Source: an optimization exercise on an open RTL-to-GDS flow (aim: small area, a short achievable clock period and few clock cycles). Production flows keep margins and buffers that such runs may drop. Only simulation tests tie the RTL to the original design; equivalence was not proved. Some runs may be left out. An edit can pass the tests and still lose a function that they never use. No activity file was given, so power comes from the tool's default toggle rates.

==> flow/design.v <==
module ALU(
    input  [31:0] src1,
    input  [31:0] src2,
    input  [3:0]  ALU_control,
    output reg [31:0] result
);
always @(*) begin
    case (ALU_control)
        4'b0000: result = src1 & src2;        
        4'b0001: result = src1 | src2;        
        4'b0010: result = src1 + src2;        
        4'b0110: result = src1 - src2;        
        4'b0111: result = ($signed(src1) < $signed(src2)) ? 32'd1 : 32'd0;   
        default: result = 32'hDEAD_BEEF;      
    endcase
end
endmodule
module Sign_Extend(
    input  [15:0] data_i,
    output [31:0] data_o
);
assign data_o = {{16{data_i[15]}}, data_i};
endmodule
module Decoder(
    input  [5:0] instr_op_i,
    output reg       RegWrite_o,
    output reg       MemtoReg_o,          
    output reg       MemRead_o,
    output reg       MemWrite_o,
    output reg       ALUSrc_o,            
    output reg [1:0] ALUOp_o,             
    output reg       Branch_o
);
always @(*) begin
    RegWrite_o = 0;
    MemtoReg_o = 0;
    MemRead_o  = 0;
    MemWrite_o = 0;
    ALUSrc_o   = 0;
    ALUOp_o    = 2'b00;
    Branch_o   = 0;
    case (instr_op_i)
        6'b000000: begin
            RegWrite_o = 1;
            ALUSrc_o   = 0;
            ALUOp_o    = 2'b10;
        end
        6'b100011: begin
            RegWrite_o = 1;
            MemtoReg_o = 1;
            MemRead_o  = 1;
            ALUSrc_o   = 1;
            ALUOp_o    = 2'b00;
        end
        6'b101011: begin
            MemWrite_o = 1;
            ALUSrc_o   = 1;
            ALUOp_o    = 2'b00;
        end
        6'b001000: begin
            RegWrite_o = 1;
            ALUSrc_o   = 1;
            ALUOp_o    = 2'b00;
        end
        6'b000100: begin    
            Branch_o = 1;
        end
        default: begin
        end
    endcase
end
endmodule
module Reg_File(
    input         clk,
    input         rst,
    input  [4:0]  RSaddr_i,
    input  [4:0]  RTaddr_i,
    output [31:0] RSdata_o,
    output [31:0] RTdata_o,
    input  [4:0]  RDaddr_i,
    input  [31:0] RDdata_i,
    input         RegWrite_i
);
reg [31:0] registers[0:31];      
assign RSdata_o =
    (RegWrite_i && (RSaddr_i == RDaddr_i) && RDaddr_i != 0)
        ? RDdata_i
        : registers[RSaddr_i];
assign RTdata_o =
    (RegWrite_i && (RTaddr_i == RDaddr_i) && RDaddr_i != 0)
        ? RDdata_i
        : registers[RTaddr_i];
integer i;
always @(posedge clk or posedge rst) begin
    if (rst) begin
        for (i = 0; i < 32; i = i + 1)
            registers[i] <= 32'b0;
    end else begin
        if (RegWrite_i && (RDaddr_i != 5'b0))       
            registers[RDaddr_i] <= RDdata_i;
    end
end
endmodule
module IF(
    input         clk,
    input         rst,
    input         PC_Write,         
    input         Branch_i,             
    input         Zero_i,               
    input  [31:0] branch_target_i,      
    output [31:0] instr_o,          
    output [31:0] pc_plus4_o,        
    output branch_taken_o,
    output [31:0] imem_addr_o,      
    input  [31:0] imem_rdata_i      
);
reg  [31:0] pc_reg;
wire branch_taken = Branch_i & Zero_i;
assign branch_taken_o = branch_taken;
wire [31:0] pc_next = (branch_taken) ?
                      branch_target_i :    
                      pc_reg + 32'd4;      
always @(posedge clk or posedge rst) begin
    if (rst)
        pc_reg <= 32'b0;
    else if (PC_Write)
        pc_reg <= pc_next;    
end
assign imem_addr_o = pc_reg;        
assign instr_o     = imem_rdata_i;
assign pc_plus4_o = pc_reg + 32'd4;
endmodule
module IF_ID(
    input         clk,
    input         rst,
    input         IF_ID_Write,       
    input  [31:0] instr_i,          
    input  [31:0] pc_i,             
    output reg [31:0] instr_o,     
    output reg [31:0] pc_o         
);
always @(posedge clk or posedge rst) begin
    if (rst) begin
        instr_o <= 32'b0;
        pc_o    <= 32'b0;
    end
    else if (IF_ID_Write) begin
        instr_o <= instr_i;
        pc_o    <= pc_i;
    end
end
endmodule
module ID(
    input         clk,
    input         rst,
    input  [31:0] instr_i,       
    input  [31:0] pc_plus4_i,    
    input         WB_RegWrite_i,  
    input  [4:0]  WB_WriteAddr_i, 
    input  [31:0] WB_WriteData_i, 
    output        RegWrite_o,      
    output        MemtoReg_o,      
    output        MemRead_o,       
    output        MemWrite_o,      
    output [1:0]  ALUOp_o,         
    output        ALUSrc_o,        
    output [31:0] rs_data_o,       
    output [31:0] rt_data_o,       
    output [31:0] imm_o,           
    output [5:0]  funct_o,         
    output [4:0]  rs_addr_o,       
    output [4:0]  rt_addr_o,       
    output [4:0]  rd_addr_o,       
    output        Branch_o,
    output        Zero_o,               
    output [31:0] branch_target_o       
);
wire [5:0] opcode  = instr_i[31:26];
wire [4:0] rs      = instr_i[25:21];
wire [4:0] rt      = instr_i[20:16];
wire [4:0] rd      = instr_i[15:11];
wire [5:0] funct   = instr_i[5:0];
wire [15:0] imm16  = instr_i[15:0];
Decoder DEC(
    .instr_op_i(opcode),
    .RegWrite_o(RegWrite_o),
    .MemtoReg_o(MemtoReg_o),
    .MemRead_o(MemRead_o),
    .MemWrite_o(MemWrite_o),
    .ALUSrc_o(ALUSrc_o),
    .ALUOp_o(ALUOp_o),
    .Branch_o(Branch_o)
);
Reg_File RF(
    .clk      (clk),
    .rst      (rst),
    .RSaddr_i   (rs),
    .RTaddr_i   (rt),
    .RDaddr_i   (WB_WriteAddr_i),
    .RDdata_i   (WB_WriteData_i),
    .RegWrite_i (WB_RegWrite_i),
    .RSdata_o   (rs_data_o),
    .RTdata_o   (rt_data_o)
);
Sign_Extend SE(
    .data_i(imm16),
    .data_o(imm_o)
);
assign Zero_o = (rs_data_o == rt_data_o);
assign branch_target_o = pc_plus4_i + (imm_o << 2);
assign funct_o   = funct;
assign rs_addr_o = rs;
assign rt_addr_o = rt;
assign rd_addr_o = rd;
endmodule
module ID_EX(
    input    clk,
    input    rst,
    input ID_EX_Flush,       
    input RegWrite_i, MemtoReg_i, MemRead_i, MemWrite_i,
    input [1:0] ALUOp_i,                                
    input ALUSrc_i,                                     
    input [31:0] rs_i, rt_i, imm_i,                   
    input [5:0]  funct_i,                             
    input [4:0]  rs_addr_i, rt_addr_i, rd_addr_i,     
    output reg RegWrite_o, MemtoReg_o, MemRead_o, MemWrite_o,
    output reg [1:0] ALUOp_o,
    output reg ALUSrc_o,
    output reg [31:0] rs_o, rt_o, imm_o,
    output reg [5:0]  funct_o,
    output reg [4:0]  rs_addr_o, rt_addr_o, rd_addr_o
);
always @(posedge clk or posedge rst) begin
    if (rst) begin
        {RegWrite_o, MemtoReg_o, MemRead_o, MemWrite_o} <= 0;
        ALUOp_o    <= 0;
        ALUSrc_o   <= 0;
        funct_o    <= 0;
        rs_o       <= 0;
        rt_o       <= 0;
        imm_o      <= 0;
        rs_addr_o  <= 0;
        rt_addr_o  <= 0;
        rd_addr_o  <= 0;
    end else if (ID_EX_Flush) begin
        {RegWrite_o, MemtoReg_o, MemRead_o, MemWrite_o} <= 0;
        ALUOp_o    <= 0;
        ALUSrc_o   <= 0;
        funct_o    <= 0;
        rs_o       <= 0;
        rt_o       <= 0;
        imm_o      <= 0;
        rs_addr_o  <= 0;
        rt_addr_o  <= 0;
        rd_addr_o  <= 0;
    end else begin
        RegWrite_o <= RegWrite_i;
        MemtoReg_o <= MemtoReg_i;
        MemRead_o  <= MemRead_i;
        MemWrite_o <= MemWrite_i;
        ALUOp_o    <= ALUOp_i;
        ALUSrc_o   <= ALUSrc_i;
        funct_o    <= funct_i;
        rs_o       <= rs_i;
        rt_o       <= rt_i;
        imm_o      <= imm_i;
        rs_addr_o  <= rs_addr_i;
        rt_addr_o  <= rt_addr_i;
        rd_addr_o  <= rd_addr_i;
    end
end
endmodule
module Forwarding_Unit(
    input  [4:0] ID_EX_rs,           
    input  [4:0] ID_EX_rt,           
    input        EX_MEM_RegWrite,
    input  [4:0] EX_MEM_rd,           
    input        MEM_WB_RegWrite,
    input  [4:0] MEM_WB_rd,           
    output reg [1:0] ForwardA,
    output reg [1:0] ForwardB
);
always @(*) begin
    ForwardA = 2'b00;
    ForwardB = 2'b00;
    if (EX_MEM_RegWrite &&
        (EX_MEM_rd != 0) &&
        (EX_MEM_rd == ID_EX_rs)) begin
        ForwardA = 2'b10;
    end
    else if (MEM_WB_RegWrite &&
             (MEM_WB_rd != 0) &&
             (MEM_WB_rd == ID_EX_rs)) begin
        ForwardA = 2'b01;
    end
    if (EX_MEM_RegWrite &&
        (EX_MEM_rd != 0) &&
        (EX_MEM_rd == ID_EX_rt)) begin
        ForwardB = 2'b10;
    end
    else if (MEM_WB_RegWrite &&
             (MEM_WB_rd != 0) &&
             (MEM_WB_rd == ID_EX_rt)) begin
        ForwardB = 2'b01;
    end
end
endmodule
module Hazard_Detection_Unit(
    input        ID_EX_MemRead,     
    input  [4:0] ID_EX_rt,          
    input  [4:0] IF_ID_rs,          
    input  [4:0] IF_ID_rt,          
    output reg   PC_Write,          
    output reg   IF_ID_Write,       
    output reg   ID_EX_Flush,        
    input IF_ID_isBranch,
    input ID_EX_RegWrite,
    input [4:0] ID_EX_writeReg,
    input EX_MEM_RegWrite,
    input [4:0] EX_MEM_writeReg,
    input MEM_WB_RegWrite,
    input [4:0] MEM_WB_writeReg
);
always @(*) begin
    PC_Write    = 1;
    IF_ID_Write = 1;
    ID_EX_Flush = 0;
    if (ID_EX_MemRead &&
       ((ID_EX_rt == IF_ID_rs) || (ID_EX_rt == IF_ID_rt))) begin     
        PC_Write    = 0;    
        IF_ID_Write = 0;    
        ID_EX_Flush = 1;    
    end
    if (IF_ID_isBranch &&
        ID_EX_RegWrite &&
        (ID_EX_writeReg != 0) &&
        ((ID_EX_writeReg == IF_ID_rs) || (ID_EX_writeReg == IF_ID_rt)))
    begin
        PC_Write    = 0;
        IF_ID_Write = 0;
        ID_EX_Flush = 1;
    end
    if (IF_ID_isBranch &&
        EX_MEM_RegWrite &&
        (EX_MEM_writeReg != 0) &&
        ((EX_MEM_writeReg == IF_ID_rs) || (EX_MEM_writeReg == IF_ID_rt)))
    begin
        PC_Write    = 0;
        IF_ID_Write = 0;
        ID_EX_Flush = 1;
    end
    if (IF_ID_isBranch &&
        MEM_WB_RegWrite &&
        (MEM_WB_writeReg != 0) &&
        ((MEM_WB_writeReg == IF_ID_rs) || (MEM_WB_writeReg == IF_ID_rt)))
    begin
        PC_Write    = 0;
        IF_ID_Write = 0;
        ID_EX_Flush = 1;
    end
end
endmodule
module EX(
    input         RegWrite_i,
    input         MemtoReg_i,
    input         MemRead_i,
    input         MemWrite_i,
    input  [1:0]  ALUOp_i,
    input         ALUSrc_i,              
    input  [31:0] rs_data_i,
    input  [31:0] rt_data_i,
    input  [31:0] imm_i,
    input  [5:0]  funct_i,
    input  [4:0]  rs_addr_i,
    input  [4:0]  rt_addr_i,
    input  [4:0]  rd_addr_i,
    input  [31:0] EXMEM_ALU_i,           
    input  [31:0] MEMWB_WriteData_i,     
    input  [1:0]  ForwardA_i,
    input  [1:0]  ForwardB_i,
    output        RegWrite_o,
    output        MemtoReg_o,
    output        MemRead_o,
    output        MemWrite_o,
    output [4:0]  rs_addr_o,             
    output [4:0]  rt_addr_o,             
    output [31:0] ALU_result_o,
    output [31:0] rt_data_o,             
    output [4:0]  dest_reg_o             
);
assign rs_addr_o = rs_addr_i;            
assign rt_addr_o = rt_addr_i;            
reg [31:0] ALU_src1;
always @(*) begin
    case (ForwardA_i)
        2'b00: ALU_src1 = rs_data_i;           
        2'b10: ALU_src1 = EXMEM_ALU_i;         
        2'b01: ALU_src1 = MEMWB_WriteData_i;   
        default: ALU_src1 = rs_data_i;
    endcase
end
reg [31:0] rt_forwarded;
always @(*) begin
    case (ForwardB_i)
        2'b00: rt_forwarded = rt_data_i;      
        2'b10: rt_forwarded = EXMEM_ALU_i;                  
        2'b01: rt_forwarded = MEMWB_WriteData_i;            
        default: rt_forwarded = rt_data_i;
    endcase
end
wire [31:0] ALU_src2 = ALUSrc_i ? imm_i : rt_forwarded;
reg [3:0] ALU_control;
always @(*) begin
    case (ALUOp_i)
        2'b00: ALU_control = 4'b0010;   
        2'b10: begin                    
            case (funct_i)
                6'b100000: ALU_control = 4'b0010;  
                6'b100010: ALU_control = 4'b0110;  
                6'b100100: ALU_control = 4'b0000;  
                6'b100101: ALU_control = 4'b0001;  
                6'b101010: ALU_control = 4'b0111;  
                default:   ALU_control = 4'b0010;
            endcase
        end
        default: ALU_control = 4'b0010;
    endcase
end
wire [31:0] ALU_result;
ALU alu(
    .src1(ALU_src1),
    .src2(ALU_src2),
    .ALU_control(ALU_control),
    .result(ALU_result)
);
wire [4:0] dest_reg = (ALUOp_i == 2'b10) ? rd_addr_i : rt_addr_i;
assign RegWrite_o    = RegWrite_i;
assign MemtoReg_o    = MemtoReg_i;
assign MemRead_o     = MemRead_i;
assign MemWrite_o    = MemWrite_i;
assign ALU_result_o  = ALU_result;
assign rt_data_o     = rt_forwarded;      
assign dest_reg_o    = dest_reg;
endmodule
module EX_MEM(
    input clk, rst,
    input RegWrite_i, MemtoReg_i, MemRead_i, MemWrite_i,
    input [31:0] ALU_i,     
    input [31:0] rt_i,      
    input [4:0]  rd_i,      
    output reg RegWrite_o, MemtoReg_o, MemRead_o, MemWrite_o,
    output reg [31:0] ALU_o,
    output reg [31:0] rt_o,
    output reg [4:0]  rd_o
);
always @(posedge clk or posedge rst) begin
    if (rst) begin
        {RegWrite_o, MemtoReg_o, MemRead_o, MemWrite_o} <= 0;
        ALU_o <= 0;
        rt_o  <= 0;
        rd_o  <= 0;
    end else begin
        RegWrite_o <= RegWrite_i;
        MemtoReg_o <= MemtoReg_i;
        MemRead_o  <= MemRead_i;
        MemWrite_o <= MemWrite_i;
        ALU_o <= ALU_i;
        rt_o  <= rt_i;
        rd_o  <= rd_i;
    end
end
endmodule
module MEM(
    input         clk,
    input         rst,
    input         RegWrite_i,
    input         MemtoReg_i,
    input         MemRead_i,
    input         MemWrite_i,
    input  [31:0] ALU_result_i,    
    input  [31:0] rt_data_i,       
    input  [4:0]  dest_reg_i,      
    output        RegWrite_o,      
    output        MemtoReg_o,      
    output [31:0] read_data_o,     
    output [31:0] ALU_result_o,    
    output [4:0]  dest_reg_o,      
    output [31:0] dmem_addr_o,
    output [31:0] dmem_wdata_o,
    output        dmem_we_o,
    input  [31:0] dmem_rdata_i
);
assign dmem_addr_o  = ALU_result_i;    
assign dmem_wdata_o = rt_data_i;
assign dmem_we_o    = MemWrite_i;
assign read_data_o  = (MemRead_i) ? dmem_rdata_i : 32'b0;
assign RegWrite_o   = RegWrite_i;        
assign MemtoReg_o   = MemtoReg_i;        
assign ALU_result_o = ALU_result_i;      
assign dest_reg_o   = dest_reg_i;        
endmodule
module MEM_WB(
    input clk, rst,
    input RegWrite_i, MemtoReg_i,
    input [31:0] read_data_i,       
    input [31:0] ALU_i,             
    input [4:0]  rd_i,              
    output reg RegWrite_o, MemtoReg_o,
    output reg [31:0] read_data_o,
    output reg [31:0] ALU_o,
    output reg [4:0]  rd_o
);
always @(posedge clk or posedge rst) begin
    if (rst) begin
        RegWrite_o <= 0;
        MemtoReg_o <= 0;
        read_data_o <= 0;
        ALU_o <= 0;
        rd_o <= 0;
    end else begin
        RegWrite_o <= RegWrite_i;
        MemtoReg_o <= MemtoReg_i;
        read_data_o <= read_data_i;
        ALU_o <= ALU_i;
        rd_o <= rd_i;
    end
end
endmodule
module WB(
    input         RegWrite_i,        
    input         MemtoReg_i,        
    input  [31:0] read_data_i,       
    input  [31:0] ALU_result_i,      
    input  [4:0]  dest_reg_i,        
    output        WB_RegWrite_o,     
    output [4:0]  WB_WriteAddr_o,    
    output [31:0] WB_WriteData_o     
);
assign WB_WriteData_o = (MemtoReg_i) ? read_data_i : ALU_result_i;       
assign WB_RegWrite_o  = RegWrite_i;     
assign WB_WriteAddr_o = dest_reg_i;     
endmodule
module CPU(
    input         clk,
    input         rst,
    output [31:0] imem_addr,
    input  [31:0] imem_rdata,
    output [31:0] dmem_addr,
    output [31:0] dmem_wdata,
    output        dmem_we,
    input  [31:0] dmem_rdata,
    output        wb_en,
    output [4:0]  wb_addr,
    output [31:0] wb_data
);
wire [4:0]  WB_WriteAddr;
wire [31:0] WB_WriteData;
wire        EX_RegWrite_pass;
wire        EX_MemtoReg_pass;
wire        EX_MemRead_pass;
wire        EX_MemWrite_pass;
wire [4:0]  EX_rs_addr_pass;
wire [4:0]  EX_rt_addr_pass;
wire        MEM_RegWrite_pass;
wire        MEM_MemtoReg_pass;
wire [31:0] MEM_ALU_result_pass;
wire [4:0]  MEM_WriteAddr_pass;
wire [31:0] IF_instr;
wire [31:0] IF_pc_plus4;
wire        PC_Write;
wire        Branch;
wire        Zero;
wire [31:0] branch_target;
wire branch_taken_o;
wire [31:0] ID_instr;
wire [31:0] ID_pc_plus4;
wire        IF_ID_Write;
wire        ID_RegWrite;
wire        ID_MemtoReg;
wire        ID_MemRead;
wire        ID_MemWrite;
wire [1:0]  ID_ALUOp;
wire        ID_ALUSrc;
wire [31:0] ID_rs_data;
wire [31:0] ID_rt_data;
wire [31:0] ID_imm;
wire [5:0]  ID_funct;
wire [4:0]  ID_rs_addr;
wire [4:0]  ID_rt_addr;
wire [4:0]  ID_rd_addr;
wire ID_EX_Flush;
wire        EX_RegWrite;
wire        EX_MemtoReg;
wire        EX_MemRead;
wire        EX_MemWrite;
wire [1:0]  EX_ALUOp;
wire        EX_ALUSrc;
wire [31:0] EX_rs_data;
wire [31:0] EX_rt_data;
wire [31:0] EX_imm;
wire [5:0]  EX_funct;
wire [4:0]  EX_rs_addr;
wire [4:0]  EX_rt_addr;
wire [4:0]  EX_rd_addr;
wire [1:0] ForwardA;
wire [1:0] ForwardB;
wire [31:0] EX_ALU_result;
wire [31:0] EX_rt_forwarded;
wire [4:0]  EX_dest_reg;
wire        MEM_RegWrite;
wire        MEM_MemtoReg;
wire        MEM_MemRead;
wire        MEM_MemWrite;
wire [31:0] MEM_ALU_result;
wire [31:0] MEM_rt_data;
wire [4:0]  MEM_WriteAddr;
wire [31:0] MEM_ReadData;
wire        WB_RegWrite;
wire        WB_MemtoReg;
wire [31:0] WB_ReadData;
wire [31:0] WB_ALU_result;
wire        WB_RegWrite_sig;
wire [4:0]  WB_WriteAddr_sig;
IF IF_stage(
    .clk(clk),
    .rst(rst),
    .PC_Write(PC_Write),
    .Branch_i(Branch),
    .Zero_i(Zero),
    .branch_target_i(branch_target),
    .instr_o(IF_instr),
    .pc_plus4_o(IF_pc_plus4),
    .branch_taken_o(branch_taken_o),
    .imem_addr_o(imem_addr),
    .imem_rdata_i(imem_rdata)
);
IF_ID IF_ID_reg(
    .clk(clk),
    .rst(rst),
    .IF_ID_Write(IF_ID_Write),
    .instr_i(IF_instr),
    .pc_i(IF_pc_plus4),
    .instr_o(ID_instr),
    .pc_o(ID_pc_plus4)
);
ID ID_stage(
    .clk(clk),
    .rst(rst),
    .instr_i(ID_instr),
    .pc_plus4_i(ID_pc_plus4),
    .WB_RegWrite_i(WB_RegWrite),
    .WB_WriteAddr_i(WB_WriteAddr),
    .WB_WriteData_i(WB_WriteData),
    .RegWrite_o(ID_RegWrite),
    .MemtoReg_o(ID_MemtoReg),
    .MemRead_o(ID_MemRead),
    .MemWrite_o(ID_MemWrite),
    .ALUOp_o(ID_ALUOp),
    .ALUSrc_o(ID_ALUSrc),
    .rs_data_o(ID_rs_data),
    .rt_data_o(ID_rt_data),
    .imm_o(ID_imm),
    .funct_o(ID_funct),
    .rs_addr_o(ID_rs_addr),
    .rt_addr_o(ID_rt_addr),
    .rd_addr_o(ID_rd_addr),
    .Branch_o(Branch),
    .Zero_o(Zero),
    .branch_target_o(branch_target)
);
Hazard_Detection_Unit hazard(
    .ID_EX_MemRead(EX_MemRead),
    .ID_EX_rt(EX_rt_addr),
    .IF_ID_rs(ID_rs_addr),
    .IF_ID_rt(ID_rt_addr),
    .PC_Write(PC_Write),
    .IF_ID_Write(IF_ID_Write),
    .ID_EX_Flush(ID_EX_Flush),
    .IF_ID_isBranch(Branch),
    .ID_EX_RegWrite(EX_RegWrite),
    .ID_EX_writeReg(EX_dest_reg),
    .EX_MEM_RegWrite(MEM_RegWrite),
    .EX_MEM_writeReg(MEM_WriteAddr),
    .MEM_WB_RegWrite(WB_RegWrite),
    .MEM_WB_writeReg(WB_WriteAddr)
);
ID_EX ID_EX_reg(
    .clk(clk),
    .rst(rst),
    .ID_EX_Flush(ID_EX_Flush),
    .RegWrite_i(ID_RegWrite),
    .MemtoReg_i(ID_MemtoReg),
    .MemRead_i(ID_MemRead),
    .MemWrite_i(ID_MemWrite),
    .ALUOp_i(ID_ALUOp),
    .ALUSrc_i(ID_ALUSrc),
    .rs_i(ID_rs_data),
    .rt_i(ID_rt_data),
    .imm_i(ID_imm),
    .funct_i(ID_funct),
    .rs_addr_i(ID_rs_addr),
    .rt_addr_i(ID_rt_addr),
    .rd_addr_i(ID_rd_addr),
    .RegWrite_o(EX_RegWrite),
    .MemtoReg_o(EX_MemtoReg),
    .MemRead_o(EX_MemRead),
    .MemWrite_o(EX_MemWrite),
    .ALUOp_o(EX_ALUOp),
    .ALUSrc_o(EX_ALUSrc),
    .rs_o(EX_rs_data),
    .rt_o(EX_rt_data),
    .imm_o(EX_imm),
    .funct_o(EX_funct),
    .rs_addr_o(EX_rs_addr),
    .rt_addr_o(EX_rt_addr),
    .rd_addr_o(EX_rd_addr)
);
Forwarding_Unit forward(
    .ID_EX_rs(EX_rs_addr),
    .ID_EX_rt(EX_rt_addr),
    .EX_MEM_RegWrite(MEM_RegWrite),
    .EX_MEM_rd(MEM_WriteAddr),
    .MEM_WB_RegWrite(WB_RegWrite),
    .MEM_WB_rd(WB_WriteAddr),
    .ForwardA(ForwardA),
    .ForwardB(ForwardB)
);
EX EX_stage(
    .RegWrite_i(EX_RegWrite),
    .MemtoReg_i(EX_MemtoReg),
    .MemRead_i(EX_MemRead),
    .MemWrite_i(EX_MemWrite),
    .ALUOp_i(EX_ALUOp),
    .ALUSrc_i(EX_ALUSrc),
    .rs_data_i(EX_rs_data),
    .rt_data_i(EX_rt_data),
    .imm_i(EX_imm),
    .funct_i(EX_funct),
    .rs_addr_i(EX_rs_addr),
    .rt_addr_i(EX_rt_addr),
    .rd_addr_i(EX_rd_addr),
    .EXMEM_ALU_i(MEM_ALU_result),
    .MEMWB_WriteData_i(WB_WriteData),
    .ForwardA_i(ForwardA),
    .ForwardB_i(ForwardB),
    .RegWrite_o(EX_RegWrite_pass),
    .MemtoReg_o(EX_MemtoReg_pass),
    .MemRead_o(EX_MemRead_pass),
    .MemWrite_o(EX_MemWrite_pass),
    .rs_addr_o(EX_rs_addr_pass),
    .rt_addr_o(EX_rt_addr_pass),
    .ALU_result_o(EX_ALU_result),
    .rt_data_o(EX_rt_forwarded),
    .dest_reg_o(EX_dest_reg)
);
EX_MEM EX_MEM_reg(
    .clk(clk),
    .rst(rst),
    .RegWrite_i(EX_RegWrite_pass),
    .MemtoReg_i(EX_MemtoReg_pass),
    .MemRead_i(EX_MemRead_pass),
    .MemWrite_i(EX_MemWrite_pass),
    .ALU_i(EX_ALU_result),
    .rt_i(EX_rt_forwarded),
    .rd_i(EX_dest_reg),
    .RegWrite_o(MEM_RegWrite),
    .MemtoReg_o(MEM_MemtoReg),
    .MemRead_o(MEM_MemRead),
    .MemWrite_o(MEM_MemWrite),
    .ALU_o(MEM_ALU_result),
    .rt_o(MEM_rt_data),
    .rd_o(MEM_WriteAddr)
);
MEM MEM_stage(
    .clk(clk),
    .rst(rst),
    .RegWrite_i(MEM_RegWrite),
    .MemtoReg_i(MEM_MemtoReg),
    .MemRead_i(MEM_MemRead),
    .MemWrite_i(MEM_MemWrite),
    .ALU_result_i(MEM_ALU_result),
    .rt_data_i(MEM_rt_data),
    .dest_reg_i(MEM_WriteAddr),
    .RegWrite_o(MEM_RegWrite_pass),
    .MemtoReg_o(MEM_MemtoReg_pass),
    .read_data_o(MEM_ReadData),
    .ALU_result_o(MEM_ALU_result_pass),
    .dest_reg_o(MEM_WriteAddr_pass),
    .dmem_addr_o(dmem_addr),
    .dmem_wdata_o(dmem_wdata),
    .dmem_we_o(dmem_we),
    .dmem_rdata_i(dmem_rdata)
);
MEM_WB MEM_WB_reg(
    .clk(clk),
    .rst(rst),
    .RegWrite_i(MEM_RegWrite_pass),
    .MemtoReg_i(MEM_MemtoReg_pass),
    .read_data_i(MEM_ReadData),
    .ALU_i(MEM_ALU_result_pass),
    .rd_i(MEM_WriteAddr_pass),
    .RegWrite_o(WB_RegWrite),
    .MemtoReg_o(WB_MemtoReg),
    .read_data_o(WB_ReadData),
    .ALU_o(WB_ALU_result),
    .rd_o(WB_WriteAddr)
);
WB WB_stage(
    .RegWrite_i(WB_RegWrite),
    .MemtoReg_i(WB_MemtoReg),
    .read_data_i(WB_ReadData),
    .ALU_result_i(WB_ALU_result),
    .dest_reg_i(WB_WriteAddr),
    .WB_RegWrite_o(WB_RegWrite_sig),
    .WB_WriteAddr_o(WB_WriteAddr_sig),
    .WB_WriteData_o(WB_WriteData)
);
assign wb_en   = WB_RegWrite;
assign wb_addr = WB_WriteAddr;
assign wb_data = WB_WriteData;
endmodule
==> flow/run.sh <==
#!/bin/bash
# synth_recipe.tcl (not shown) runs the flow's synth.tcl, then flattens the netlist and writes it again
# the make line also repeats each setting of config.mk as NAME=value (left out here)
make -C /OpenROAD-flow-scripts/flow DESIGN_CONFIG=/design/flow/config.mk WORK_HOME=/design/flow/orfs CLKGATE_MAP_FILE= SYNTH_SCRIPT=/design/flow/synth_recipe.tcl finish
==> flow/config.mk <==
export PLATFORM = sky130hd
export DESIGN_NAME = CPU
export DESIGN_NICKNAME = CPU
export VERILOG_FILES = /design/flow/design.v
export SDC_FILE = /design/flow/constraint.sdc
export NUM_CORES = 4
export LEC_CHECK = 0
export CAP_MARGIN = 20
export CORE_MARGIN = 2
export CORE_UTILIZATION = 25
export PLACE_DENSITY = 0.4
export SLEW_MARGIN = 20
==> flow/constraint.sdc <==
create_clock -name core_clock -period 8.5 [get_ports {clk}]
set_input_delay 1.7000 -clock core_clock [delete_from_list [all_inputs] [get_ports {clk}]]
set_output_delay 1.7000 -clock core_clock [all_outputs]
set_load 0.01 [all_outputs]
==> summary.txt, run 1 <==
- The run finished with no timing, DRC or antenna violations.
- In this run the vertical extent of the chip is 535 microns.
- The register area share after synthesis is 48.1%.
- The first global-routing pass estimated 589000 microns of wire.
- The hold buffer count at cts is 0.
- The commonest cells after synthesis are sky130_fd_sc_hd__dfrtp_1 (1358), sky130_fd_sc_hd__nor2_1 (930), sky130_fd_sc_hd__nand2_1 (817).
- The number of nets at the end of the flow is 8103.
- IR analysis of the VDD net gives a maximum drop of 238 uV.
- The number of global-route vias before repair is 66148.
- The worst setup timing slack at the placement stage is 1.33 ns.
- After clock tree synthesis, the clock-pin slew on the worst setup and hold paths is 0.06 ns.
- Among all cell types in the netlist, the one instantiated most often is sky130_fd_sc_hd__dfrtp_1.
- The first-pass iteration count of the detailed router is 6.
- STA puts the critical path data required time at 9.24 ns.
- The cell area after technology mapping is 70600 sq um.
- The number of cells produced by synthesis is 7931.
- After global routing the overflow that remains totals 0.
- The first-iteration detailed-routing DRC count is 10824.
- The average wire length per cell after detail routing is 37.0 microns.
- Measured against its own limit, the worst slew margin works out to 10.8%.
- The number of hold violations in the final report is 0.
- In this run the static leakage power is 37.0 nW.
- Once detailed placement completed, the half-perimeter wirelength came to 288000 microns.
- The critical path capture point type is a register.
- Setup violations remaining at the end of the flow were counted as 0.
- The DRC violation count after routing is 0.
- For flop-to-flop paths, the worst setup slack is 1.21 ns.
- Among all flip-flop cells after synthesis, the most frequent one is sky130_fd_sc_hd__dfrtp_1.
- The minimum clock period is 7.29 ns.
- The detailed router placed 70487 vias in this run.
- The number of max-slew violations in the final report was 0.
- The flip-flop count of the largest register, all copies and words added is 1024.
- Yosys mapped the design onto 98 distinct sky130hd cell types.
- The placer congestion estimate is 0.973.
- For the pin with the worst max-slew slack, the measured transition is 1.33 ns.
- The total net switching power is 5.70 mW.
- The worst register-to-register path has a depth of 22.
- The share of total power dissipated in combinational logic is 16.2%.
- Once placement completed, the tool counted placed cells totaling 11474.
- The internal portion of the total power is 12.1 mW.
- The proportion of layout cells with a drive suffix above 1 is 10.4%.
- No sink is reached through more buffers than the 3 on the longest clock path.
- The most common cell after layout, fill and taps aside is sky130_fd_sc_hd__dfrtp_1.
- The largest register by flop count is ID_stage.RF.registers.
- The source of the worst register-to-register timing path is MEM_WB_reg.rd_o[2].
- The terminating pin of the worst hold path is MEM_WB_reg.RegWrite_o.
- Buffers inserted during clock tree synthesis total 167.
- The maximum number of pins on one net before global-route repair is 165.
- Walking the worst path, the cells encountered are buf_4, or4_1, o21ai_2, nor4_2, buf_4, o21ai_0, o21ai_0, mux2i_1, fa_1, nor2b_1, o21ai_0, a21oi_1, o41ai_1, buf_4, a31oi_1, o41ai_1, o21ai_1, a221oi_1, o21bai_1, a21oi_1, o221ai_1, a22o_1.
- The Yosys step of the flow raised 12 warnings.
- The count of nets left with antenna violations once routing finished came out at 0.
- The worst endpoint data arrival time is 8.03 ns.
- Once layout is complete, the cells apart from fillers number 11818.
- Ranked by total cell area, the synthesized netlist is headed by sky130_fd_sc_hd__dfrtp_1 (48%), sky130_fd_sc_hd__a22oi_1 (6.3%), sky130_fd_sc_hd__a21oi_1 (5.6%).
- The last element of the critical path is EX_MEM_reg.ALU_o[28].
- A synthesized cell averages 8.90 sq um.
- The worst hold path depth is 0.
- The die width is 535 microns.
- The fraction of post-synthesis cell area in the top cell type by area is 48.1%.
- The startpoint class of the critical path is a register.
- For this run, the slowest stage of the critical path takes 0.69 ns.
- Once the floorplan was initialized, standard cells occupied 25.1% of the core.
- Across the routed clock network, the largest skew measured is 0.0648 ns.
- The clock network fraction of total power is 42.3%.
- The portion of the clock cycle consumed by the worst path in the final layout is 85.8%.
- The fraction of registers with async set/reset is 100%.
- The start point of the critical path is MEM_WB_reg.rd_o[2].
- Setup repair after global routing left no endpoint under its margin.
- Global routing consumed, over all layers together, 29.7% of the routing resources.
- The top cell types in the final layout, fill and taps aside, are sky130_fd_sc_hd__dfrtp_1 (1346), sky130_fd_sc_hd__nor2_1 (878), sky130_fd_sc_hd__nand2_1 (806).
- Static timing analysis puts the maximum clock frequency at 0.137 GHz.
- The synthesized design contains 0 enable-type register cells.
- The type of the worst setup path is register to register.
- Summing internal, switching and leakage power gives 17.8 mW.
- The type of the most critical hold path is register to register.
- The area of the die is 287000 sq um.
- Along the worst path, the maximum fanout reaches 62.
- The worst reg2reg path endpoint is EX_MEM_reg.ALU_o[28].
- Summed over all layers, the routed wires come to 438000 microns.
- The post-CTS setup-driven buffer insertion count is 0.
- After detailed routing, the number of vias per cell comes to 5.96.
- 201 I/O pins were placed.
- The initial antenna violation count is 56.
- The post-CTS resize count is 0.
- The slowest stage of the critical path belongs to the cell sky130_fd_sc_hd__o41ai_1.
- The count of port buffers added during placement is 200.
- The power per cell area is 212 nW/um^2.
- The buffer cell driving the clock tree root is sky130_fd_sc_hd__clkbuf_16.
- The number of levels in the clock H-tree is 4.
- The largest area contributor in the netlist is sky130_fd_sc_hd__dfrtp_1.
- TritonCTS built the clock tree.
- In this run the most critical hold path is launched from EX_MEM_reg.RegWrite_o.
- The area growth from synthesis to layout is 18.7%.
- The slack of the critical path is 1.21 ns.
- The later-pin clock latency in the skew report is 0.89 ns.
- Summed over all failing endpoints, the final setup total negative slack is 0 ns.
- The share of total power consumed by net switching is 32.1%.
- The sequential share of power is 41.4%.
- Synthesis inferred 1358 register bits.
- The max-capacitance violation count is 0.
Testbench counts for the RTL of run 1, summed over its fixed seeds: cycles 42,907.
run 1: layer usage:
metal / vias to the layer above / global-route usage, % / routed length, microns
met4: 20 / 17.1 / 30100
met5: - / 0.316 / 284
met2: 5004 / 42.6 / 181000
met3: 1342 / 8.35 / 47800
met1: 35627 / 39.7 / 179000
li1: 28494 / - / -
run 1: through the flow:
step | area, sq um | hold slack, ns | util [%]
floorplan | 70600 | 0.331 | -
global placement | 78000 | 0.379 | 27.7
detailed placement | 78000 | 0.363 | 27.7
CTS | 83600 | 0.399 | 29.7
global route | 83800 | 0.410 | 29.8
finish | 83800 | 0.386 | 29.8
run 1: power by group through the flow:
stage               clock network [mW]  logic (mW)  registers [mW]
floorplan                            0        1.55            7.27
global placement                     0        2.80            7.47
detailed placement                   0        2.81            7.46
CTS                               7.60        2.82            7.35
global route                      7.84        3.06            7.40
finish                            7.51        2.89            7.36
run 1: worst max-delay path, delay by kind of cell (launching register included):
kind,cells,cell delay (ns)
AND/OR/NAND/NOR,3,0.86
buffers and inverters,3,1.11
AO/OA/AOI/OAI,14,4.01
multiplexers,1,0.26
adder cells (fa/ha/maj),1,0.52
flip-flops,1,0.39
run 1: logic make-up (layout without fill, tap and decap cells):
group / after synthesis / after routing / share of synthesized area (%)
compound gates: 2553 / 2553 / 22.9
xor+xnor: 139 / 139 / 1.72
fa+ha+maj: 132 / 132 / 2.37
buf+inv: 886 / 998 / 5.30
flops: 1358 / 1358 / 48.1
mux: 87 / 87 / 1.27
other cells: 0 / 32 / 0
simple gates: 2776 / 2776 / 18.3
run 1: layout make-up:
type | count | area [sq um] | share of cell area (%)
Sequential cell | 1358 | 34000 | 40.6
Timing Repair Buffer | 524 | 4690 | 5.60
Clock inverter | 62 | 776 | 0.925
Multi-Input combinational cell | 5687 | 34100 | 40.7
Antenna cell | 32 | 80.1 | 0.0955
Tap cell | 3743 | 4680 | 5.59
Clock buffer | 245 | 4850 | 5.79
Inverter | 167 | 631 | 0.752
run_1/cts.png
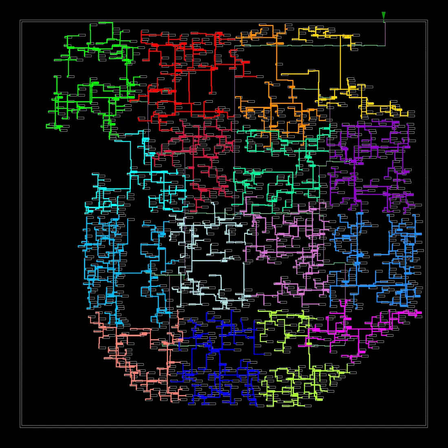
seq_cells: 1358
clock sink total: 1358

run_1/placed.png
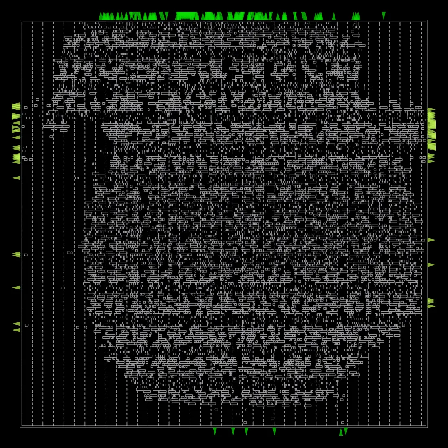
tap cells: 3743
post-layout utilization of the core: 29.8%
Filler cells: 29688
total core area: 282000 sq um
Cell Rows: 195

run_1/port_trees.png
Bar = 200 microns.
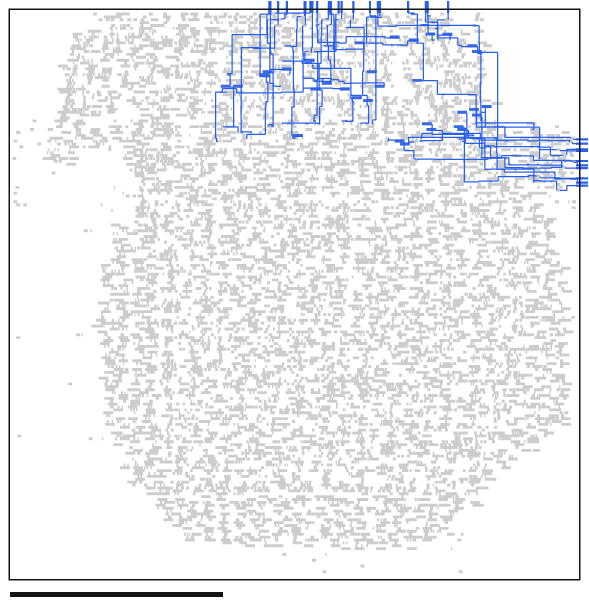
`dmem_addr`: marked blue, bits 32, direction output, end cells 32, buffers 32, wire 4940 microns.

run_1/util_map.png
Bar = 200 microns. The die is cut into 27 by 27 equal tiles; dark blue is low, red is high, 0 to 100% covered.
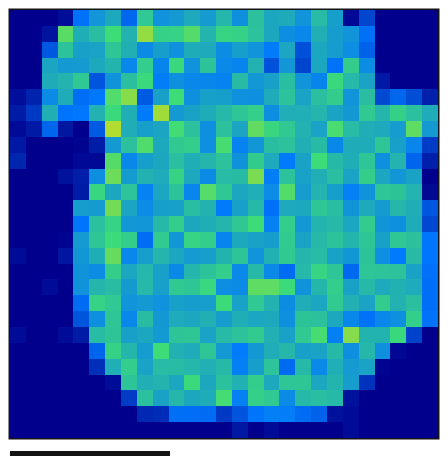
The mean over all tiles is 28%. The fullest tile reaches 65%. 22% of the tiles are nearly empty. The emptiest ninth of the die: south-west.

run_1/m3.png
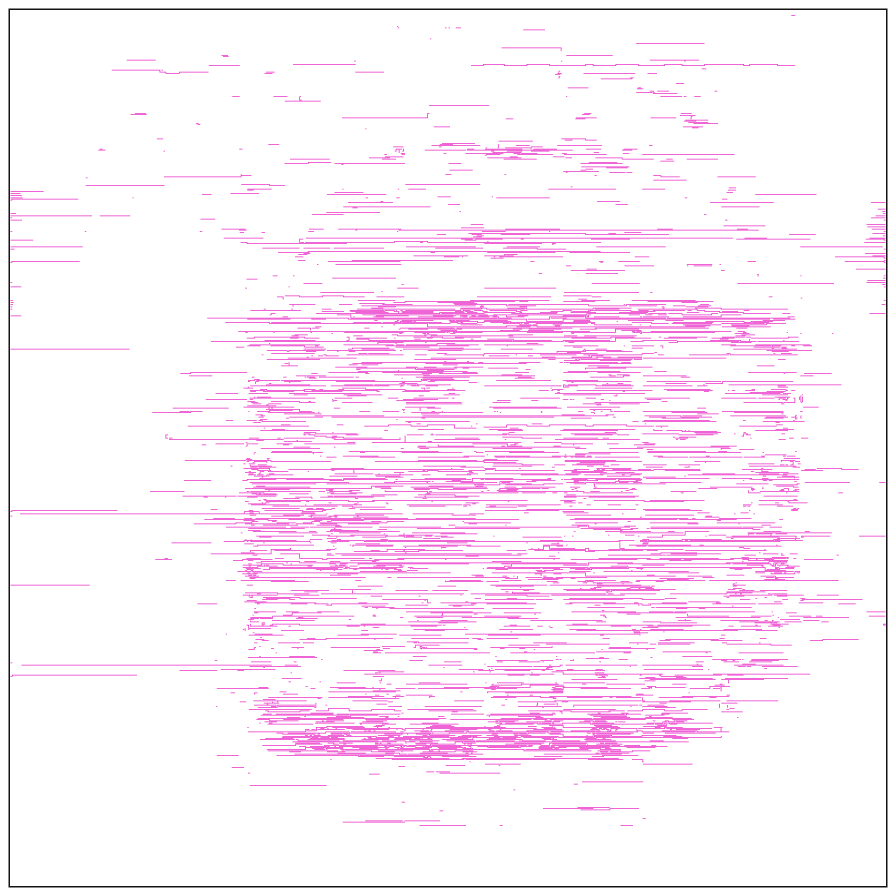

--- run 2 (changed files replaced; the others as in run 1) ---
==> flow/design.v <==
module CPU(
    input         clk,
    input         rst,
    output [31:0] imem_addr,
    input  [31:0] imem_rdata,
    output [31:0] dmem_addr,
    output [31:0] dmem_wdata,
    output        dmem_we,
    input  [31:0] dmem_rdata,
    output        wb_en,
    output [4:0]  wb_addr,
    output [31:0] wb_data
);
reg  [31:2] pc;
reg  [31:0] e_a, e_b, e_s;       
reg  [4:0]  e_dest;
reg         e_wr, e_ld, e_st, e_br;
reg         e_sub, e_and, e_or, e_slt;
reg         e_fam, e_faw, e_fbm, e_fbw, e_fsm, e_fsw;
reg  [31:0] m_alu, m_sd;
reg  [4:0]  m_dest;
reg         m_wr, m_ld, m_st;
reg  [31:0] w_data;
reg  [4:0]  w_dest;
reg         w_wr;
reg  [31:1] rv;
wire [31:0] ins = imem_rdata;
wire [5:0]  op  = ins[31:26];
wire [4:0]  rs  = ins[25:21];
wire [4:0]  rt  = ins[20:16];
wire [4:0]  rd  = ins[15:11];
wire [5:0]  fn  = ins[5:0];
wire [31:0] simm = {{16{ins[15]}}, ins[15:0]};
wire is_r    = (op == 6'b000000);
wire is_addi = (op == 6'b001000);
wire is_lw   = (op == 6'b100011);
wire is_sw   = (op == 6'b101011);
wire is_beq  = (op == 6'b000100);
wire [4:0] dest   = is_r ? rd : rt;
wire       wr     = (is_r | is_addi | is_lw) & (dest != 5'd0);
wire       use_rs = is_r | is_addi | is_lw | is_sw | is_beq;
wire       use_rt = is_r | is_sw | is_beq;
wire       b_rt   = is_r | is_beq;        
wire stall = e_ld & ((use_rs & (rs == e_dest)) | (use_rt & (rt == e_dest)));
wire [32*32-1:0] rflat;
wire [31:1]      rs_sel, rt_sel;
reg  [31:0]      rs_v, rt_v;
wire [31:0] wd = m_ld ? dmem_rdata : m_alu;      
genvar g;
generate
    for (g = 1; g < 32; g = g + 1) begin : RF
        reg [31:0] q;
        always @(posedge clk)
            if (m_wr && m_dest == g)
                q <= wd;
        assign rflat[g*32 +: 32] = q;
        assign rs_sel[g] = rv[g] & (rs == g);
        assign rt_sel[g] = rv[g] & (rt == g);
    end
endgenerate
assign rflat[31:0] = 32'd0;
integer k;
always @(*) begin
    rs_v = 32'd0;
    rt_v = 32'd0;
    for (k = 1; k < 32; k = k + 1) begin
        rs_v = rs_v | ({32{rs_sel[k]}} & rflat[k*32 +: 32]);
        rt_v = rt_v | ({32{rt_sel[k]}} & rflat[k*32 +: 32]);
    end
end
always @(posedge clk or posedge rst) begin
    if (rst)
        rv <= 31'd0;
    else if (m_wr)
        rv[m_dest] <= 1'b1;
end
wire [31:0] A = e_fam ? m_alu : (e_faw ? w_data : e_a);
wire [31:0] B = e_fbm ? m_alu : (e_fbw ? w_data : e_b);
wire [31:0] S = e_fsm ? m_alu : (e_fsw ? w_data : e_s);
wire [31:0] Bx  = B ^ {32{e_sub}};
wire [31:0] sum = A + Bx + {31'd0, e_sub};
wire        lt  = (A[31] ^ B[31]) ? A[31] : sum[31];
wire [31:0] res = e_and ? (A & B) :
                  e_or  ? (A | B) :
                  e_slt ? {31'd0, lt} : sum;
wire        taken = e_br & (A == B);
wire [31:2] tgt   = pc + S[29:0];     
always @(posedge clk or posedge rst) begin
    if (rst)
        pc <= 30'd0;
    else if (taken)
        pc <= tgt;
    else if (!stall)
        pc <= pc + 30'd1;
end
always @(posedge clk or posedge rst) begin
    if (rst) begin
        e_wr <= 1'b0;
        e_ld <= 1'b0;
        e_st <= 1'b0;
        e_br <= 1'b0;
    end else if (stall) begin
        e_wr <= 1'b0;
        e_ld <= 1'b0;
        e_st <= 1'b0;
        e_br <= 1'b0;
    end else begin
        e_wr <= wr;
        e_ld <= is_lw & (dest != 5'd0);
        e_st <= is_sw;
        e_br <= is_beq;
    end
end
always @(posedge clk) begin
    e_a    <= rs_v;
    e_b    <= b_rt ? rt_v : simm;
    e_s    <= is_beq ? simm : rt_v;
    e_dest <= dest;
    e_sub  <= is_r & ((fn == 6'b100010) | (fn == 6'b101010));
    e_and  <= is_r & (fn == 6'b100100);
    e_or   <= is_r & (fn == 6'b100101);
    e_slt  <= is_r & (fn == 6'b101010);
    e_fam  <= e_wr & (e_dest == rs);
    e_faw  <= m_wr & (m_dest == rs);
    e_fbm  <= b_rt & e_wr & (e_dest == rt);
    e_fbw  <= b_rt & m_wr & (m_dest == rt);
    e_fsm  <= is_sw & e_wr & (e_dest == rt);
    e_fsw  <= is_sw & m_wr & (m_dest == rt);
end
always @(posedge clk or posedge rst) begin
    if (rst) begin
        m_wr <= 1'b0;
        m_st <= 1'b0;
    end else begin
        m_wr <= e_wr;
        m_st <= e_st;
    end
end
always @(posedge clk) begin
    m_alu  <= res;
    m_sd   <= S;
    m_dest <= e_dest;
    m_ld   <= e_ld;
end
always @(posedge clk or posedge rst) begin
    if (rst)
        w_wr <= 1'b0;
    else
        w_wr <= m_wr;
end
always @(posedge clk) begin
    w_data <= wd;
    w_dest <= m_dest;
end
assign imem_addr  = {pc, 2'b00};
assign dmem_addr  = m_alu;
assign dmem_wdata = m_sd;
assign dmem_we    = m_st;
assign wb_en      = w_wr;
assign wb_addr    = w_dest;
assign wb_data    = w_data;
endmodule
run_2/m3.png
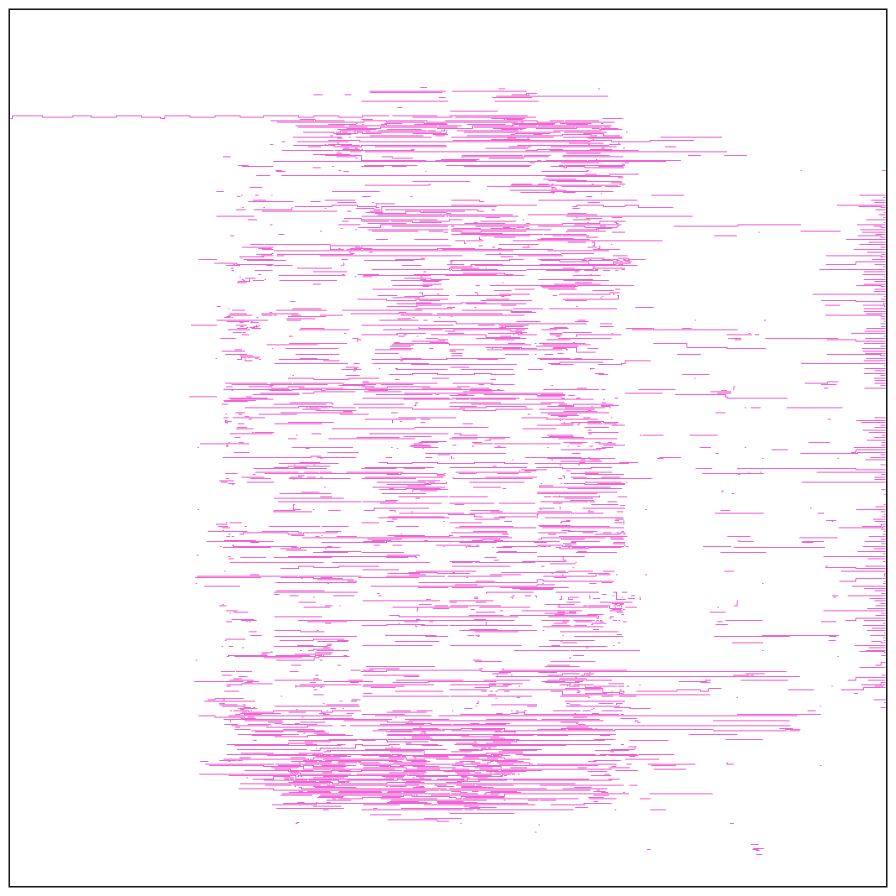
The wires run mostly horizontal. The longest straight run is 242 microns. 756 nets have wire on it. The layer holds 12% of the routed length. The layer carries 37.4 mm of wire.
via total after detailed routing: 46545
met3 layer usage reported by global route: 7.68%

==> run 2 against run 1 <==
Effect of this change:
- synthesized area fell by 19%
- register-to-register slack improved by 0.73 ns
- utilization rose by 0.094 points
- synthesized cell count fell by 44%
- largest cell class is now registers
- power fell by 18%
- clock power fell by 12%
- routed wire length fell by 29%
- critical path depth fell by 1
- worst setup slack improved by 0.73 ns
- fmax rose by 11%
- still clean on timing, DRC and antenna
- non-clock buffer count fell by 181
- count of clock-buffer cells in the layout fell by 65
- highest routed layer unchanged
==> summary.txt, run 2 <==
- The total power of the final layout came to 14.5 mW (-18%).
- The global-route wire length before repair is 409000 microns (-30%).
- The largest total area in the synthesized netlist belongs to sky130_fd_sc_hd__edfxtp_1.
- The post-CTS resize count came to 0 (unchanged).
- The flop and latch count out of synthesis is 1278 (-5.9%).
- The count of port buffers added during placement is 198 (-1.0%).
- The largest fanout on the critical path is 23 (-63%).
- The worst endpoint data arrival time is 7.27 ns (-0.76 ns).
- The post-CTS setup-driven buffer insertion count is 0 (unchanged).
- The clock network area share was 7.20% (+0.48 points).
- The routed via count divided by cell count is 6.06 (+1.5%).
- The maximum number of pins on one net before global-route repair was 69 (-58%).
- The power per cell area was 214 nW/um^2 (+0.92%).
- The proportion of layout cells with a drive suffix above 1 is 11.6% (+1.2 points).
- The TritonCTS clock tree is built.
- The synthesized-area fraction occupied by and/or/nand/nor cells came to 8.23% (-10 points).
- The post-layout instance count excluding filler cells is 7685 (-35%).
- The post-synthesis xor/xnor area fraction is 1.69% (-0.034 points).
- CTS placed an instance of sky130_fd_sc_hd__clkbuf_16 at the clock tree root.
- The die width came to 482 microns (-10%).
- Setup repair after global routing left no endpoint under its margin.
- The average wire length per cell after detail routing was 40.4 microns (+9.1%).
- The first-iteration detailed-routing DRC count came to 8002 (-26%).
- The site row count is 175 (-10%).
- The final hold slack is 0.349 ns (-0.0371 ns).
- In the layout the commonest cells are sky130_fd_sc_hd__edfxtp_1 (992), sky130_fd_sc_hd__a22oi_1 (580), sky130_fd_sc_hd__nand3_1 (254).
- The slew at the pin closest to its max-slew limit came to 1.25 ns (-0.0763 ns).
- The fraction of registers with async set/reset is 5.32% (-95 points).
- The met2 track demand over resource was 39.4% (-3.1 points).
- The TritonCTS sink count came to 1278 (-5.9%).
- In this run the worst hold path is classified as register to register.
- The placed instance area came to 62900 sq um (-19%).
- The post-synthesis to final-layout area growth is 19.0%.
- The count of final setup violators came to 0 (unchanged).
- The worst setup timing slack at the placement stage is 1.84 ns (+0.503 ns).
- The type of the worst setup path is register to register.
- The fraction of post-synthesis cell area in the top cell type by area is 52.2% (+4.1 points).
- The layout buffer count excluding clock buffers is 343 (-35%).
- The commonest cells after synthesis are sky130_fd_sc_hd__edfxtp_1 (992), sky130_fd_sc_hd__a22oi_1 (580), sky130_fd_sc_hd__clkbuf_1 (260).
- After synthesis, the largest family of logic cells by area is compound AO/OA/AOI/OAI gates.
- The total global routing overflow is 0 (unchanged).
- The most common cell in the synthesized netlist is sky130_fd_sc_hd__edfxtp_1.
- In this run the most used layer during global routing was met2.
- The portion of the clock cycle consumed by the worst path in the final layout is 77.2% (-8.6 points).
- The number of buffers inserted during clock tree synthesis is 144 (-14%).
- The boundary pin count is 201 (unchanged).
- The worst clock skew is 0.0324 ns (-0.0323 ns).
- The routed length on met1 is 121000 microns (-32%).
- The number of max-slew violations in the final report is 0 (unchanged).
- The startpoint class of the critical path is a register.
- The mean instance size in the synthesized netlist is 12.9 sq um (+45%).
- The maximum frequency from static timing analysis is 0.152 GHz (+11%).
- The max-capacitance violation count is 0 (unchanged).
- The slack of the critical path is 1.94 ns (+0.729 ns).
- The fraction of met1 tracks used by global routing is 33.6% (-6.1 points).
- In the post-synthesis netlist, the biggest area contributors are sky130_fd_sc_hd__edfxtp_1 (52%), sky130_fd_sc_hd__dfxtp_1 (7.7%), sky130_fd_sc_hd__a22oi_1 (7.6%).
- The vertical extent of the die is 482 microns (-10%).
- The library cell used most frequently in the layout, excluding fill and tap cells, is sky130_fd_sc_hd__edfxtp_1.
- The minimum clock period is 6.56 ns (-0.729 ns).
- The detailed router used layers up to and including met5.
- The fraction of area in multi-input gates is 29.1% (-12 points).
- The number of warning messages in the yosys log is 1 (-11).
- The normalized max-slew margin is 16.7% (+5.9 points).
- The final design area excluding fillers is 67800 sq um (-19%).
- The fraction of the mapped netlist area in compound gates was 18.4% (-4.5 points).
- The placer congestion estimate is 0.875 (-10%).
- The number of enable-type register cells in the synthesized netlist was 992 (+992).
- The cell area after technology mapping is 57000 sq um (-19%).
- The number of nets at the end of the flow is 4754 (-41%).
- The overall global routing resource usage is 26.0% (-3.7 points).
- The total length of routed met3 wires is 37400 microns (-22%).
- The largest register by flop count is RF.q.
- The number of antenna diodes is 7 (-78%).
- The DRC violation count after routing came to 0 (unchanged).
- The total length of routed wires came to 311000 microns (-29%).
- The cell count after placement is 7414 (-35%).
- The hold buffer count at cts was 0 (unchanged).
- The number of non-clock inverters in the layout is 95 (-43%).
- In the final design, more cell area goes to registers than to any other class.
- The number of hold violations in the final report is 0 (unchanged).
- The register area share after synthesis was 62.9% (+15 points).
- The share of synthesized cell area in full adder, half adder and majority cells is 3.03% (+0.66 points).
- The leakage power figure is 23.5 nW (-36%).
- The number of cells produced by synthesis is 4414 (-44%).
- The count of inserted tapcells came to 3009 (-20%).
- The area of the die came to 232000 sq um (-19%).
- The flow ran to the end and the layout has no timing, DRC or antenna violations.
- The number of routed nets with antenna violations was 0 (unchanged).
- The total negative slack for setup checks is 0 ns (unchanged).
- The total of clock buffers placed in the layout was 180 (-27%).
- The count of distinct cell types in the synthesized netlist came to 79 (-19%).
- The worst supply voltage drop on vdd was 191 uV (-20%).
- The register area is 35900 sq um (+5.5%).
- The flip-flop count of the largest register, all copies and words added was 992 (-3.1%).
- The footprint of the multi-input gates is 19700 sq um (-42%).
- The filler cell count is 22718 (-23%).
- The starting utilization of the core area was 25.1% (+0.030 points).
- The number of global-route vias before repair is 44426 (-33%).
- The share of cell area taken by muxes after synthesis is 2.70% (+1.4 points).
- The number of buffers on the longest clock path was 3 (unchanged).
- The met2 wire length came to 133000 microns (-26%).
- The number of multi-input combinational cells is 2689 (-53%).
- The CTS clock-pin slew for the worst setup and hold paths is 0.06 ns (about the same).
- Among all flip-flop cells after synthesis, the most frequent one is sky130_fd_sc_hd__edfxtp_1.
- The initial antenna violation count is 32 (-43%).
- The number of flip-flops and latches came to 1278 (-5.9%).
- The layout buffering overhead excluding clock cells is 4.71% (-0.89 points).
- The total core area is 227000 sq um (-19%).
- The endpoint required time on the critical path is 9.21 ns (-0.03 ns).
- The number of levels in the clock H-tree is 4 (unchanged).
- The later-pin clock latency in the skew report is 0.82 ns (-0.07 ns).
- The estimated wirelength of the detail-placed design is 181000 microns (-37%).
- The critical path capture point type is a register.
- The first-pass iteration count of the detailed router is 9 (+3).
Testbench counts for the RTL of run 2, summed over its fixed seeds: cycles 35,517.
run_2/placed.png
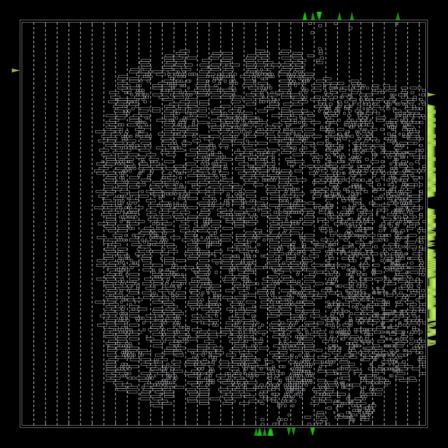
post-layout utilization of the core: 29.9%
share of the final layout cell area in sequential cells: 52.9%

-- run 2: cell types whose count changed after synthesis, moves of 252 or more --
cell	delta
sky130_fd_sc_hd__edfxtp_1	+992
sky130_fd_sc_hd__clkbuf_1	-252
sky130_fd_sc_hd__nand2_1	-633
sky130_fd_sc_hd__o21ai_0	-529
sky130_fd_sc_hd__a21oi_1	-693
sky130_fd_sc_hd__dfrtp_1	-1290
sky130_fd_sc_hd__nor2_1	-779
-- run 2: worst paths after layout --
kind / slack, ns / end / cells after the start / start
max: 1.94 / pc[25] / 21 / e_fbw
min: 0.35 / m_st / 0 / e_st
max reg2reg: 1.94 / pc[25] / 21 / e_fbw
min reg2reg: 0.35 / m_st / 0 / e_st
max in group asynchronous: 6.58 / rv[14] / 3 / rst
min in group asynchronous: 1.43 / pc[12] / 3 / rst
-- run 2: logic make-up (layout without fill, tap and decap cells) --
kind of cell | after synthesis | count (layout)
other | 1 | 9
and+or+nand+nor | 917 | 917
AOI/OAI and AO/OA | 1376 | 1376
adders and majority gates | 137 | 137
DFF | 1278 | 1278
muxes | 147 | 147
buffers and inverters | 448 | 702
xor gates and xnor gates | 110 | 110
-- run 2: report_power, final --
group | internal [mW] | leakage [nW] | switching [mW]
sequential | 6.90 | 11.6 | 0.118
combinational | 0.295 | 9.49 | 0.550
clock | 3.84 | 2.38 | 2.79
-- run 2: critical path: stages, from the launching register on --
cell	delay [ns]
sky130_fd_sc_hd__dfxtp_2	0.92
sky130_fd_sc_hd__buf_4	0.31
sky130_fd_sc_hd__mux2i_1	0.20
sky130_fd_sc_hd__nor2_1	0.06
sky130_fd_sc_hd__a21oi_1	0.27
sky130_fd_sc_hd__ha_1	0.28
sky130_fd_sc_hd__nor4_1	0.51
sky130_fd_sc_hd__nand4_1	0.34
sky130_fd_sc_hd__nor2_2	0.45
sky130_fd_sc_hd__nand2_1	0.12
sky130_fd_sc_hd__or2_2	0.33
sky130_fd_sc_hd__ha_1	0.20
sky130_fd_sc_hd__a21oi_1	0.17
sky130_fd_sc_hd__nor2_1	0.09
sky130_fd_sc_hd__o41ai_1	0.57
sky130_fd_sc_hd__o21ai_0	0.31
sky130_fd_sc_hd__a21oi_1	0.49
sky130_fd_sc_hd__nand2b_1	0.20
sky130_fd_sc_hd__a21oi_1	0.09
sky130_fd_sc_hd__o21ai_0	0.20
sky130_fd_sc_hd__a21oi_1	0.10
sky130_fd_sc_hd__o31ai_1	0.22
run_2/cts.png
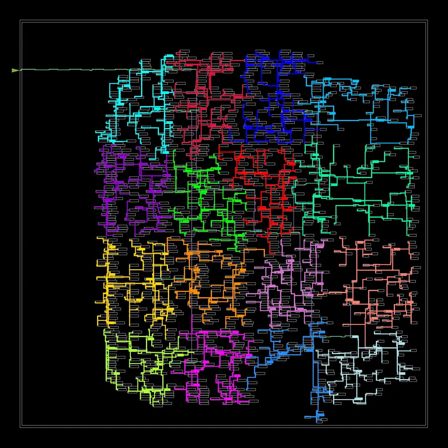

==> inputs of run 3 (changes only) <==
--- a/flow/config.mk
+++ b/flow/config.mk
@@ -6,7 +6,9 @@
 export NUM_CORES = 4
 export LEC_CHECK = 0
+export ABC_CLOCK_PERIOD_IN_PS = 2500
 export CAP_MARGIN = 20
 export CORE_MARGIN = 2
-export CORE_UTILIZATION = 25
-export PLACE_DENSITY = 0.4
+export CORE_UTILIZATION = 45
+export PLACE_DENSITY = 0.55
+export SETUP_SLACK_MARGIN = 5
 export SLEW_MARGIN = 20
run_3/cts.png
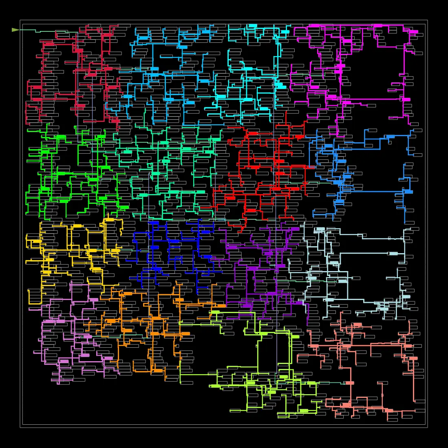
H-tree level count: 4
root buffer cell: sky130_fd_sc_hd__clkbuf_16
seq_cells: 1278
total clock buffers created by CTS: 138
clock sink total: 1278

run_3/port_trees.png
Bar = 100 microns.
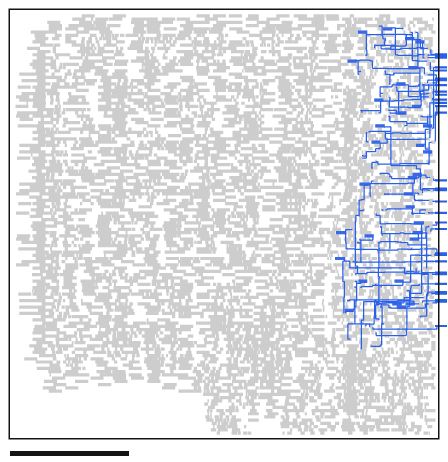
`dmem_addr`: marked blue, bits 32, direction output, end cells 32, buffers 32, wire 3310 microns.
number of top-level design ports: 201
quantity of I/O buffers inserted on ports: 198

==> run 3 against run 2 <==
Effect of this change:
- routed wire length fell by 9.5%
- via count increased by 2.0%
- register-to-register slack improved by 1.9 ns
- global-route usage is 16 points higher
- synthesized cell count unchanged
- critical path type unchanged
- largest cell class unchanged
- largest power group unchanged
==> summary.txt, run 3 <==
- The run finished with no timing, DRC or antenna violations.
- In the synthesized netlist, the cells that appear most often are sky130_fd_sc_hd__edfxtp_1 (992), sky130_fd_sc_hd__a22oi_1 (580), sky130_fd_sc_hd__clkbuf_1 (260).
- The maximum number of pins on one net before global-route repair was 69 (unchanged).
- The minimum clock period came to 4.71 ns (-1.85 ns).
- The leakage power figure came to 24.5 nW (+4.0%).
- The routed via count divided by cell count is 7.37 (+22%).
- The number of cells produced by synthesis is 4414 (unchanged).
- The estimated wirelength of the detail-placed design was 147000 microns (-19%).
- The register area share after synthesis is 62.9% (unchanged).
- The fraction of registers with async set/reset was 5.32% (unchanged).
- The worst-case register-to-register setup slack was 3.79 ns (+1.85 ns).
- The number of hold violations in the final report was 0 (unchanged).
- STA classifies the critical path endpoint as a register.
- The CTS clock-pin slew for the worst setup and hold paths was 0.06 ns (about the same).
- The startpoint class of the critical path is a register.
- The endpoint required time on the critical path is 9.16 ns (-0.05 ns).
- The post-synthesis to final-layout area growth is 21.5%.
- The total negative slack for setup checks is 0 ns (unchanged).
- The max-capacitance violation count is 0 (unchanged).
- In this run the most critical hold path is launched from e_st.
- The total length of routed wires was 281000 microns (-9.5%).
- The tightest min-delay check is of the register to register type.
- The largest fanout on the critical path is 21 (-8.7%).
- The maximum frequency from static timing analysis was 0.212 GHz (+39%).
- The overall global routing resource usage was 41.7% (+16 points).
- The flop and latch count out of synthesis is 1278 (unchanged).
- The number of routed nets with antenna violations is 0 (unchanged).
- Leaving out fill and tap cells, the most frequent cells in the layout are sky130_fd_sc_hd__edfxtp_1 (992), sky130_fd_sc_hd__a22oi_1 (551), sky130_fd_sc_hd__nand3_1 (253).
- The global-route wire length before repair is 371000 microns (-9.4%).
- The final design area excluding fillers was 69300 sq um (+2.1%).
- The flip-flop count of the largest register, all copies and words added is 992 (unchanged).
- The cell occurring most often along the worst timing path is sky130_fd_sc_hd__a21o_1.
- The first-pass iteration count of the detailed router is 10 (+1).
- The power per cell area is 204 nW/um^2 (-4.7%).
- The filler cell count is 10306 (-55%).
- The worst endpoint data arrival time is 5.37 ns (-1.90 ns).
- The total buffers and inverters traversed by the critical path is 2 (+1).
- The cell with the biggest individual delay on the critical path is sky130_fd_sc_hd__dfxtp_4.
- The count of distinct cell types in the synthesized netlist is 79 (unchanged).
- The placed instance area is 61800 sq um (-1.8%).
- The most common cell after layout, fill and taps aside is sky130_fd_sc_hd__edfxtp_1.
- The hold buffer count at cts is 0 (unchanged).
- The fraction of post-synthesis cell area in the top cell type by area was 52.2% (unchanged).
- The critical path starts at e_fbw.
- The DRC violation count after routing is 0 (unchanged).
- The site row count is 130 (-26%).
- The vertical extent of the die was 360 microns (-25%).
- The die width is 360 microns (-25%).
- Setup repair after global routing could not meet its margin everywhere.
- The portion of the clock cycle consumed by the worst path in the final layout is 55.4% (-22 points).
- The number of warning messages in the yosys log was 1 (unchanged).
- The worst clock skew is 0.0317 ns (-0.000751 ns).
- The cell area after technology mapping is 57000 sq um (unchanged).
- Walking the worst path, the cells encountered are buf_12, mux2i_1, nor2_1, a21oi_2, ha_1, nor4_4, nand4_1, nor2_4, buf_12, and3_1, ha_2, a21o_1, a21o_1, a21oi_1, or3b_2, o211a_1, o21bai_4, a21o_1, a21oi_2, xor2_1, o21ai_1.
- The number of buffers on the longest clock path came to 3 (unchanged).
- The number of max-slew violations in the final report came to 0 (unchanged).
- The TritonCTS clock tree is built.
- The source of the worst register-to-register timing path is e_fbw.
- The area of the die is 130000 sq um (-44%).
- Summed over all instances, the cell type with the most area after synthesis is sky130_fd_sc_hd__edfxtp_1.
- Yosys attributes the largest share of cell area to sky130_fd_sc_hd__edfxtp_1 (52%), sky130_fd_sc_hd__dfxtp_1 (7.7%), sky130_fd_sc_hd__a22oi_1 (7.6%).
- The delay contributed by the slowest stage of the critical path was 0.39 ns (-0.53 ns).
- The number of global-route vias before repair came to 44445 (+0.043%).
- The type of the worst setup path is register to register.
- The worst supply voltage drop on vdd is 222 uV (+16%).
- The first-iteration detailed-routing DRC count is 9435 (+18%).
- The number of nets at the end of the flow is 4868 (+2.4%).
- The normalized max-slew margin is 16.4% (-0.31 points).
- Among all cell types in the netlist, the one instantiated most often is sky130_fd_sc_hd__edfxtp_1.
- The total via count in the routed design was 47455 (+2.0%).
- The initial antenna violation count came to 19 (-41%).
- The count of final setup violators is 0 (unchanged).
- The starting utilization of the core area is 45.3% (+20 points).
- The average wire length per cell after detail routing is 43.7 microns (+8.1%).
==> run 3: cell counts after synthesis <==
Identical to the previous run, type by type.
==> run 3: layout make-up <==
class / count / area (sq um) / share of cell area (%)
Multi-Input combinational cell: 2698 / 21500 / 31.1
Antenna cell: 12 / 30.0 / 0.0433
Inverter: 95 / 357 / 0.515
Timing Repair Buffer: 454 / 4840 / 6.98
Clock buffer: 174 / 3730 / 5.39
Sequential cell: 1278 / 36000 / 51.9
Tap cell: 1650 / 2060 / 2.98
Clock inverter: 74 / 776 / 1.12
==> run 3: report_power, final <==
part	internal (mW)	switching [mW]	total [mW]
logic	0.350	0.581	0.931
clock network	3.52	2.63	6.15
registers	6.91	0.116	7.02
==> run 3: cells by family after synthesis <==
| logic type | count (synthesis) | share of synthesized area (%) |
|---|---|---|
| buf+inv | 448 | 3.07 |
| flops | 1278 | 62.9 |
| other cells | 1 | 0.00658 |
| xor+xnor | 110 | 1.69 |
| fa+ha+maj | 137 | 3.03 |
| mux | 147 | 2.70 |
| compound gates | 1376 | 18.4 |
| simple gates | 917 | 8.23 |
==> run 3: what timing repair did <==
action                                  in CTS  in global routing
endpoints found under the setup margin     265                172
setup buffers                               66                 61
pin swaps                                   40                 70
cloned                                       9                  6
gates resized for setup                    350                176
==> run 3: per-layer routing <==
layer,GRT usage (%),wire (microns)
met1,51.6,94900
met2,60.9,116000
met3,16.4,45900
met4,26.8,23600
met5,0.444,330
==> run 3: final timing paths <==
path	depth (start not counted)	endpoint
setup / recovery	21	pc[26]
hold / removal	0	m_st
setup reg to reg	21	pc[26]
hold reg to reg	0	m_st
max in group asynchronous	3	pc[2]
min in group asynchronous	3	pc[17]
==> run 3: metrics by stage <==
step | total power [mW] | util (%) | setup slack, ns | hold slack (ns) | instances
floorplan | 7.53 | - | 4.34 | 0.329 | 4415
global placement | 7.96 | 49.1 | 2.45 | 0.341 | 6033
detailed placement | 7.96 | 49.1 | 2.37 | 0.341 | 6033
CTS | 14.0 | 54.1 | 3.83 | 0.354 | 6356
global route | 14.4 | 55.1 | 3.57 | 0.358 | 6426
finish | 14.1 | 55.1 | 3.79 | 0.349 | 6435
run_3/util_map.png
Bar = 100 microns. The die is cut into 36 by 36 equal tiles; dark blue is low, red is high, 0 to 100% covered.
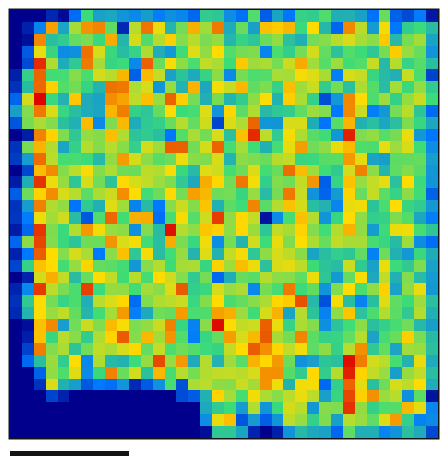

==> inputs of run 4 (changes only) <==
--- a/flow/design.v
+++ b/flow/design.v
@@ -13,9 +13,13 @@
 );
 reg  [31:2] pc;
-reg  [31:0] e_a, e_b, e_s;       
+reg  [31:0] e_a, e_b;            
+reg  [15:0] e_imm;               
+reg  [31:2] e_tgt;               
 reg  [4:0]  e_dest;
 reg         e_wr, e_ld, e_st, e_br;
 reg         e_sub, e_and, e_or, e_slt;
-reg         e_fam, e_faw, e_fbm, e_fbw, e_fsm, e_fsw;
+reg         e_fam, e_faw, e_fae;           
+reg         e_fbm, e_fbw, e_fbe;           
+reg         e_bi;                          
 reg  [31:0] m_alu, m_sd;
 reg  [4:0]  m_dest;
@@ -42,4 +46,6 @@
 wire       use_rt = is_r | is_sw | is_beq;
 wire       b_rt   = is_r | is_beq;        
+wire [31:2] pc1   = pc + 30'd1;
+wire [31:2] tgt_d = pc1 + simm[29:0];    
 wire stall = e_ld & ((use_rs & (rs == e_dest)) | (use_rt & (rt == e_dest)));
 wire [32*32-1:0] rflat;
@@ -75,9 +81,16 @@
         rv[m_dest] <= 1'b1;
 end
-wire [31:0] A = e_fam ? m_alu : (e_faw ? w_data : e_a);
-wire [31:0] B = e_fbm ? m_alu : (e_fbw ? w_data : e_b);
-wire [31:0] S = e_fsm ? m_alu : (e_fsw ? w_data : e_s);
+wire fam = e_wr & (e_dest == rs);
+wire faw = m_wr & (m_dest == rs) & ~fam;
+wire fbm = e_wr & (e_dest == rt);
+wire fbw = m_wr & (m_dest == rt) & ~fbm;
+wire [31:0] eimm = {{16{e_imm[15]}}, e_imm};
+wire [31:0] A = ({32{e_fam}} & m_alu) | ({32{e_faw}} & w_data) | ({32{e_fae}} & e_a);
+wire [31:0] S = ({32{e_fbm}} & m_alu) | ({32{e_fbw}} & w_data) | ({32{e_fbe}} & e_b);
+wire [31:0] B = ({32{e_fbm & ~e_bi}} & m_alu) | ({32{e_fbw & ~e_bi}} & w_data) |
+                ({32{e_fbe & ~e_bi}} & e_b) | ({32{e_bi}} & eimm);
 wire [31:0] Bx  = B ^ {32{e_sub}};
-wire [31:0] sum = A + Bx + {31'd0, e_sub};
+wire [32:0] sum1 = {A, 1'b1} + {Bx, e_sub};    
+wire [31:0] sum  = sum1[32:1];
 wire        lt  = (A[31] ^ B[31]) ? A[31] : sum[31];
 wire [31:0] res = e_and ? (A & B) :
@@ -85,12 +98,11 @@
                   e_slt ? {31'd0, lt} : sum;
 wire        taken = e_br & (A == B);
-wire [31:2] tgt   = pc + S[29:0];     
 always @(posedge clk or posedge rst) begin
     if (rst)
         pc <= 30'd0;
     else if (taken)
-        pc <= tgt;
+        pc <= e_tgt;
     else if (!stall)
-        pc <= pc + 30'd1;
+        pc <= pc1;
 end
 always @(posedge clk or posedge rst) begin
@@ -114,6 +126,8 @@
 always @(posedge clk) begin
     e_a    <= rs_v;
-    e_b    <= b_rt ? rt_v : simm;
-    e_s    <= is_beq ? simm : rt_v;
+    e_b    <= rt_v;
+    e_imm  <= ins[15:0];
+    e_tgt  <= tgt_d;
+    e_bi   <= ~b_rt;
     e_dest <= dest;
     e_sub  <= is_r & ((fn == 6'b100010) | (fn == 6'b101010));
@@ -121,10 +135,10 @@
     e_or   <= is_r & (fn == 6'b100101);
     e_slt  <= is_r & (fn == 6'b101010);
-    e_fam  <= e_wr & (e_dest == rs);
-    e_faw  <= m_wr & (m_dest == rs);
-    e_fbm  <= b_rt & e_wr & (e_dest == rt);
-    e_fbw  <= b_rt & m_wr & (m_dest == rt);
-    e_fsm  <= is_sw & e_wr & (e_dest == rt);
-    e_fsw  <= is_sw & m_wr & (m_dest == rt);
+    e_fam  <= fam;
+    e_faw  <= faw;
+    e_fae  <= ~fam & ~faw;
+    e_fbm  <= fbm;
+    e_fbw  <= fbw;
+    e_fbe  <= ~fbm & ~fbw;
 end
 always @(posedge clk or posedge rst) begin
--- a/flow/config.mk
+++ b/flow/config.mk
@@ -11,4 +11,4 @@
 export CORE_UTILIZATION = 45
 export PLACE_DENSITY = 0.55
-export SETUP_SLACK_MARGIN = 5
+export SETUP_SLACK_MARGIN = 4
 export SLEW_MARGIN = 20
run_4/util_map.png
Bar = 100 microns. The die is cut into 36 by 36 equal tiles; dark blue is low, red is high, 0 to 100% covered.
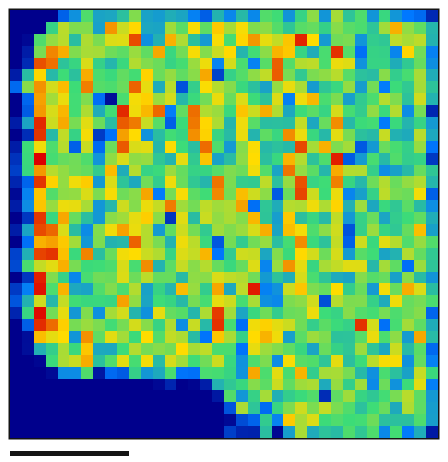
8.9% of the tiles are nearly empty. The emptiest ninth of the die: south-west. The mean over all tiles is 49%. 11% of the tiles are over 75% full. The fullest tile reaches 100%.
post-layout utilization of the core: 52.1%
starting density of the core: 45.2%

run_4/cts.png
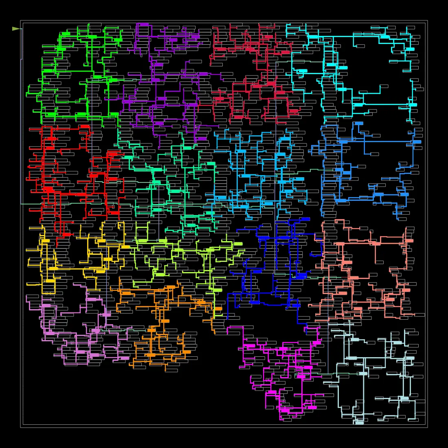
clock sink total: 1293
total clock buffers created by CTS: 141
seq_cells: 1293

==> run 4 against run 3 <==
Effect of this change:
- via count down 3.1%
- clock skew up 0.0053 ns
- hold slack better by 0.0059 ns
- critical path type is now input pin to register
- register-to-register slack better by 0.38 ns
- sequential share of layout area up 3.6 points
- sequential cell count up 15
- critical endpoint is now e_b[19]
- power up 1.1%
- largest cell class unchanged
- still clean on timing, DRC and antenna
==> summary.txt, run 4 <==
- The total via count in the routed design is 45984 (-3.1%).
- The type of the most critical hold path is register to register.
- The normalized max-slew margin was 17.9% (+1.5 points).
- The largest fanout on the critical path was 18 (-14%).
- The worst setup timing slack at the placement stage is 3.48 ns (+1.11 ns).
- The cell family contributing the most delay on the critical path is simple AND/OR/NAND/NOR gates.
- The source of the worst register-to-register timing path is e_bi.
- The first-pass iteration count of the detailed router is 12 (+2).
- The number of hold violations in the final report was 0 (unchanged).
- STA classifies the critical path startpoint as an input pin.
- The post-layout instance count excluding filler cells is 6183 (-3.9%).
- The overall global routing resource usage is 39.9% (-1.8 points).
- The initial antenna violation count is 17 (-2).
- The critical path capture point type is a register.
- The most common cell in the synthesized netlist is sky130_fd_sc_hd__edfxtp_1.
- The largest area contributor in the netlist is sky130_fd_sc_hd__edfxtp_1.
- The power consumed by combinational cells is 0.881 mW (-5.4%).
- On the critical path, the stage with the largest delay is an instance of sky130_fd_sc_hd__and3_2.
- TritonCTS built the clock tree.
- The maximum number of pins on one net before global-route repair is 69 (unchanged).
- The count of port buffers added during placement is 198 (unchanged).
- The critical path goes through clkdlybuf4s50_1, nor2b_1, nor2b_1, and3_2, buf_4, a22o_1, a221oi_1, nand4_1, or3_1.
- The flip-flop count of the largest register, all copies and words added is 992 (unchanged).
- The slack of the critical path was 4.06 ns (+0.271 ns).
- In the layout the commonest cells are sky130_fd_sc_hd__edfxtp_1 (992), sky130_fd_sc_hd__a22oi_1 (482), sky130_fd_sc_hd__a221oi_1 (236).
- The post-CTS setup-driven buffer insertion count is 0 (-100%).
- In this run the most critical hold path is launched from e_st.
- The flop and latch count out of synthesis was 1293 (+1.2%).
- The fraction of registers with async set/reset is 5.26% (-0.062 points).
- The number of cells produced by synthesis is 4288 (-2.9%).
- The endpoint required time on the critical path was 9.24 ns (+0.08 ns).
- The cell count after placement is 5911 (-2.0%).
- The cell area after technology mapping is 56600 sq um (-0.77%).
- The biggest power consumer among the groups is sequential cells.
- The largest register by flop count is RF.q.
- The max-capacitance violation count is 0 (unchanged).
- The run finished with no timing, DRC or antenna violations.
- The number of routed nets with antenna violations came to 0 (unchanged).
- The number of levels in the clock H-tree is 4 (unchanged).
- The start point of the critical path is imem_rdata[17].
- The internal power of the cells is 10.9 mW (+1.0%).
- The total net switching power is 3.37 mW (+1.3%).
- From synthesis to final layout, the design area changed by 15.3%.
- The global-route wire length before repair is 351000 microns (-5.4%).
- The worst clock skew is 0.0369 ns (+0.00527 ns).
- The fraction of post-synthesis cell area in the top cell type by area is 52.7% (+0.40 points).
- The power drawn by the sequential cells is 7.15 mW (+2%).
- The site row count is 130 (unchanged).
- The clock network fraction of total power was 43.7% (about the same).
- Setup repair after global routing left no endpoint under its margin.
- The power in the clock group was 6.23 mW (+1%).
- The share of total power consumed by net switching is 23.6% (+0.038 points).
- The total length of routed wires is 262000 microns (-6.8%).
- After synthesis, the most frequently instantiated cells are sky130_fd_sc_hd__edfxtp_1 (992), sky130_fd_sc_hd__a22oi_1 (482), sky130_fd_sc_hd__clkbuf_1 (293).
- The die width is 359 microns (-0.38%).
- The DRC violation count after routing is 0 (unchanged).
- The total buffers and inverters traversed by the critical path is 2 (unchanged).
- The power per cell area is 219 nW/um^2 (+7.4%).
- The total negative slack for setup checks is 0 ns (unchanged).
- The maximum frequency from static timing analysis is 0.225 GHz (+6.1%).
- The count of final setup violators was 0 (unchanged).
- The library cell used most frequently in the layout, excluding fill and tap cells, is sky130_fd_sc_hd__edfxtp_1.
- The worst supply voltage drop on vdd is 215 uV (-2.9%).
- The area of the die came to 129000 sq um (-0.76%).
- The placed instance area is 60500 sq um (-2.0%).
- The buffer cell driving the clock tree root is sky130_fd_sc_hd__clkbuf_16.
- The boundary pin count is 201 (unchanged).
- The most numerous cell type found on the critical path is sky130_fd_sc_hd__nor2b_1.
- The minimum clock period is 4.44 ns (-0.271 ns).
- In the post-synthesis netlist, the biggest area contributors are sky130_fd_sc_hd__edfxtp_1 (53%), sky130_fd_sc_hd__dfxtp_1 (8.2%), sky130_fd_sc_hd__a22oi_1 (6.4%).
- By startpoint and endpoint, the worst setup path is classified as input pin to register.
- The filler cell count is 10575 (+2.6%).
- The count of distinct cell types in the synthesized netlist was 72 (-8.9%).
- The delay contributed by the slowest stage of the critical path is 0.95 ns (+0.56 ns).
- The number of nets at the end of the flow is 4608 (-5.3%).
- The worst endpoint data arrival time is 5.18 ns (-0.19 ns).
- The portion of the clock cycle consumed by the worst path in the final layout is 52.2% (-3.2 points).
- The sequential share of power is 50.1% (+0.3 points).
- The estimated wirelength of the detail-placed design came to 138000 microns (-5.9%).
- The number of global-route vias before repair came to 42940 (-3.4%).
- The average wire length per cell after detail routing is 42.4 microns (-3.0%).
- The register area share after synthesis came to 63.9% (+1.0 points).
- The number of max-slew violations in the final report came to 0 (unchanged).
- The CTS clock-pin slew for the worst setup and hold paths came to 0.06 ns (about the same).
- The vertical extent of the die is 359 microns (-0.38%).
- The number of warning messages in the yosys log was 1 (unchanged).
- The final hold slack is 0.355 ns (+0.00591 ns).
- The leakage power figure came to 23.1 nW (-5.6%).
- The part of the power in combinational logic is 6.2% (-0.4 points).
- The first-iteration detailed-routing DRC count is 10288 (+9.0%).
- The total power of the final layout was 14.3 mW (+1.1%).
- The final design area excluding fillers is 65200 sq um (-5.9%).
- The hold buffer count at cts is 0 (unchanged).
- The routed via count divided by cell count is 7.44 (+0.85%).
Testbench counts for the RTL of run 4, summed over its fixed seeds: cycles 35,517.
[run 4: cell count changes after synthesis, sizes merged, moves of 63 or more]
| cell | change |
|---|---|
| a22oi | -98 |
| mux2i | -91 |
| a221oi | +76 |
| a22o | +67 |
| o21a | -67 |
| nand3 | -63 |
[run 4: per-layer routing]
metal	global-route usage, %	routed length [microns]	vias up
met5	2.37	529	-
met1	49.0	90100	22295
met4	23.7	19700	22
li1	-	-	17562
met2	58.1	109000	4676
met3	17.4	42500	1429
[run 4: cell families after synthesis]
kind of cell             share of synthesized area [%]
flip-flops                                        63.9
adder cells (fa/ha/maj)                           3.07
XOR/XNOR                                          2.66
multiplexers                                      1.10
AND/OR/NAND/NOR                                   7.93
AO/OA/AOI/OAI                                     18.3
buffers and inverters                             3.00
other                                          0.00663
[run 4: worst reg2reg max path: stages (launching register included)]
cell and delay (ns):
sky130_fd_sc_hd__dfxtp_2 0.31, sky130_fd_sc_hd__buf_4 0.46, sky130_fd_sc_hd__mux2_2 0.45, sky130_fd_sc_hd__xor2_1 0.15
sky130_fd_sc_hd__ha_1 0.38, sky130_fd_sc_hd__or4_1 0.51, sky130_fd_sc_hd__o21a_1 0.14, sky130_fd_sc_hd__o211a_4 0.18
sky130_fd_sc_hd__a211oi_2 0.36, sky130_fd_sc_hd__o21bai_1 0.17, sky130_fd_sc_hd__o41a_1 0.37, sky130_fd_sc_hd__a21o_1 0.20
sky130_fd_sc_hd__a21oi_2 0.14, sky130_fd_sc_hd__xnor2_1 0.09, sky130_fd_sc_hd__a221o_1 0.32
[run 4: timing repair]
action,in CTS,in global routing
setup endpoints to repair,1,4
gates resized for setup,1,5
gates cloned,0,0
pin swaps,0,1
[run 4: final timing paths]
check | slack, ns | depth (start not counted) | endpoint
setup / recovery | 4.06 | 9 | e_b[19]
hold / removal | 0.36 | 0 | m_st
setup reg to reg | 4.17 | 14 | m_alu[20]
hold reg to reg | 0.36 | 0 | m_st
max in group asynchronous | 6.35 | 3 | rv[8]
min in group asynchronous | 1.53 | 3 | pc[24]
[run 4: cell type report]
type | instances | area, sq um | share of cell area, %
diodes | 12 | 30.0 | 0.0460
clock buffers | 176 | 3770 | 5.79
clock inverters | 84 | 862 | 1.32
inverters | 119 | 448 | 0.687
multi-input cells | 2547 | 19100 | 29.3
flip-flops and latches | 1293 | 36200 | 55.5
well taps | 1650 | 2060 | 3.17
repair buffers | 302 | 2760 | 4.24
run_4/m3.png
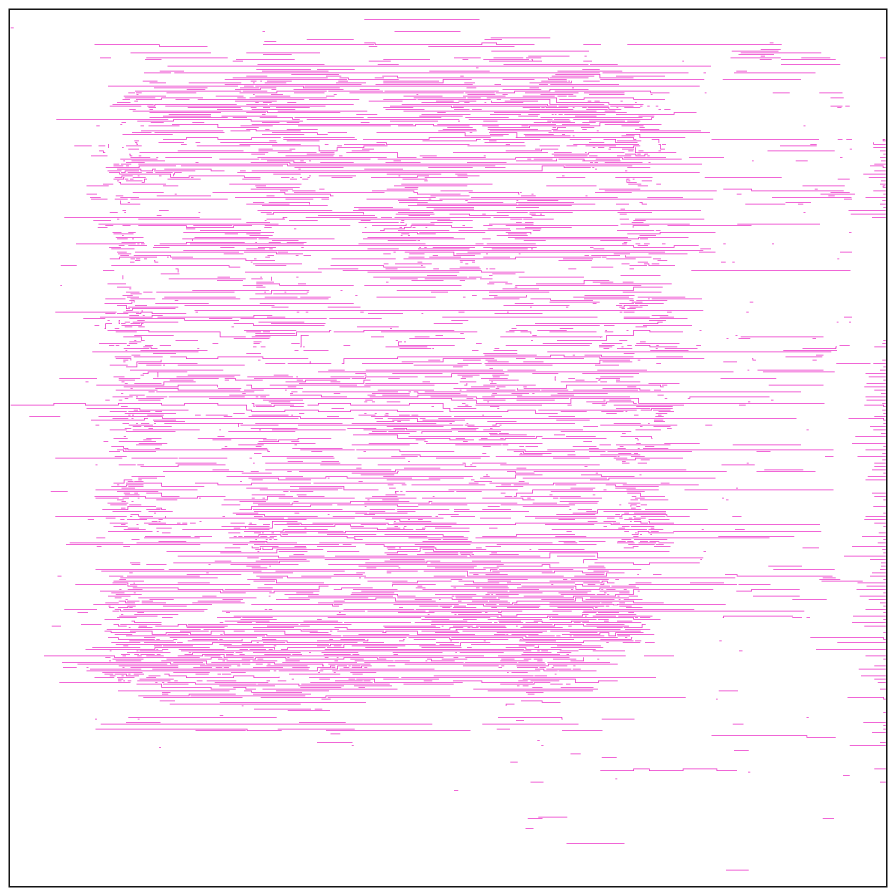

==> inputs of run 5 (changes only) <==
--- a/flow/config.mk
+++ b/flow/config.mk
@@ -11,4 +11,4 @@
 export CORE_UTILIZATION = 45
 export PLACE_DENSITY = 0.55
-export SETUP_SLACK_MARGIN = 4
+export SETUP_SLACK_MARGIN = 5
 export SLEW_MARGIN = 20
run_5/m3.png
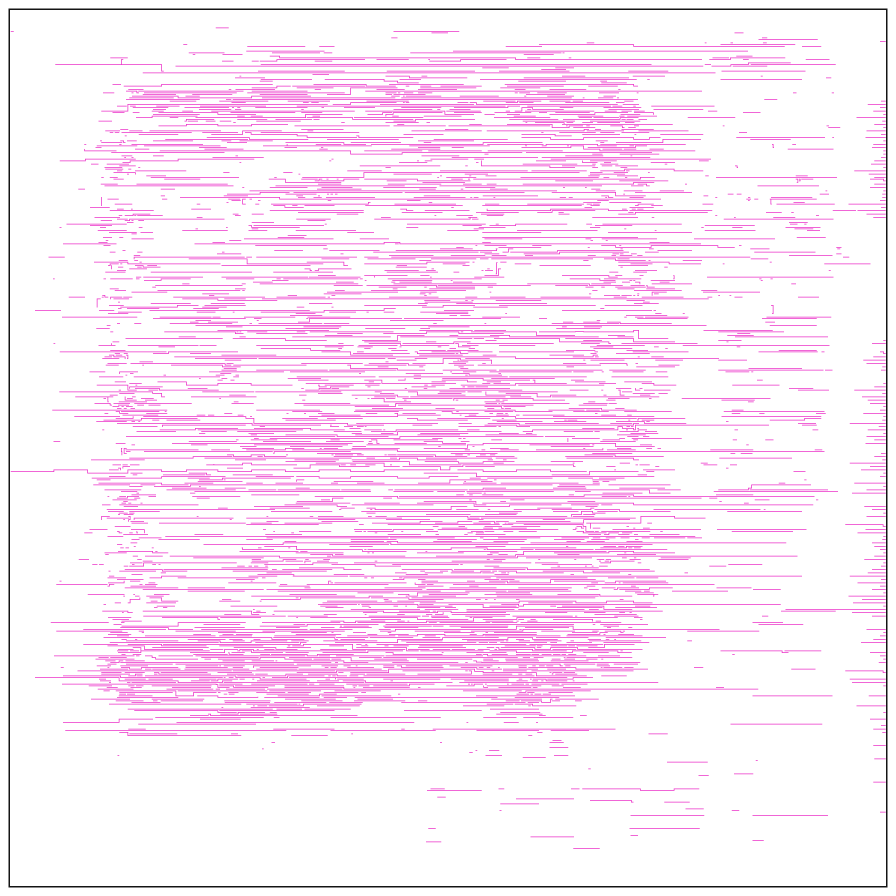
The longest straight run is 234 microns. The wires run mostly horizontal. The layer holds 17% of the routed length. The layer carries 45.6 mm of wire.

run_5/port_trees.png
Bar = 100 microns.
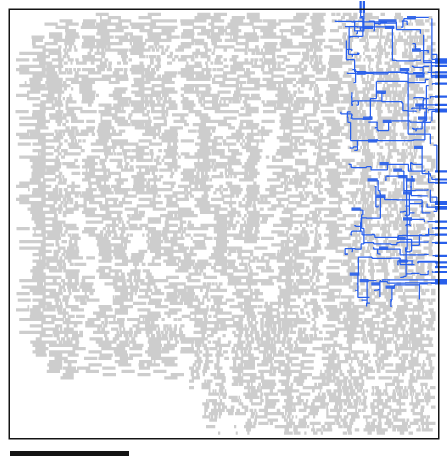
`dmem_addr`: marked blue, bits 32, direction output, end cells 32, buffers 32, wire 2720 microns.

==> run 5 against run 4 <==
Effect of this change:
- clock skew is 0.0036 ns higher
- routed wire length rose by 4.3%
- synthesized area unchanged
- final area rose by 5.3%
- final cell count rose by 2.8%
- worst setup slack better by 0.59 ns
- non-clock buffer count rose by 169
- combinational power is 18% higher
- first-iteration DRC count shrank 0.31%
- power is 1.7% higher
- critical endpoint is now m_alu[28]
- largest power group unchanged
==> summary.txt, run 5 <==
- The most common cell in the synthesized netlist is sky130_fd_sc_hd__edfxtp_1.
- The type of the worst setup path is register to register.
- The buffer cell driving the clock tree root is sky130_fd_sc_hd__clkbuf_16.
- The number of global-route vias before repair came to 43857 (+2.1%).
- The worst clock skew is 0.0406 ns (+0.00364 ns).
- The total negative slack for setup checks was 0 ns (unchanged).
- The count of final setup violators is 0 (unchanged).
- The post-synthesis xor/xnor area fraction was 2.66% (unchanged).
- The estimated wirelength of the detail-placed design is 139000 microns (+0.61%).
- The power per cell area is 211 nW/um^2 (-3.4%).
- The count of distinct cell types in the synthesized netlist came to 72 (unchanged).
- The worst register-to-register path begins at e_fbm.
- The maximum frequency from static timing analysis is 0.260 GHz (+15%).
- The site row count came to 130 (unchanged).
- The met2 track demand over resource came to 58.7% (+0.68 points).
- Setup repair after global routing could not meet its margin everywhere.
- TritonCTS built the clock tree.
- The worst supply voltage drop on vdd is 236 uV (+9.5%).
- The total length of routed wires is 273000 microns (+4.3%).
- The fraction of met1 tracks used by global routing came to 51.3% (+2.4 points).
- The overall global routing resource usage is 41.3% (+1.3 points).
- The boundary pin count is 201 (unchanged).
- The flip-flop count of the largest register, all copies and words added was 992 (unchanged).
- The first-iteration detailed-routing DRC count was 10256 (-0.31%).
- The register area was 36200 sq um (+0.18%).
- The DRC violation count after routing is 0 (unchanged).
- The endpoint required time on the critical path came to 9.12 ns (-0.12 ns).
- The startpoint class of the critical path is a register.
- The hold buffer count at cts is 0 (unchanged).
- The CTS clock-pin slew for the worst setup and hold paths was 0.06 ns (about the same).
- The cell area after technology mapping is 56600 sq um (unchanged).
- The most used routing layer is met2.
- The largest fanout on the critical path is 4 (-14).
- The worst-case register-to-register setup slack was 4.65 ns (+0.48 ns).
- The starting utilization of the core area is 45.2% (unchanged).
- The register area share after synthesis was 63.9% (unchanged).
- The footprint of the multi-input gates was 20700 sq um (+8.3%).
- The total power of the final layout is 14.5 mW (+1.7%).
- The number of nets at the end of the flow was 4779 (+3.7%).
- The worst hold path depth is 0 (unchanged).
- The path class of the tightest hold or removal check is register to register.
- The path depth of the worst reg2reg path was 18 (+4).
- After synthesis, the most frequently instantiated cells are sky130_fd_sc_hd__edfxtp_1 (992), sky130_fd_sc_hd__a22oi_1 (482), sky130_fd_sc_hd__clkbuf_1 (293).
- The endpoint identified for the worst register-to-register timing path is m_alu[28].
- The run finished with no timing, DRC or antenna violations.
- The initial antenna violation count is 20 (+3).
- The share of cell area taken by muxes after synthesis came to 1.10% (unchanged).
- The number of buffers inserted during clock tree synthesis is 140 (-0.71%).
- The minimum clock period is 3.85 ns (-0.590 ns).
- The die width was 359 microns (unchanged).
- The routed via count divided by cell count is 7.46 (+0.32%).
- The average wire length per cell after detail routing is 42.9 microns (+1.4%).
- The first-pass iteration count of the detailed router is 13 (+1).
- Leaving out fill and tap cells, the most frequent cell in the layout is sky130_fd_sc_hd__edfxtp_1.
- The total length of routed met3 wires is 45600 microns (+7.4%).
- The max-capacitance violation count came to 0 (unchanged).
- The post-CTS setup-driven buffer insertion count is 97 (+97).
- The number of max-slew violations in the final report is 0 (unchanged).
- The TritonCTS sink count was 1293 (unchanged).
- The worst endpoint data arrival time is 4.47 ns (-0.71 ns).
- The routed length on met1 is 92600 microns (+2.7%).
- The number of hold violations in the final report is 0 (unchanged).
- The met2 wire length was 111000 microns (+1.4%).
- The total via count in the routed design is 47439 (+3.2%).
- The leakage power figure is 24.6 nW (+6.7%).
- The synthesized-area fraction occupied by and/or/nand/nor cells came to 7.93% (unchanged).
- After detailed routing, no signal wire sits above met5.
- After synthesis, the cell types taking the most area are sky130_fd_sc_hd__edfxtp_1 (53%), sky130_fd_sc_hd__dfxtp_1 (8.2%), sky130_fd_sc_hd__a22oi_1 (6.4%).
- The normalized max-slew margin is 21.4% (+3.5 points).
- The number of levels in the clock H-tree came to 4 (unchanged).
- The number of cells produced by synthesis is 4288 (unchanged).
- The path with the worst hold slack has its endpoint at m_st.
- After synthesis, the largest family of logic cells by area is compound AO/OA/AOI/OAI gates.
- The met3 demand-to-capacity share in global routing is 17.7% (+0.35 points).
- The critical path capture point type is a register.
- The largest total area in the synthesized netlist belongs to sky130_fd_sc_hd__edfxtp_1.
- The global-route wire length before repair is 361000 microns (+2.8%).
- The portion of the clock cycle consumed by the worst path in the final layout came to 45.3% (-6.9 points).
- The register with the most flip-flops in the final layout is RF.q.
- The maximum number of pins on one net before global-route repair is 69 (unchanged).
- The flop and latch count out of synthesis was 1293 (unchanged).
- The fraction of the mapped netlist area in compound gates came to 18.3% (unchanged).
- The post-synthesis to final-layout area growth is 21.3%.
- The utilization after layout is 54.8% (+2.7 points).
- The area of the die was 129000 sq um (unchanged).
- The share of synthesized cell area in full adder, half adder and majority cells is 3.07% (unchanged).
- The startpoint identified for the worst hold timing path is e_st.
- The top cell types in the final layout, fill and taps aside, are sky130_fd_sc_hd__edfxtp_1 (992), sky130_fd_sc_hd__a22oi_1 (446), sky130_fd_sc_hd__a22o_1 (225).
- The post-CTS resize count came to 257 (+256).
==> run 5: cell counts after synthesis <==
No cell type changed its count.
==> run 5: stage by stage <==
step,hold WS [ns],cells,instance area (sq um),setup WS (ns)
final,0.342,6358,68700,4.65
after global placement,0.336,5919,61200,3.54
after global routing,0.351,6344,68600,4.53
after CTS,0.345,6282,67400,4.66
after detailed placement,0.354,5919,61200,3.45
after floorplan,0.329,4289,57800,4.78
==> run 5: cell type report <==
| cell class | count | share of cell area (%) |
|---|---|---|
| flip-flops and latches | 1293 | 52.8 |
| well taps | 1650 | 3.01 |
| clock inverters | 65 | 1.07 |
| diodes | 14 | 0.0510 |
| multi-input cells | 2550 | 30.1 |
| inverters | 119 | 0.652 |
| repair buffers | 471 | 6.48 |
| clock buffers | 196 | 5.82 |
==> run 5: worst max path at each step <==
| stage | slack [ns] | to | startpoint | cells after the start |
|---|---|---|---|---|
| 3_3_place_gp | 3.54 | e_b[4] | imem_rdata[17] | 9 |
| 5_1_grt | 4.53 | m_alu[28] | e_fbm | 18 |
| 2_1_floorplan | 4.78 | e_tgt[30] | imem_rdata[0] | 12 |
| 6_report | 4.65 | m_alu[28] | e_fbm | 18 |
| 4_1_cts | 4.66 | m_alu[20] | e_fbm | 16 |
| 3_5_place_dp | 3.45 | e_a[10] | imem_rdata[22] | 8 |
==> run 5: worst max-delay path: stages, from the launching register on <==
cell,delay (ns)
sky130_fd_sc_hd__dfxtp_4,0.36
sky130_fd_sc_hd__buf_12,0.13
sky130_fd_sc_hd__buf_16,0.13
sky130_fd_sc_hd__a22oi_2,0.14
sky130_fd_sc_hd__nand2_1,0.09
sky130_fd_sc_hd__mux2_4,0.30
sky130_fd_sc_hd__xor2_1,0.15
sky130_fd_sc_hd__ha_1,0.36
sky130_fd_sc_hd__a211o_1,0.31
sky130_fd_sc_hd__a21oi_4,0.22
sky130_fd_sc_hd__a21oi_4,0.10
sky130_fd_sc_hd__buf_6,0.13
sky130_fd_sc_hd__a211o_4,0.30
sky130_fd_sc_hd__nand3_2,0.07
sky130_fd_sc_hd__o211a_1,0.18
sky130_fd_sc_hd__a211o_1,0.25
sky130_fd_sc_hd__xnor2_1,0.10
sky130_fd_sc_hd__a221oi_1,0.28
sky130_fd_sc_hd__a21oi_1,0.09
==> run 5: report_power, final <==
part,internal [mW],switching [mW]
logic,0.423,0.621
clock network,3.63,2.68
registers,7.01,0.140
run_5/placed.png
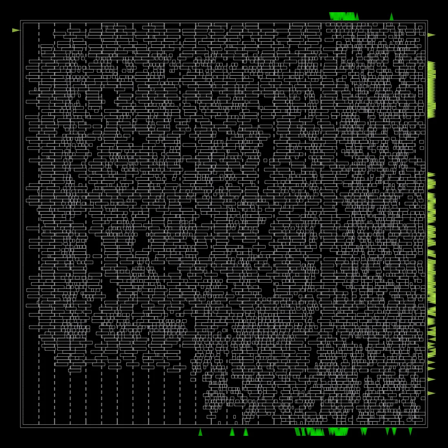

==> inputs of run 6 (changes only) <==
--- a/flow/design.v
+++ b/flow/design.v
@@ -21,5 +21,6 @@
 reg         e_fam, e_faw, e_fae;           
 reg         e_fbm, e_fbw, e_fbe;           
-reg         e_bi;                          
+reg         e_bm, e_bw, e_be, e_bi;        
+reg         e_add;                         
 reg  [31:0] m_alu, m_sd;
 reg  [4:0]  m_dest;
@@ -47,5 +48,14 @@
 wire       b_rt   = is_r | is_beq;        
 wire [31:2] pc1   = pc + 30'd1;
-wire [31:2] tgt_d = pc1 + simm[29:0];    
+wire [16:0] tgt_lo = {1'b0, pc[17:2]} + {1'b0, ins[15:0]} + 17'd1;
+wire [31:18] pch_p = pc[31:18] + 14'd1;
+wire [31:18] pch_m = pc[31:18] - 14'd1;
+wire [31:18] tgt_hi = ( tgt_lo[16] & ~ins[15]) ? pch_p :
+                      (~tgt_lo[16] &  ins[15]) ? pch_m : pc[31:18];
+wire [31:2] tgt_d = {tgt_hi, tgt_lo[15:0]};
+wire sub_d = is_r & ((fn == 6'b100010) | (fn == 6'b101010));
+wire and_d = is_r & (fn == 6'b100100);
+wire or_d  = is_r & (fn == 6'b100101);
+wire slt_d = is_r & (fn == 6'b101010);
 wire stall = e_ld & ((use_rs & (rs == e_dest)) | (use_rt & (rt == e_dest)));
 wire [32*32-1:0] rflat;
@@ -88,14 +98,14 @@
 wire [31:0] A = ({32{e_fam}} & m_alu) | ({32{e_faw}} & w_data) | ({32{e_fae}} & e_a);
 wire [31:0] S = ({32{e_fbm}} & m_alu) | ({32{e_fbw}} & w_data) | ({32{e_fbe}} & e_b);
-wire [31:0] B = ({32{e_fbm & ~e_bi}} & m_alu) | ({32{e_fbw & ~e_bi}} & w_data) |
-                ({32{e_fbe & ~e_bi}} & e_b) | ({32{e_bi}} & eimm);
-wire [31:0] Bx  = B ^ {32{e_sub}};
+wire [31:0] mx = m_alu  ^ {32{e_sub}};
+wire [31:0] wx = w_data ^ {32{e_sub}};
+wire [31:0] Bx = ({32{e_bm}} & mx) | ({32{e_bw}} & wx) |
+                 ({32{e_be}} & e_b) | ({32{e_bi}} & eimm);
 wire [32:0] sum1 = {A, 1'b1} + {Bx, e_sub};    
 wire [31:0] sum  = sum1[32:1];
-wire        lt  = (A[31] ^ B[31]) ? A[31] : sum[31];
-wire [31:0] res = e_and ? (A & B) :
-                  e_or  ? (A | B) :
-                  e_slt ? {31'd0, lt} : sum;
-wire        taken = e_br & (A == B);
+wire        lt   = (A[31] == Bx[31]) ? A[31] : sum[31];
+wire [31:0] res  = ({32{e_add}} & sum) | ({32{e_and}} & (A & Bx)) |
+                   ({32{e_or}} & (A | Bx)) | {31'd0, e_slt & lt};
+wire        taken = e_br & (A == Bx);
 always @(posedge clk or posedge rst) begin
     if (rst)
@@ -126,13 +136,17 @@
 always @(posedge clk) begin
     e_a    <= rs_v;
-    e_b    <= rt_v;
+    e_b    <= rt_v ^ {32{sub_d}};
     e_imm  <= ins[15:0];
     e_tgt  <= tgt_d;
     e_bi   <= ~b_rt;
+    e_bm   <= b_rt & fbm;
+    e_bw   <= b_rt & fbw;
+    e_be   <= b_rt & ~fbm & ~fbw;
+    e_add  <= ~and_d & ~or_d & ~slt_d;
     e_dest <= dest;
-    e_sub  <= is_r & ((fn == 6'b100010) | (fn == 6'b101010));
-    e_and  <= is_r & (fn == 6'b100100);
-    e_or   <= is_r & (fn == 6'b100101);
-    e_slt  <= is_r & (fn == 6'b101010);
+    e_sub  <= sub_d;
+    e_and  <= and_d;
+    e_or   <= or_d;
+    e_slt  <= slt_d;
     e_fam  <= fam;
     e_faw  <= faw;
==> flow/flow/run.sh (new file) <==
#!/bin/bash
# The standard layout (standard.sh: ORFS synthesis to finish, unchanged
# synthesis), with three changes to how it is laid out:
#  - the port buffers are a plain buffer (buf_2), not the delay buffer that
#    buffer_ports picks by default;
#  - gate sizing may change a cell's footprint (MATCH_CELL_FOOTPRINT=0);
#  - repair_timing aims 5.4 ns below the clock period
# make's full output goes to standard.log; ORFS keeps each step's log under
# orfs/logs.
cd "$(dirname "$0")/.."
bash standard.sh \
    "BUFFER_PORTS_ARGS=-buffer_cell sky130_fd_sc_hd__buf_2" \
    MATCH_CELL_FOOTPRINT=0 SETUP_SLACK_MARGIN=5.4 \
    finish > standard.log 2>&1
==> flow/standard.sh (new file) <==
#!/bin/bash
# synth_recipe.tcl (not shown) runs the flow's synth.tcl, then flattens the netlist and writes it again
# the make line also repeats each setting of config.mk as NAME=value (left out here)
make -C /OpenROAD-flow-scripts/flow DESIGN_CONFIG=/design/flow/config.mk WORK_HOME=/design/flow/orfs CLKGATE_MAP_FILE= SYNTH_SCRIPT=/design/flow/synth_recipe.tcl "${@:-finish}"
--- a/flow/config.mk
+++ b/flow/config.mk
@@ -9,6 +9,6 @@
 export CAP_MARGIN = 20
 export CORE_MARGIN = 2
-export CORE_UTILIZATION = 45
-export PLACE_DENSITY = 0.55
+export CORE_UTILIZATION = 40
+export PLACE_DENSITY = 0.5
 export SETUP_SLACK_MARGIN = 5
 export SLEW_MARGIN = 20
removed: flow/run.sh
run_6/placed.png
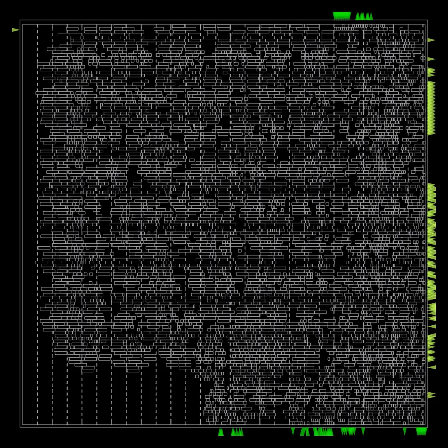
total core area: 140000 sq um
share of the final layout cell area in sequential cells: 51.4%
tap cells: 1876

run_6/cts.png
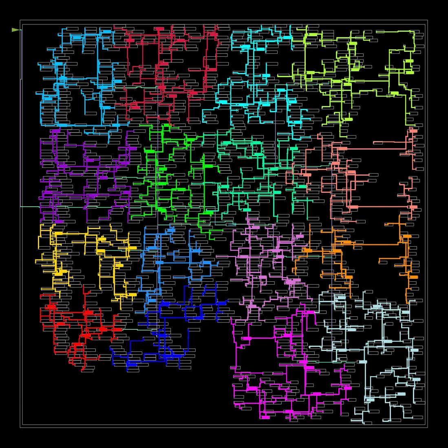
seq_cells: 1297
total clock buffers created by CTS: 140
clock sink total: 1297

==> run 6 against run 5 <==
Effect of this change:
- final cell count rose by 3.8%
- hold slack improved by 0.0052 ns
- global-route usage decreased by 1.0 points
- count of clock-buffer cells in the layout shrank 16
- power shrank 0.63%
- combinational power down 11%
- sequential share of layout area decreased by 1.4 points
- sequential power about the same
==> summary.txt, run 6 <==
- The site row count is 137 (+5.4%).
- Traced cell by cell, the critical path runs through buf_12, clkbuf_16, a221oi_2, nor2_1, a221o_1, ha_4, nand2_1, o211a_1, or4_4, a211oi_4, nor2b_2, o311a_1, or4_4, o211ai_2.
- The largest fanout on the critical path is 16 (+12).
- The initial antenna violation count came to 17 (-15%).
- The starting utilization of the core area is 40.4% (-4.8 points).
- The number of hold violations in the final report is 0 (unchanged).
- The CTS clock-pin slew for the worst setup and hold paths came to 0.06 ns (about the same).
- The number of global-route vias before repair came to 45086 (+2.8%).
- The kind of cell adding the most delay to the critical path is compound AO/OA/AOI/OAI gates.
- The average wire length per cell after detail routing is 45.3 microns (+5.5%).
- The count of final setup violators is 0 (unchanged).
- The overall global routing resource usage is 40.2% (-1.0 points).
- The boundary pin count is 201 (unchanged).
- The worst supply voltage drop on vdd was 163 uV (-31%).
- The worst setup path is captured at a register.
- The leakage power figure is 24.9 nW (+1.2%).
- The startpoint identified for the worst hold timing path is e_st.
- The first-iteration detailed-routing DRC count is 9364 (-8.7%).
- The die width is 379 microns (+5.8%).
- The number of cells produced by synthesis came to 4243 (-1.0%).
- Setup repair after global routing could not meet its margin everywhere.
- Ranked by total cell area, the synthesized netlist is headed by sky130_fd_sc_hd__edfxtp_1 (53%), sky130_fd_sc_hd__dfxtp_1 (8.4%), sky130_fd_sc_hd__a22oi_1 (6.3%).
- The worst hold path depth is 0 (unchanged).
- The cell occurring most often along the worst timing path is sky130_fd_sc_hd__or4_4.
- The delay contributed by the slowest stage of the critical path is 0.50 ns (+0.14 ns).
- The count of distinct cell types in the synthesized netlist is 82 (+14%).
- The routed via count divided by cell count is 7.38 (-1.2%).
- The largest area contributor in the netlist is sky130_fd_sc_hd__edfxtp_1.
- The total negative slack for setup checks is 0 ns (unchanged).
- The terminating pin of the worst hold path is m_st.
- The worst reg2reg path endpoint is m_alu[25].
- After synthesis, the most frequently instantiated cells are sky130_fd_sc_hd__edfxtp_1 (992), sky130_fd_sc_hd__a22oi_1 (470), sky130_fd_sc_hd__clkbuf_1 (265).
- The maximum frequency from static timing analysis is 0.267 GHz (+2.8%).
- The cell area after technology mapping is 56400 sq um (-0.33%).
- The first-pass iteration count of the detailed router is 10 (-3).
- The total buffers and inverters traversed by the critical path is 2 (-1).
- The power per cell area is 203 nW/um^2 (-3.7%).
- The source of the worst register-to-register timing path is e_bm.
- The global-route wire length before repair is 391000 microns (+8.4%).
- More flip-flops sit in one register than any other, and that register is RF.q.
- The worst clock skew is 0.0317 ns (-0.00882 ns).
- The detailed router used layers up to and including met5.
- The routed length on met1 came to 103000 microns (+11%).
- The maximum number of pins on one net before global-route repair is 69 (unchanged).
- The flop and latch count out of synthesis was 1297 (+0.31%).
- The met2 wire length is 124000 microns (+12%).
- The critical path in this run is classified as register to register.
- The number of levels in the clock H-tree came to 4 (unchanged).
- The minimum clock period is 3.75 ns (-0.103 ns).
- The max-capacitance violation count is 0 (unchanged).
- The logic depth of the worst setup path including buffers is 14 (-4).
- The estimated wirelength of the detail-placed design is 147000 microns (+5.4%).
- STA classifies the critical path startpoint as a register.
- The final design area excluding fillers is 70800 sq um (+3.2%).
- The min-delay analysis places its worst path in the category register to register.
- The most common cell in the synthesized netlist is sky130_fd_sc_hd__edfxtp_1.
- The total length of routed wires came to 299000 microns (+9.5%).
- The endpoint required time on the critical path came to 9.23 ns (+0.11 ns).
- The total length of routed met3 wires is 47100 microns (+3.3%).
- The flow ran to the end and the layout has no timing, DRC or antenna violations.
- The placed instance area is 61300 sq um (+0.23%).
- The TritonCTS clock tree is built.
- The total via count in the routed design is 48668 (+2.6%).
- The worst endpoint data arrival time is 4.48 ns (about the same).
- The normalized max-slew margin came to 18.6% (-2.8 points).
- The portion of the clock cycle consumed by the worst path in the final layout is 44.1% (-1.2 points).
- The flip-flop count of the largest register, all copies and words added is 992 (unchanged).
Testbench counts for the RTL of run 6, summed over its fixed seeds: cycles 35,517.
## run 6: cell types whose count changed in the layout (fill, tap and decap cells not counted), sizes merged, moves of 24 or more
cell           previous run  this run
a21oi                   109        75
a221o                     3        33
a222oi                   94       128
buf                     274       525
clkdlybuf4s50           143         0
dlygate4sd2              24         0
ha                      137        95
nand2                   151       126
nand3                   191       220
nor3                     20        68
o221ai                    0        41
or3                      34         7
xnor2                    74       100
xor2                     98        33
## run 6: logic make-up after synthesis
family                   Yosys count  share of synthesized area, %
AO/OA/AOI/OAI                   1340                          19.4
adder cells (fa/ha/maj)           97                          2.18
XOR/XNOR                         133                          2.07
other                              1                       0.00665
multiplexers                      48                         0.945
buffers and inverters            482                          3.35
flip-flops                      1297                          64.3
AND/OR/NAND/NOR                  845                          7.85
## run 6: power breakdown
part           switching, mW  internal [mW]
logic                  0.606          0.322
clock network           2.73           3.59
registers              0.146           7.02
total                   3.48           10.9
## run 6: how the worst max path moves through the flow
stage | from | to | slack, ns
after floorplan | imem_rdata[0] | e_tgt[30] | 4.75
after global placement | imem_rdata[27] | e_b[26] | 3.89
after detailed placement | imem_rdata[27] | e_b[26] | 3.89
after CTS | e_bm | m_alu[30] | 4.86
after global routing | e_bw | m_alu[25] | 4.71
final | e_bm | m_alu[25] | 4.75
## run 6: what timing repair did
action,CTS,global route
gates resized for setup,518,141
cloned,19,7
buffers inserted,148,65
pin swaps,81,87
setup endpoints to repair,259,181
endpoints found under the hold margin,0,0
## run 6: metal layers
layer	up-vias	GRT usage (%)
met5	-	0.343
met3	1446	16.3
met4	14	26.1
li1	18143	-
met1	24047	49.4
met2	5018	58.2
## run 6: area by class of cell
class	instances	share of cell area, %
Timing Repair Buffer	546	7.35
Antenna cell	15	0.0530
Multi-Input combinational cell	2471	30.4
Tap cell	1876	3.31
Timing Repair inverter	1	0.0159
Sequential cell	1297	51.4
Inverter	133	0.841
Clock buffer	180	5.52
Clock inverter	80	1.10
## run 6: per-stage QoR
stage	total power [mW]	utilization, %	instances	hold WS [ns]	worst slack (ns)
2_1_floorplan	7.70	-	4244	0.329	4.75
3_3_place_gp	8.06	43.9	6084	0.335	3.89
3_5_place_dp	8.06	43.9	6085	0.335	3.89
4_1_cts	14.3	49.7	6512	0.348	4.86
5_1_grt	14.7	50.7	6584	0.373	4.71
6_report	14.4	50.7	6599	0.347	4.75
run_6/m3.png
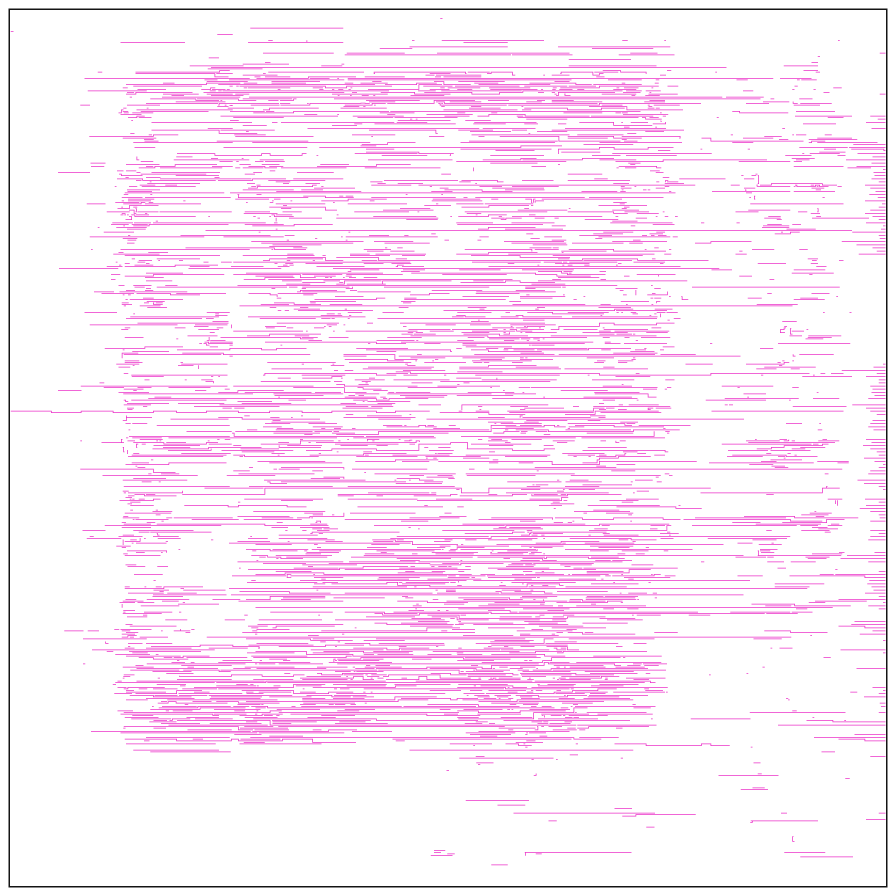

==> inputs of run 7 (changes only) <==
--- a/flow/flow/run.sh
+++ b/flow/flow/run.sh
@@ -5,5 +5,5 @@
 #    buffer_ports picks by default;
 #  - gate sizing may change a cell's footprint (MATCH_CELL_FOOTPRINT=0);
-#  - repair_timing aims 5.4 ns below the clock period
+#  - (setup margin as given in config.mk)
 # make's full output goes to standard.log; ORFS keeps each step's log under
 # orfs/logs.
@@ -11,4 +11,4 @@
 bash standard.sh \
     "BUFFER_PORTS_ARGS=-buffer_cell sky130_fd_sc_hd__buf_2" \
-    MATCH_CELL_FOOTPRINT=0 SETUP_SLACK_MARGIN=5.4 \
+    MATCH_CELL_FOOTPRINT=0 \
     finish > standard.log 2>&1
run_7/m3.png
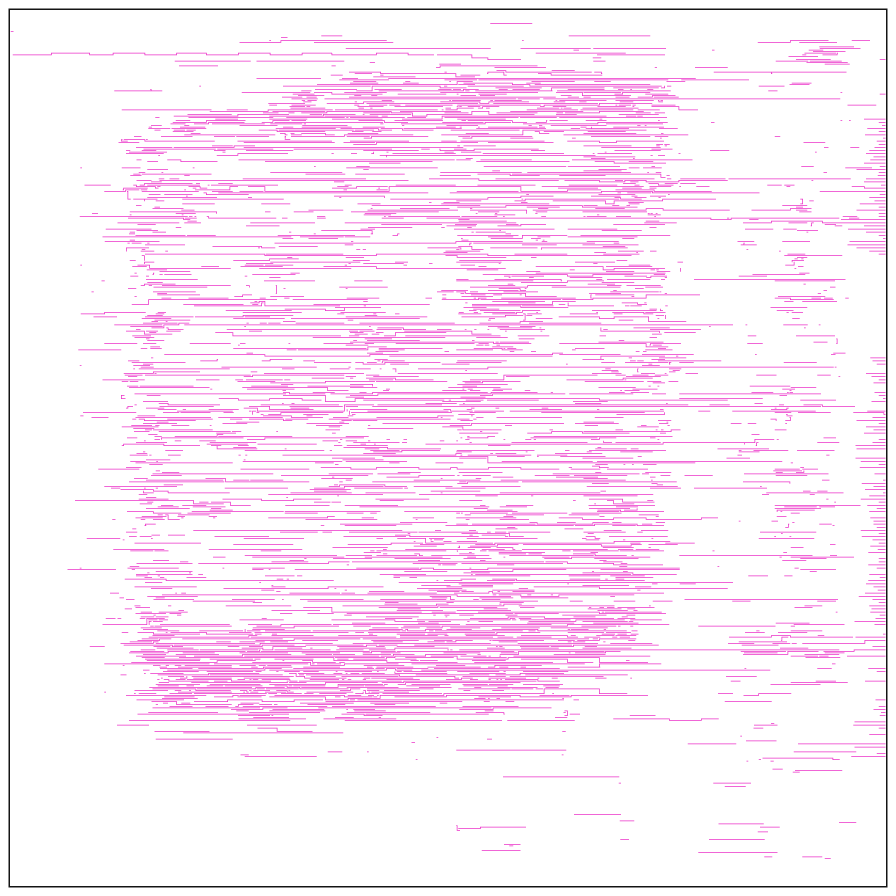
The layer carries 43.5 mm of wire. The layer holds 15% of the routed length. The longest straight run is 237 microns. The wires run mostly horizontal. 899 nets have wire on it.
met3 layer usage reported by global route: 15.0%
via total after detailed routing: 47214
wirelength, routed: 281000 microns

==> run 7 against run 6 <==
Effect of this change:
- sequential cell count stayed put
- combinational power is about 10% lower
- hold slack better by 0.0091 ns
- still clean
- clock skew is 0.011 ns higher
- power is 1.3% lower
- critical endpoint unchanged
- worst setup slack worse by 0.093 ns
- largest cell class unchanged
==> summary.txt, run 7 <==
- The routed via count divided by cell count came to 7.30 (-1.1%).
- The portion of the clock cycle consumed by the worst path in the final layout came to 45.2% (+1.1 points).
- The global-route wire length before repair is 373000 microns (-4.7%).
- The mean instance size in the synthesized netlist is 13.3 sq um.
- The worst clock skew was 0.0424 ns (+0.0106 ns).
- Setup repair after global routing could not meet its margin everywhere.
- The power per cell area was 213 nW/um^2 (+4.6%).
- The max-capacitance violation count is 0 (unchanged).
- The leakage power figure was 23.4 nW (-6.2%).
- The final design area excluding fillers is 66900 sq um (-5.6%).
- The flip-flop cell with the highest count after synthesis is sky130_fd_sc_hd__edfxtp_1.
- The most critical setup path has its endpoint at m_alu[25].
- The flip-flop count of the largest register, all copies and words added is 992 (unchanged).
- The slack of the critical path is 4.66 ns (-0.0929 ns).
- The most common cell after layout, fill and taps aside is sky130_fd_sc_hd__edfxtp_1.
- The cell area after technology mapping is 56400 sq um (unchanged).
- The normalized max-slew margin was 22.2% (+3.7 points).
- The slew at the pin closest to its max-slew limit is 1.17 ns.
- The estimated wirelength of the detail-placed design came to 151000 microns (+3.0%).
- Ranked by instance count, the synthesized netlist is headed by sky130_fd_sc_hd__edfxtp_1 (992), sky130_fd_sc_hd__a22oi_1 (470), sky130_fd_sc_hd__clkbuf_1 (265).
- The start point of the critical path is e_bw.
- The count of nets left with antenna violations once routing finished came out at 0.
- The worst reg2reg path endpoint is m_alu[25].
- The flop and latch count out of synthesis came to 1297 (unchanged).
- The largest fanout on the critical path is 6 (-10).
- The DRC violation count after routing is 0.
- The total power of the final layout is 14.2 mW (-1.3%).
- The root buffer cell chosen for the clock tree is sky130_fd_sc_hd__clkbuf_16.
- After synthesis, the share of flip-flops with an asynchronous set or reset is 5.24%.
- Summing the sequential cell areas from Yosys gives 64.3% of the chip area.
- The footprint of the multi-input gates is 19900 sq um.
- The first-iteration detailed-routing DRC count is 9554 (+2.0%).
- The number of nets at the end of the flow is 4635.
- The worst supply voltage drop on vdd came to 242 uV (+48%).
- For this run the aggregate overflow at the end of global routing stands at 0.
- The vertical extent of the die is 379 microns.
- The synthesized design contains 992 enable-type register cells.
- The TritonCTS clock tree is built.
- The total negative slack for setup checks is 0 ns (unchanged).
- The starting utilization of the core area is 40.4% (unchanged).
- The area of the die is 144000 sq um.
- The maximum frequency from static timing analysis is 0.260 GHz (-2.4%).
- The congestion estimate from routability-driven global placement came to 0.934.
- The number of warning messages in the yosys log is 1.
- Compared with the post-synthesis result, the final layout area differs by 18.6%.
- The number of global-route vias before repair is 43787 (-2.9%).
- The first-pass iteration count of the detailed router was 12 (+2).
- The worst-case register-to-register setup slack is 4.66 ns.
- The CTS clock-pin slew for the worst setup and hold paths is 0.05 ns (about the same).
- The critical path capture point type is a register.
- The largest register by flop count is RF.q.
- The die width is 379 microns (unchanged).
- After synthesis, the cell types taking the most area are sky130_fd_sc_hd__edfxtp_1 (53%), sky130_fd_sc_hd__dfxtp_1 (8.4%), sky130_fd_sc_hd__a22oi_1 (6.3%).
- The placed instance area is 60000 sq um (-2.2%).
- The count of port buffers added during placement is 198.
- The maximum number of pins on one net before global-route repair is 69 (unchanged).
- The endpoint required time on the critical path is 9.22 ns (about the same).
- The type of the worst setup path is register to register.
- The source of the worst register-to-register timing path is e_bw.
- The startpoint identified for the worst hold timing path is e_st.
- The worst setup timing slack at the placement stage was 3.48 ns (-0.414 ns).
- STA classifies the critical path startpoint as a register.
- The cell count after placement is 6111 (+0.43%).
- The count of final setup violators is 0 (unchanged).
- The number of max-slew violations in the final report is 0.
- The number of hold violations in the final report is 0 (unchanged).
- The terminating pin of the worst hold path is m_st.
- The fraction of post-synthesis cell area in the top cell type by area is 52.8%.
- Buffers inserted to repair hold after CTS numbered 0.
- The overall global routing resource usage is 37.9% (-2.3 points).
- The average wire length per cell after detail routing is 43.5 microns (-4.1%).
- The initial antenna violation count is 22 (+5).
- The total core area was 140000 sq um (unchanged).
- By instance count, the leading cell after synthesis is sky130_fd_sc_hd__edfxtp_1.
- The number of cells produced by synthesis is 4243 (unchanged).
- The register area is 36300 sq um.
- The number of buffers inserted during clock tree synthesis is 142 (+1.4%).
- In this run the worst hold path is classified as register to register.
- Of the cells placed in the final design, the portion with a size suffix greater than 1 is 22.1%.
- The final hold slack is 0.356 ns (+0.00908 ns).
- The worst hold path depth is 0 (unchanged).
- The number of buffers on the longest clock path is 3.
- The minimum clock period came to 3.84 ns (+0.0929 ns).
- The later-pin clock latency in the skew report is 0.81 ns.
- The path depth of the worst reg2reg path is 16.
- The largest area contributor in the netlist is sky130_fd_sc_hd__edfxtp_1.
- The number of levels in the clock H-tree was 4 (unchanged).
- The worst endpoint data arrival time is 4.56 ns (+0.08 ns).
- The count of distinct cell types in the synthesized netlist is 82 (unchanged).
- The flow ran to the end and the layout has no timing, DRC or antenna violations.
- The boundary pin count is 201 (unchanged).
- The top cell types in the final layout, fill and taps aside, are sky130_fd_sc_hd__edfxtp_1 (992), sky130_fd_sc_hd__a22oi_1 (470), sky130_fd_sc_hd__dfxtp_1 (230).
- The TritonCTS sink count is 1297 (unchanged).
- The site row count is 137 (unchanged).
run_7/placed.png
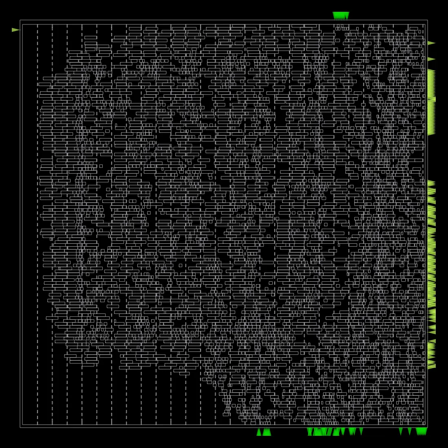
post-route non-filler standard cell count: 6471
Filler cells: 12183
post-layout utilization of the core: 47.9%

[run 7: power breakdown]
part	internal [mW]	switching [mW]	leakage [nW]	total [mW]
clock	3.56	2.67	2.25	6.23
sequential	7.02	0.148	11.8	7.16
combinational	0.272	0.560	9.37	0.831
[run 7: what timing repair did]
action,CTS,global route
setup buffers,57,22
pin swaps,51,42
resized for setup,192,130
cloned,7,7
endpoints found under the setup margin,165,151
[run 7: cell type report]
type,instances,share of cell area [%]
diodes,5,0.0187
clock buffers,198,5.98
clock inverters,64,0.971
inverters,133,0.799
multi-input cells,2475,29.8
flip-flops and latches,1297,54.2
well taps,1876,3.51
repair buffers,423,4.70
[run 7: metal layers]
metal / vias to the layer above / part of all wire (%) / global-route usage, %
met5: - / 0.12 / 0.652
li1: 17866 / - / -
met3: 1379 / 15 / 15.0
met1: 23219 / 35 / 47.5
met4: 20 / 8.1 / 23.3
met2: 4730 / 41 / 54.7
[run 7: worst max-delay path, stage by stage, from the launching register on]
cell and delay (ns):
sky130_fd_sc_hd__dfxtp_4 0.36, sky130_fd_sc_hd__buf_12 0.14, sky130_fd_sc_hd__clkinvlp_4 0.19, sky130_fd_sc_hd__clkbuf_16 0.23, sky130_fd_sc_hd__buf_12 0.13, sky130_fd_sc_hd__o221a_2 0.28, sky130_fd_sc_hd__nor2_2 0.12, sky130_fd_sc_hd__a221o_1 0.19
sky130_fd_sc_hd__ha_4 0.20, sky130_fd_sc_hd__inv_1 0.07, sky130_fd_sc_hd__o211a_1 0.17, sky130_fd_sc_hd__or4_4 0.51, sky130_fd_sc_hd__a211oi_4 0.30, sky130_fd_sc_hd__nor2b_2 0.08, sky130_fd_sc_hd__o311a_1 0.31, sky130_fd_sc_hd__or4_4 0.43
sky130_fd_sc_hd__o211ai_2 0.07
[run 7: kinds of logic (layout without fill, tap and decap cells)]
logic type | after synthesis | count (layout) | synth area share, %
buffers and inverters | 482 | 818 | 3.35
flip-flops | 1297 | 1297 | 64.3
AO/OA/AOI/OAI | 1340 | 1342 | 19.4
other | 1 | 7 | 0.00665
AND/OR/NAND/NOR | 845 | 853 | 7.85
XOR/XNOR | 133 | 133 | 2.07
adder cells (fa/ha/maj) | 97 | 97 | 2.18
multiplexers | 48 | 48 | 0.945

==> gallery <==
Cell density map.
shot_01.png
Bar = 100 microns. The die is cut into 36 by 36 equal tiles; dark blue is low, red is high, 0 to 100% covered.
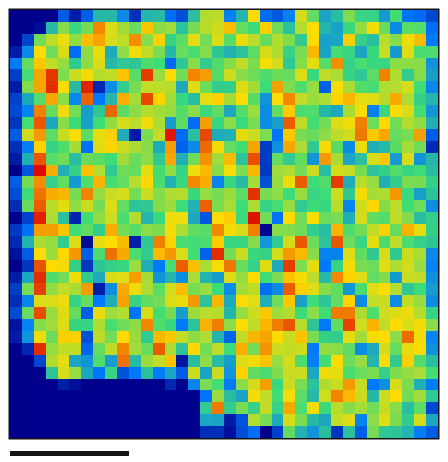
shot_02.png
Bar = 100 microns. The die is cut into 24 by 24 equal tiles; dark blue is low, red is high, 0 to 100% covered.
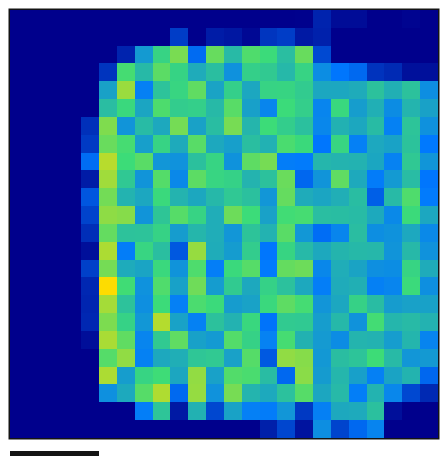
- shot_02.png = run 2
- shot_01.png = run 5
Of these, highest utilization: shot_01.png
Of these, largest die: shot_02.png

what the ideal ports hide:
How much do the figures lean on ideal ports? The routed layouts below were timed once more, with nothing changed but the port constraints.
Step 1, drivers: a clkbuf_16 drives clk and a buf_2 each remaining input, both assumed.
Step 2 also shifts input and output timing later by t, the mid clock arrival at the registers, as if the neighbouring blocks saw the same clock.
Three values: ideal ports, drivers, drivers and shift; two values: the first two.
run | shift t [ns] | slack for setup (ns) | latest minus earliest clock arrival (ns) | worst register clock-pin slew, ns
run 1 | 0.959 | 1.209 / 1.209 / 1.209 | 0.071 / 0.072 | 0.07 / 0.07
run 2 | 0.901 | 1.938 / 1.938 / 1.938 | 0.038 / 0.038 | 0.07 / 0.07
run 3 | 0.871 | 3.789 / 3.789 / 3.789 | 0.034 / 0.033 | 0.07 / 0.07
run 4 | 0.862 | 4.060 / 4.094 / 3.232 | 0.037 / 0.038 | 0.07 / 0.07
run 5 | 0.859 | 4.650 / 4.650 / 4.090 | 0.041 / 0.041 | 0.07 / 0.07
run 6 | 0.872 | 4.753 / 4.753 / 4.441 | 0.037 / 0.036 | 0.07 / 0.07
run 7 | 0.871 | 4.660 / 4.660 / 4.055 | 0.042 / 0.043 | 0.07 / 0.07
After both steps setup and hold are still met in every run listed. The setup slack of run 4, which loses most, moves by +0.034 ns with the drivers and by -0.828 ns with both steps.
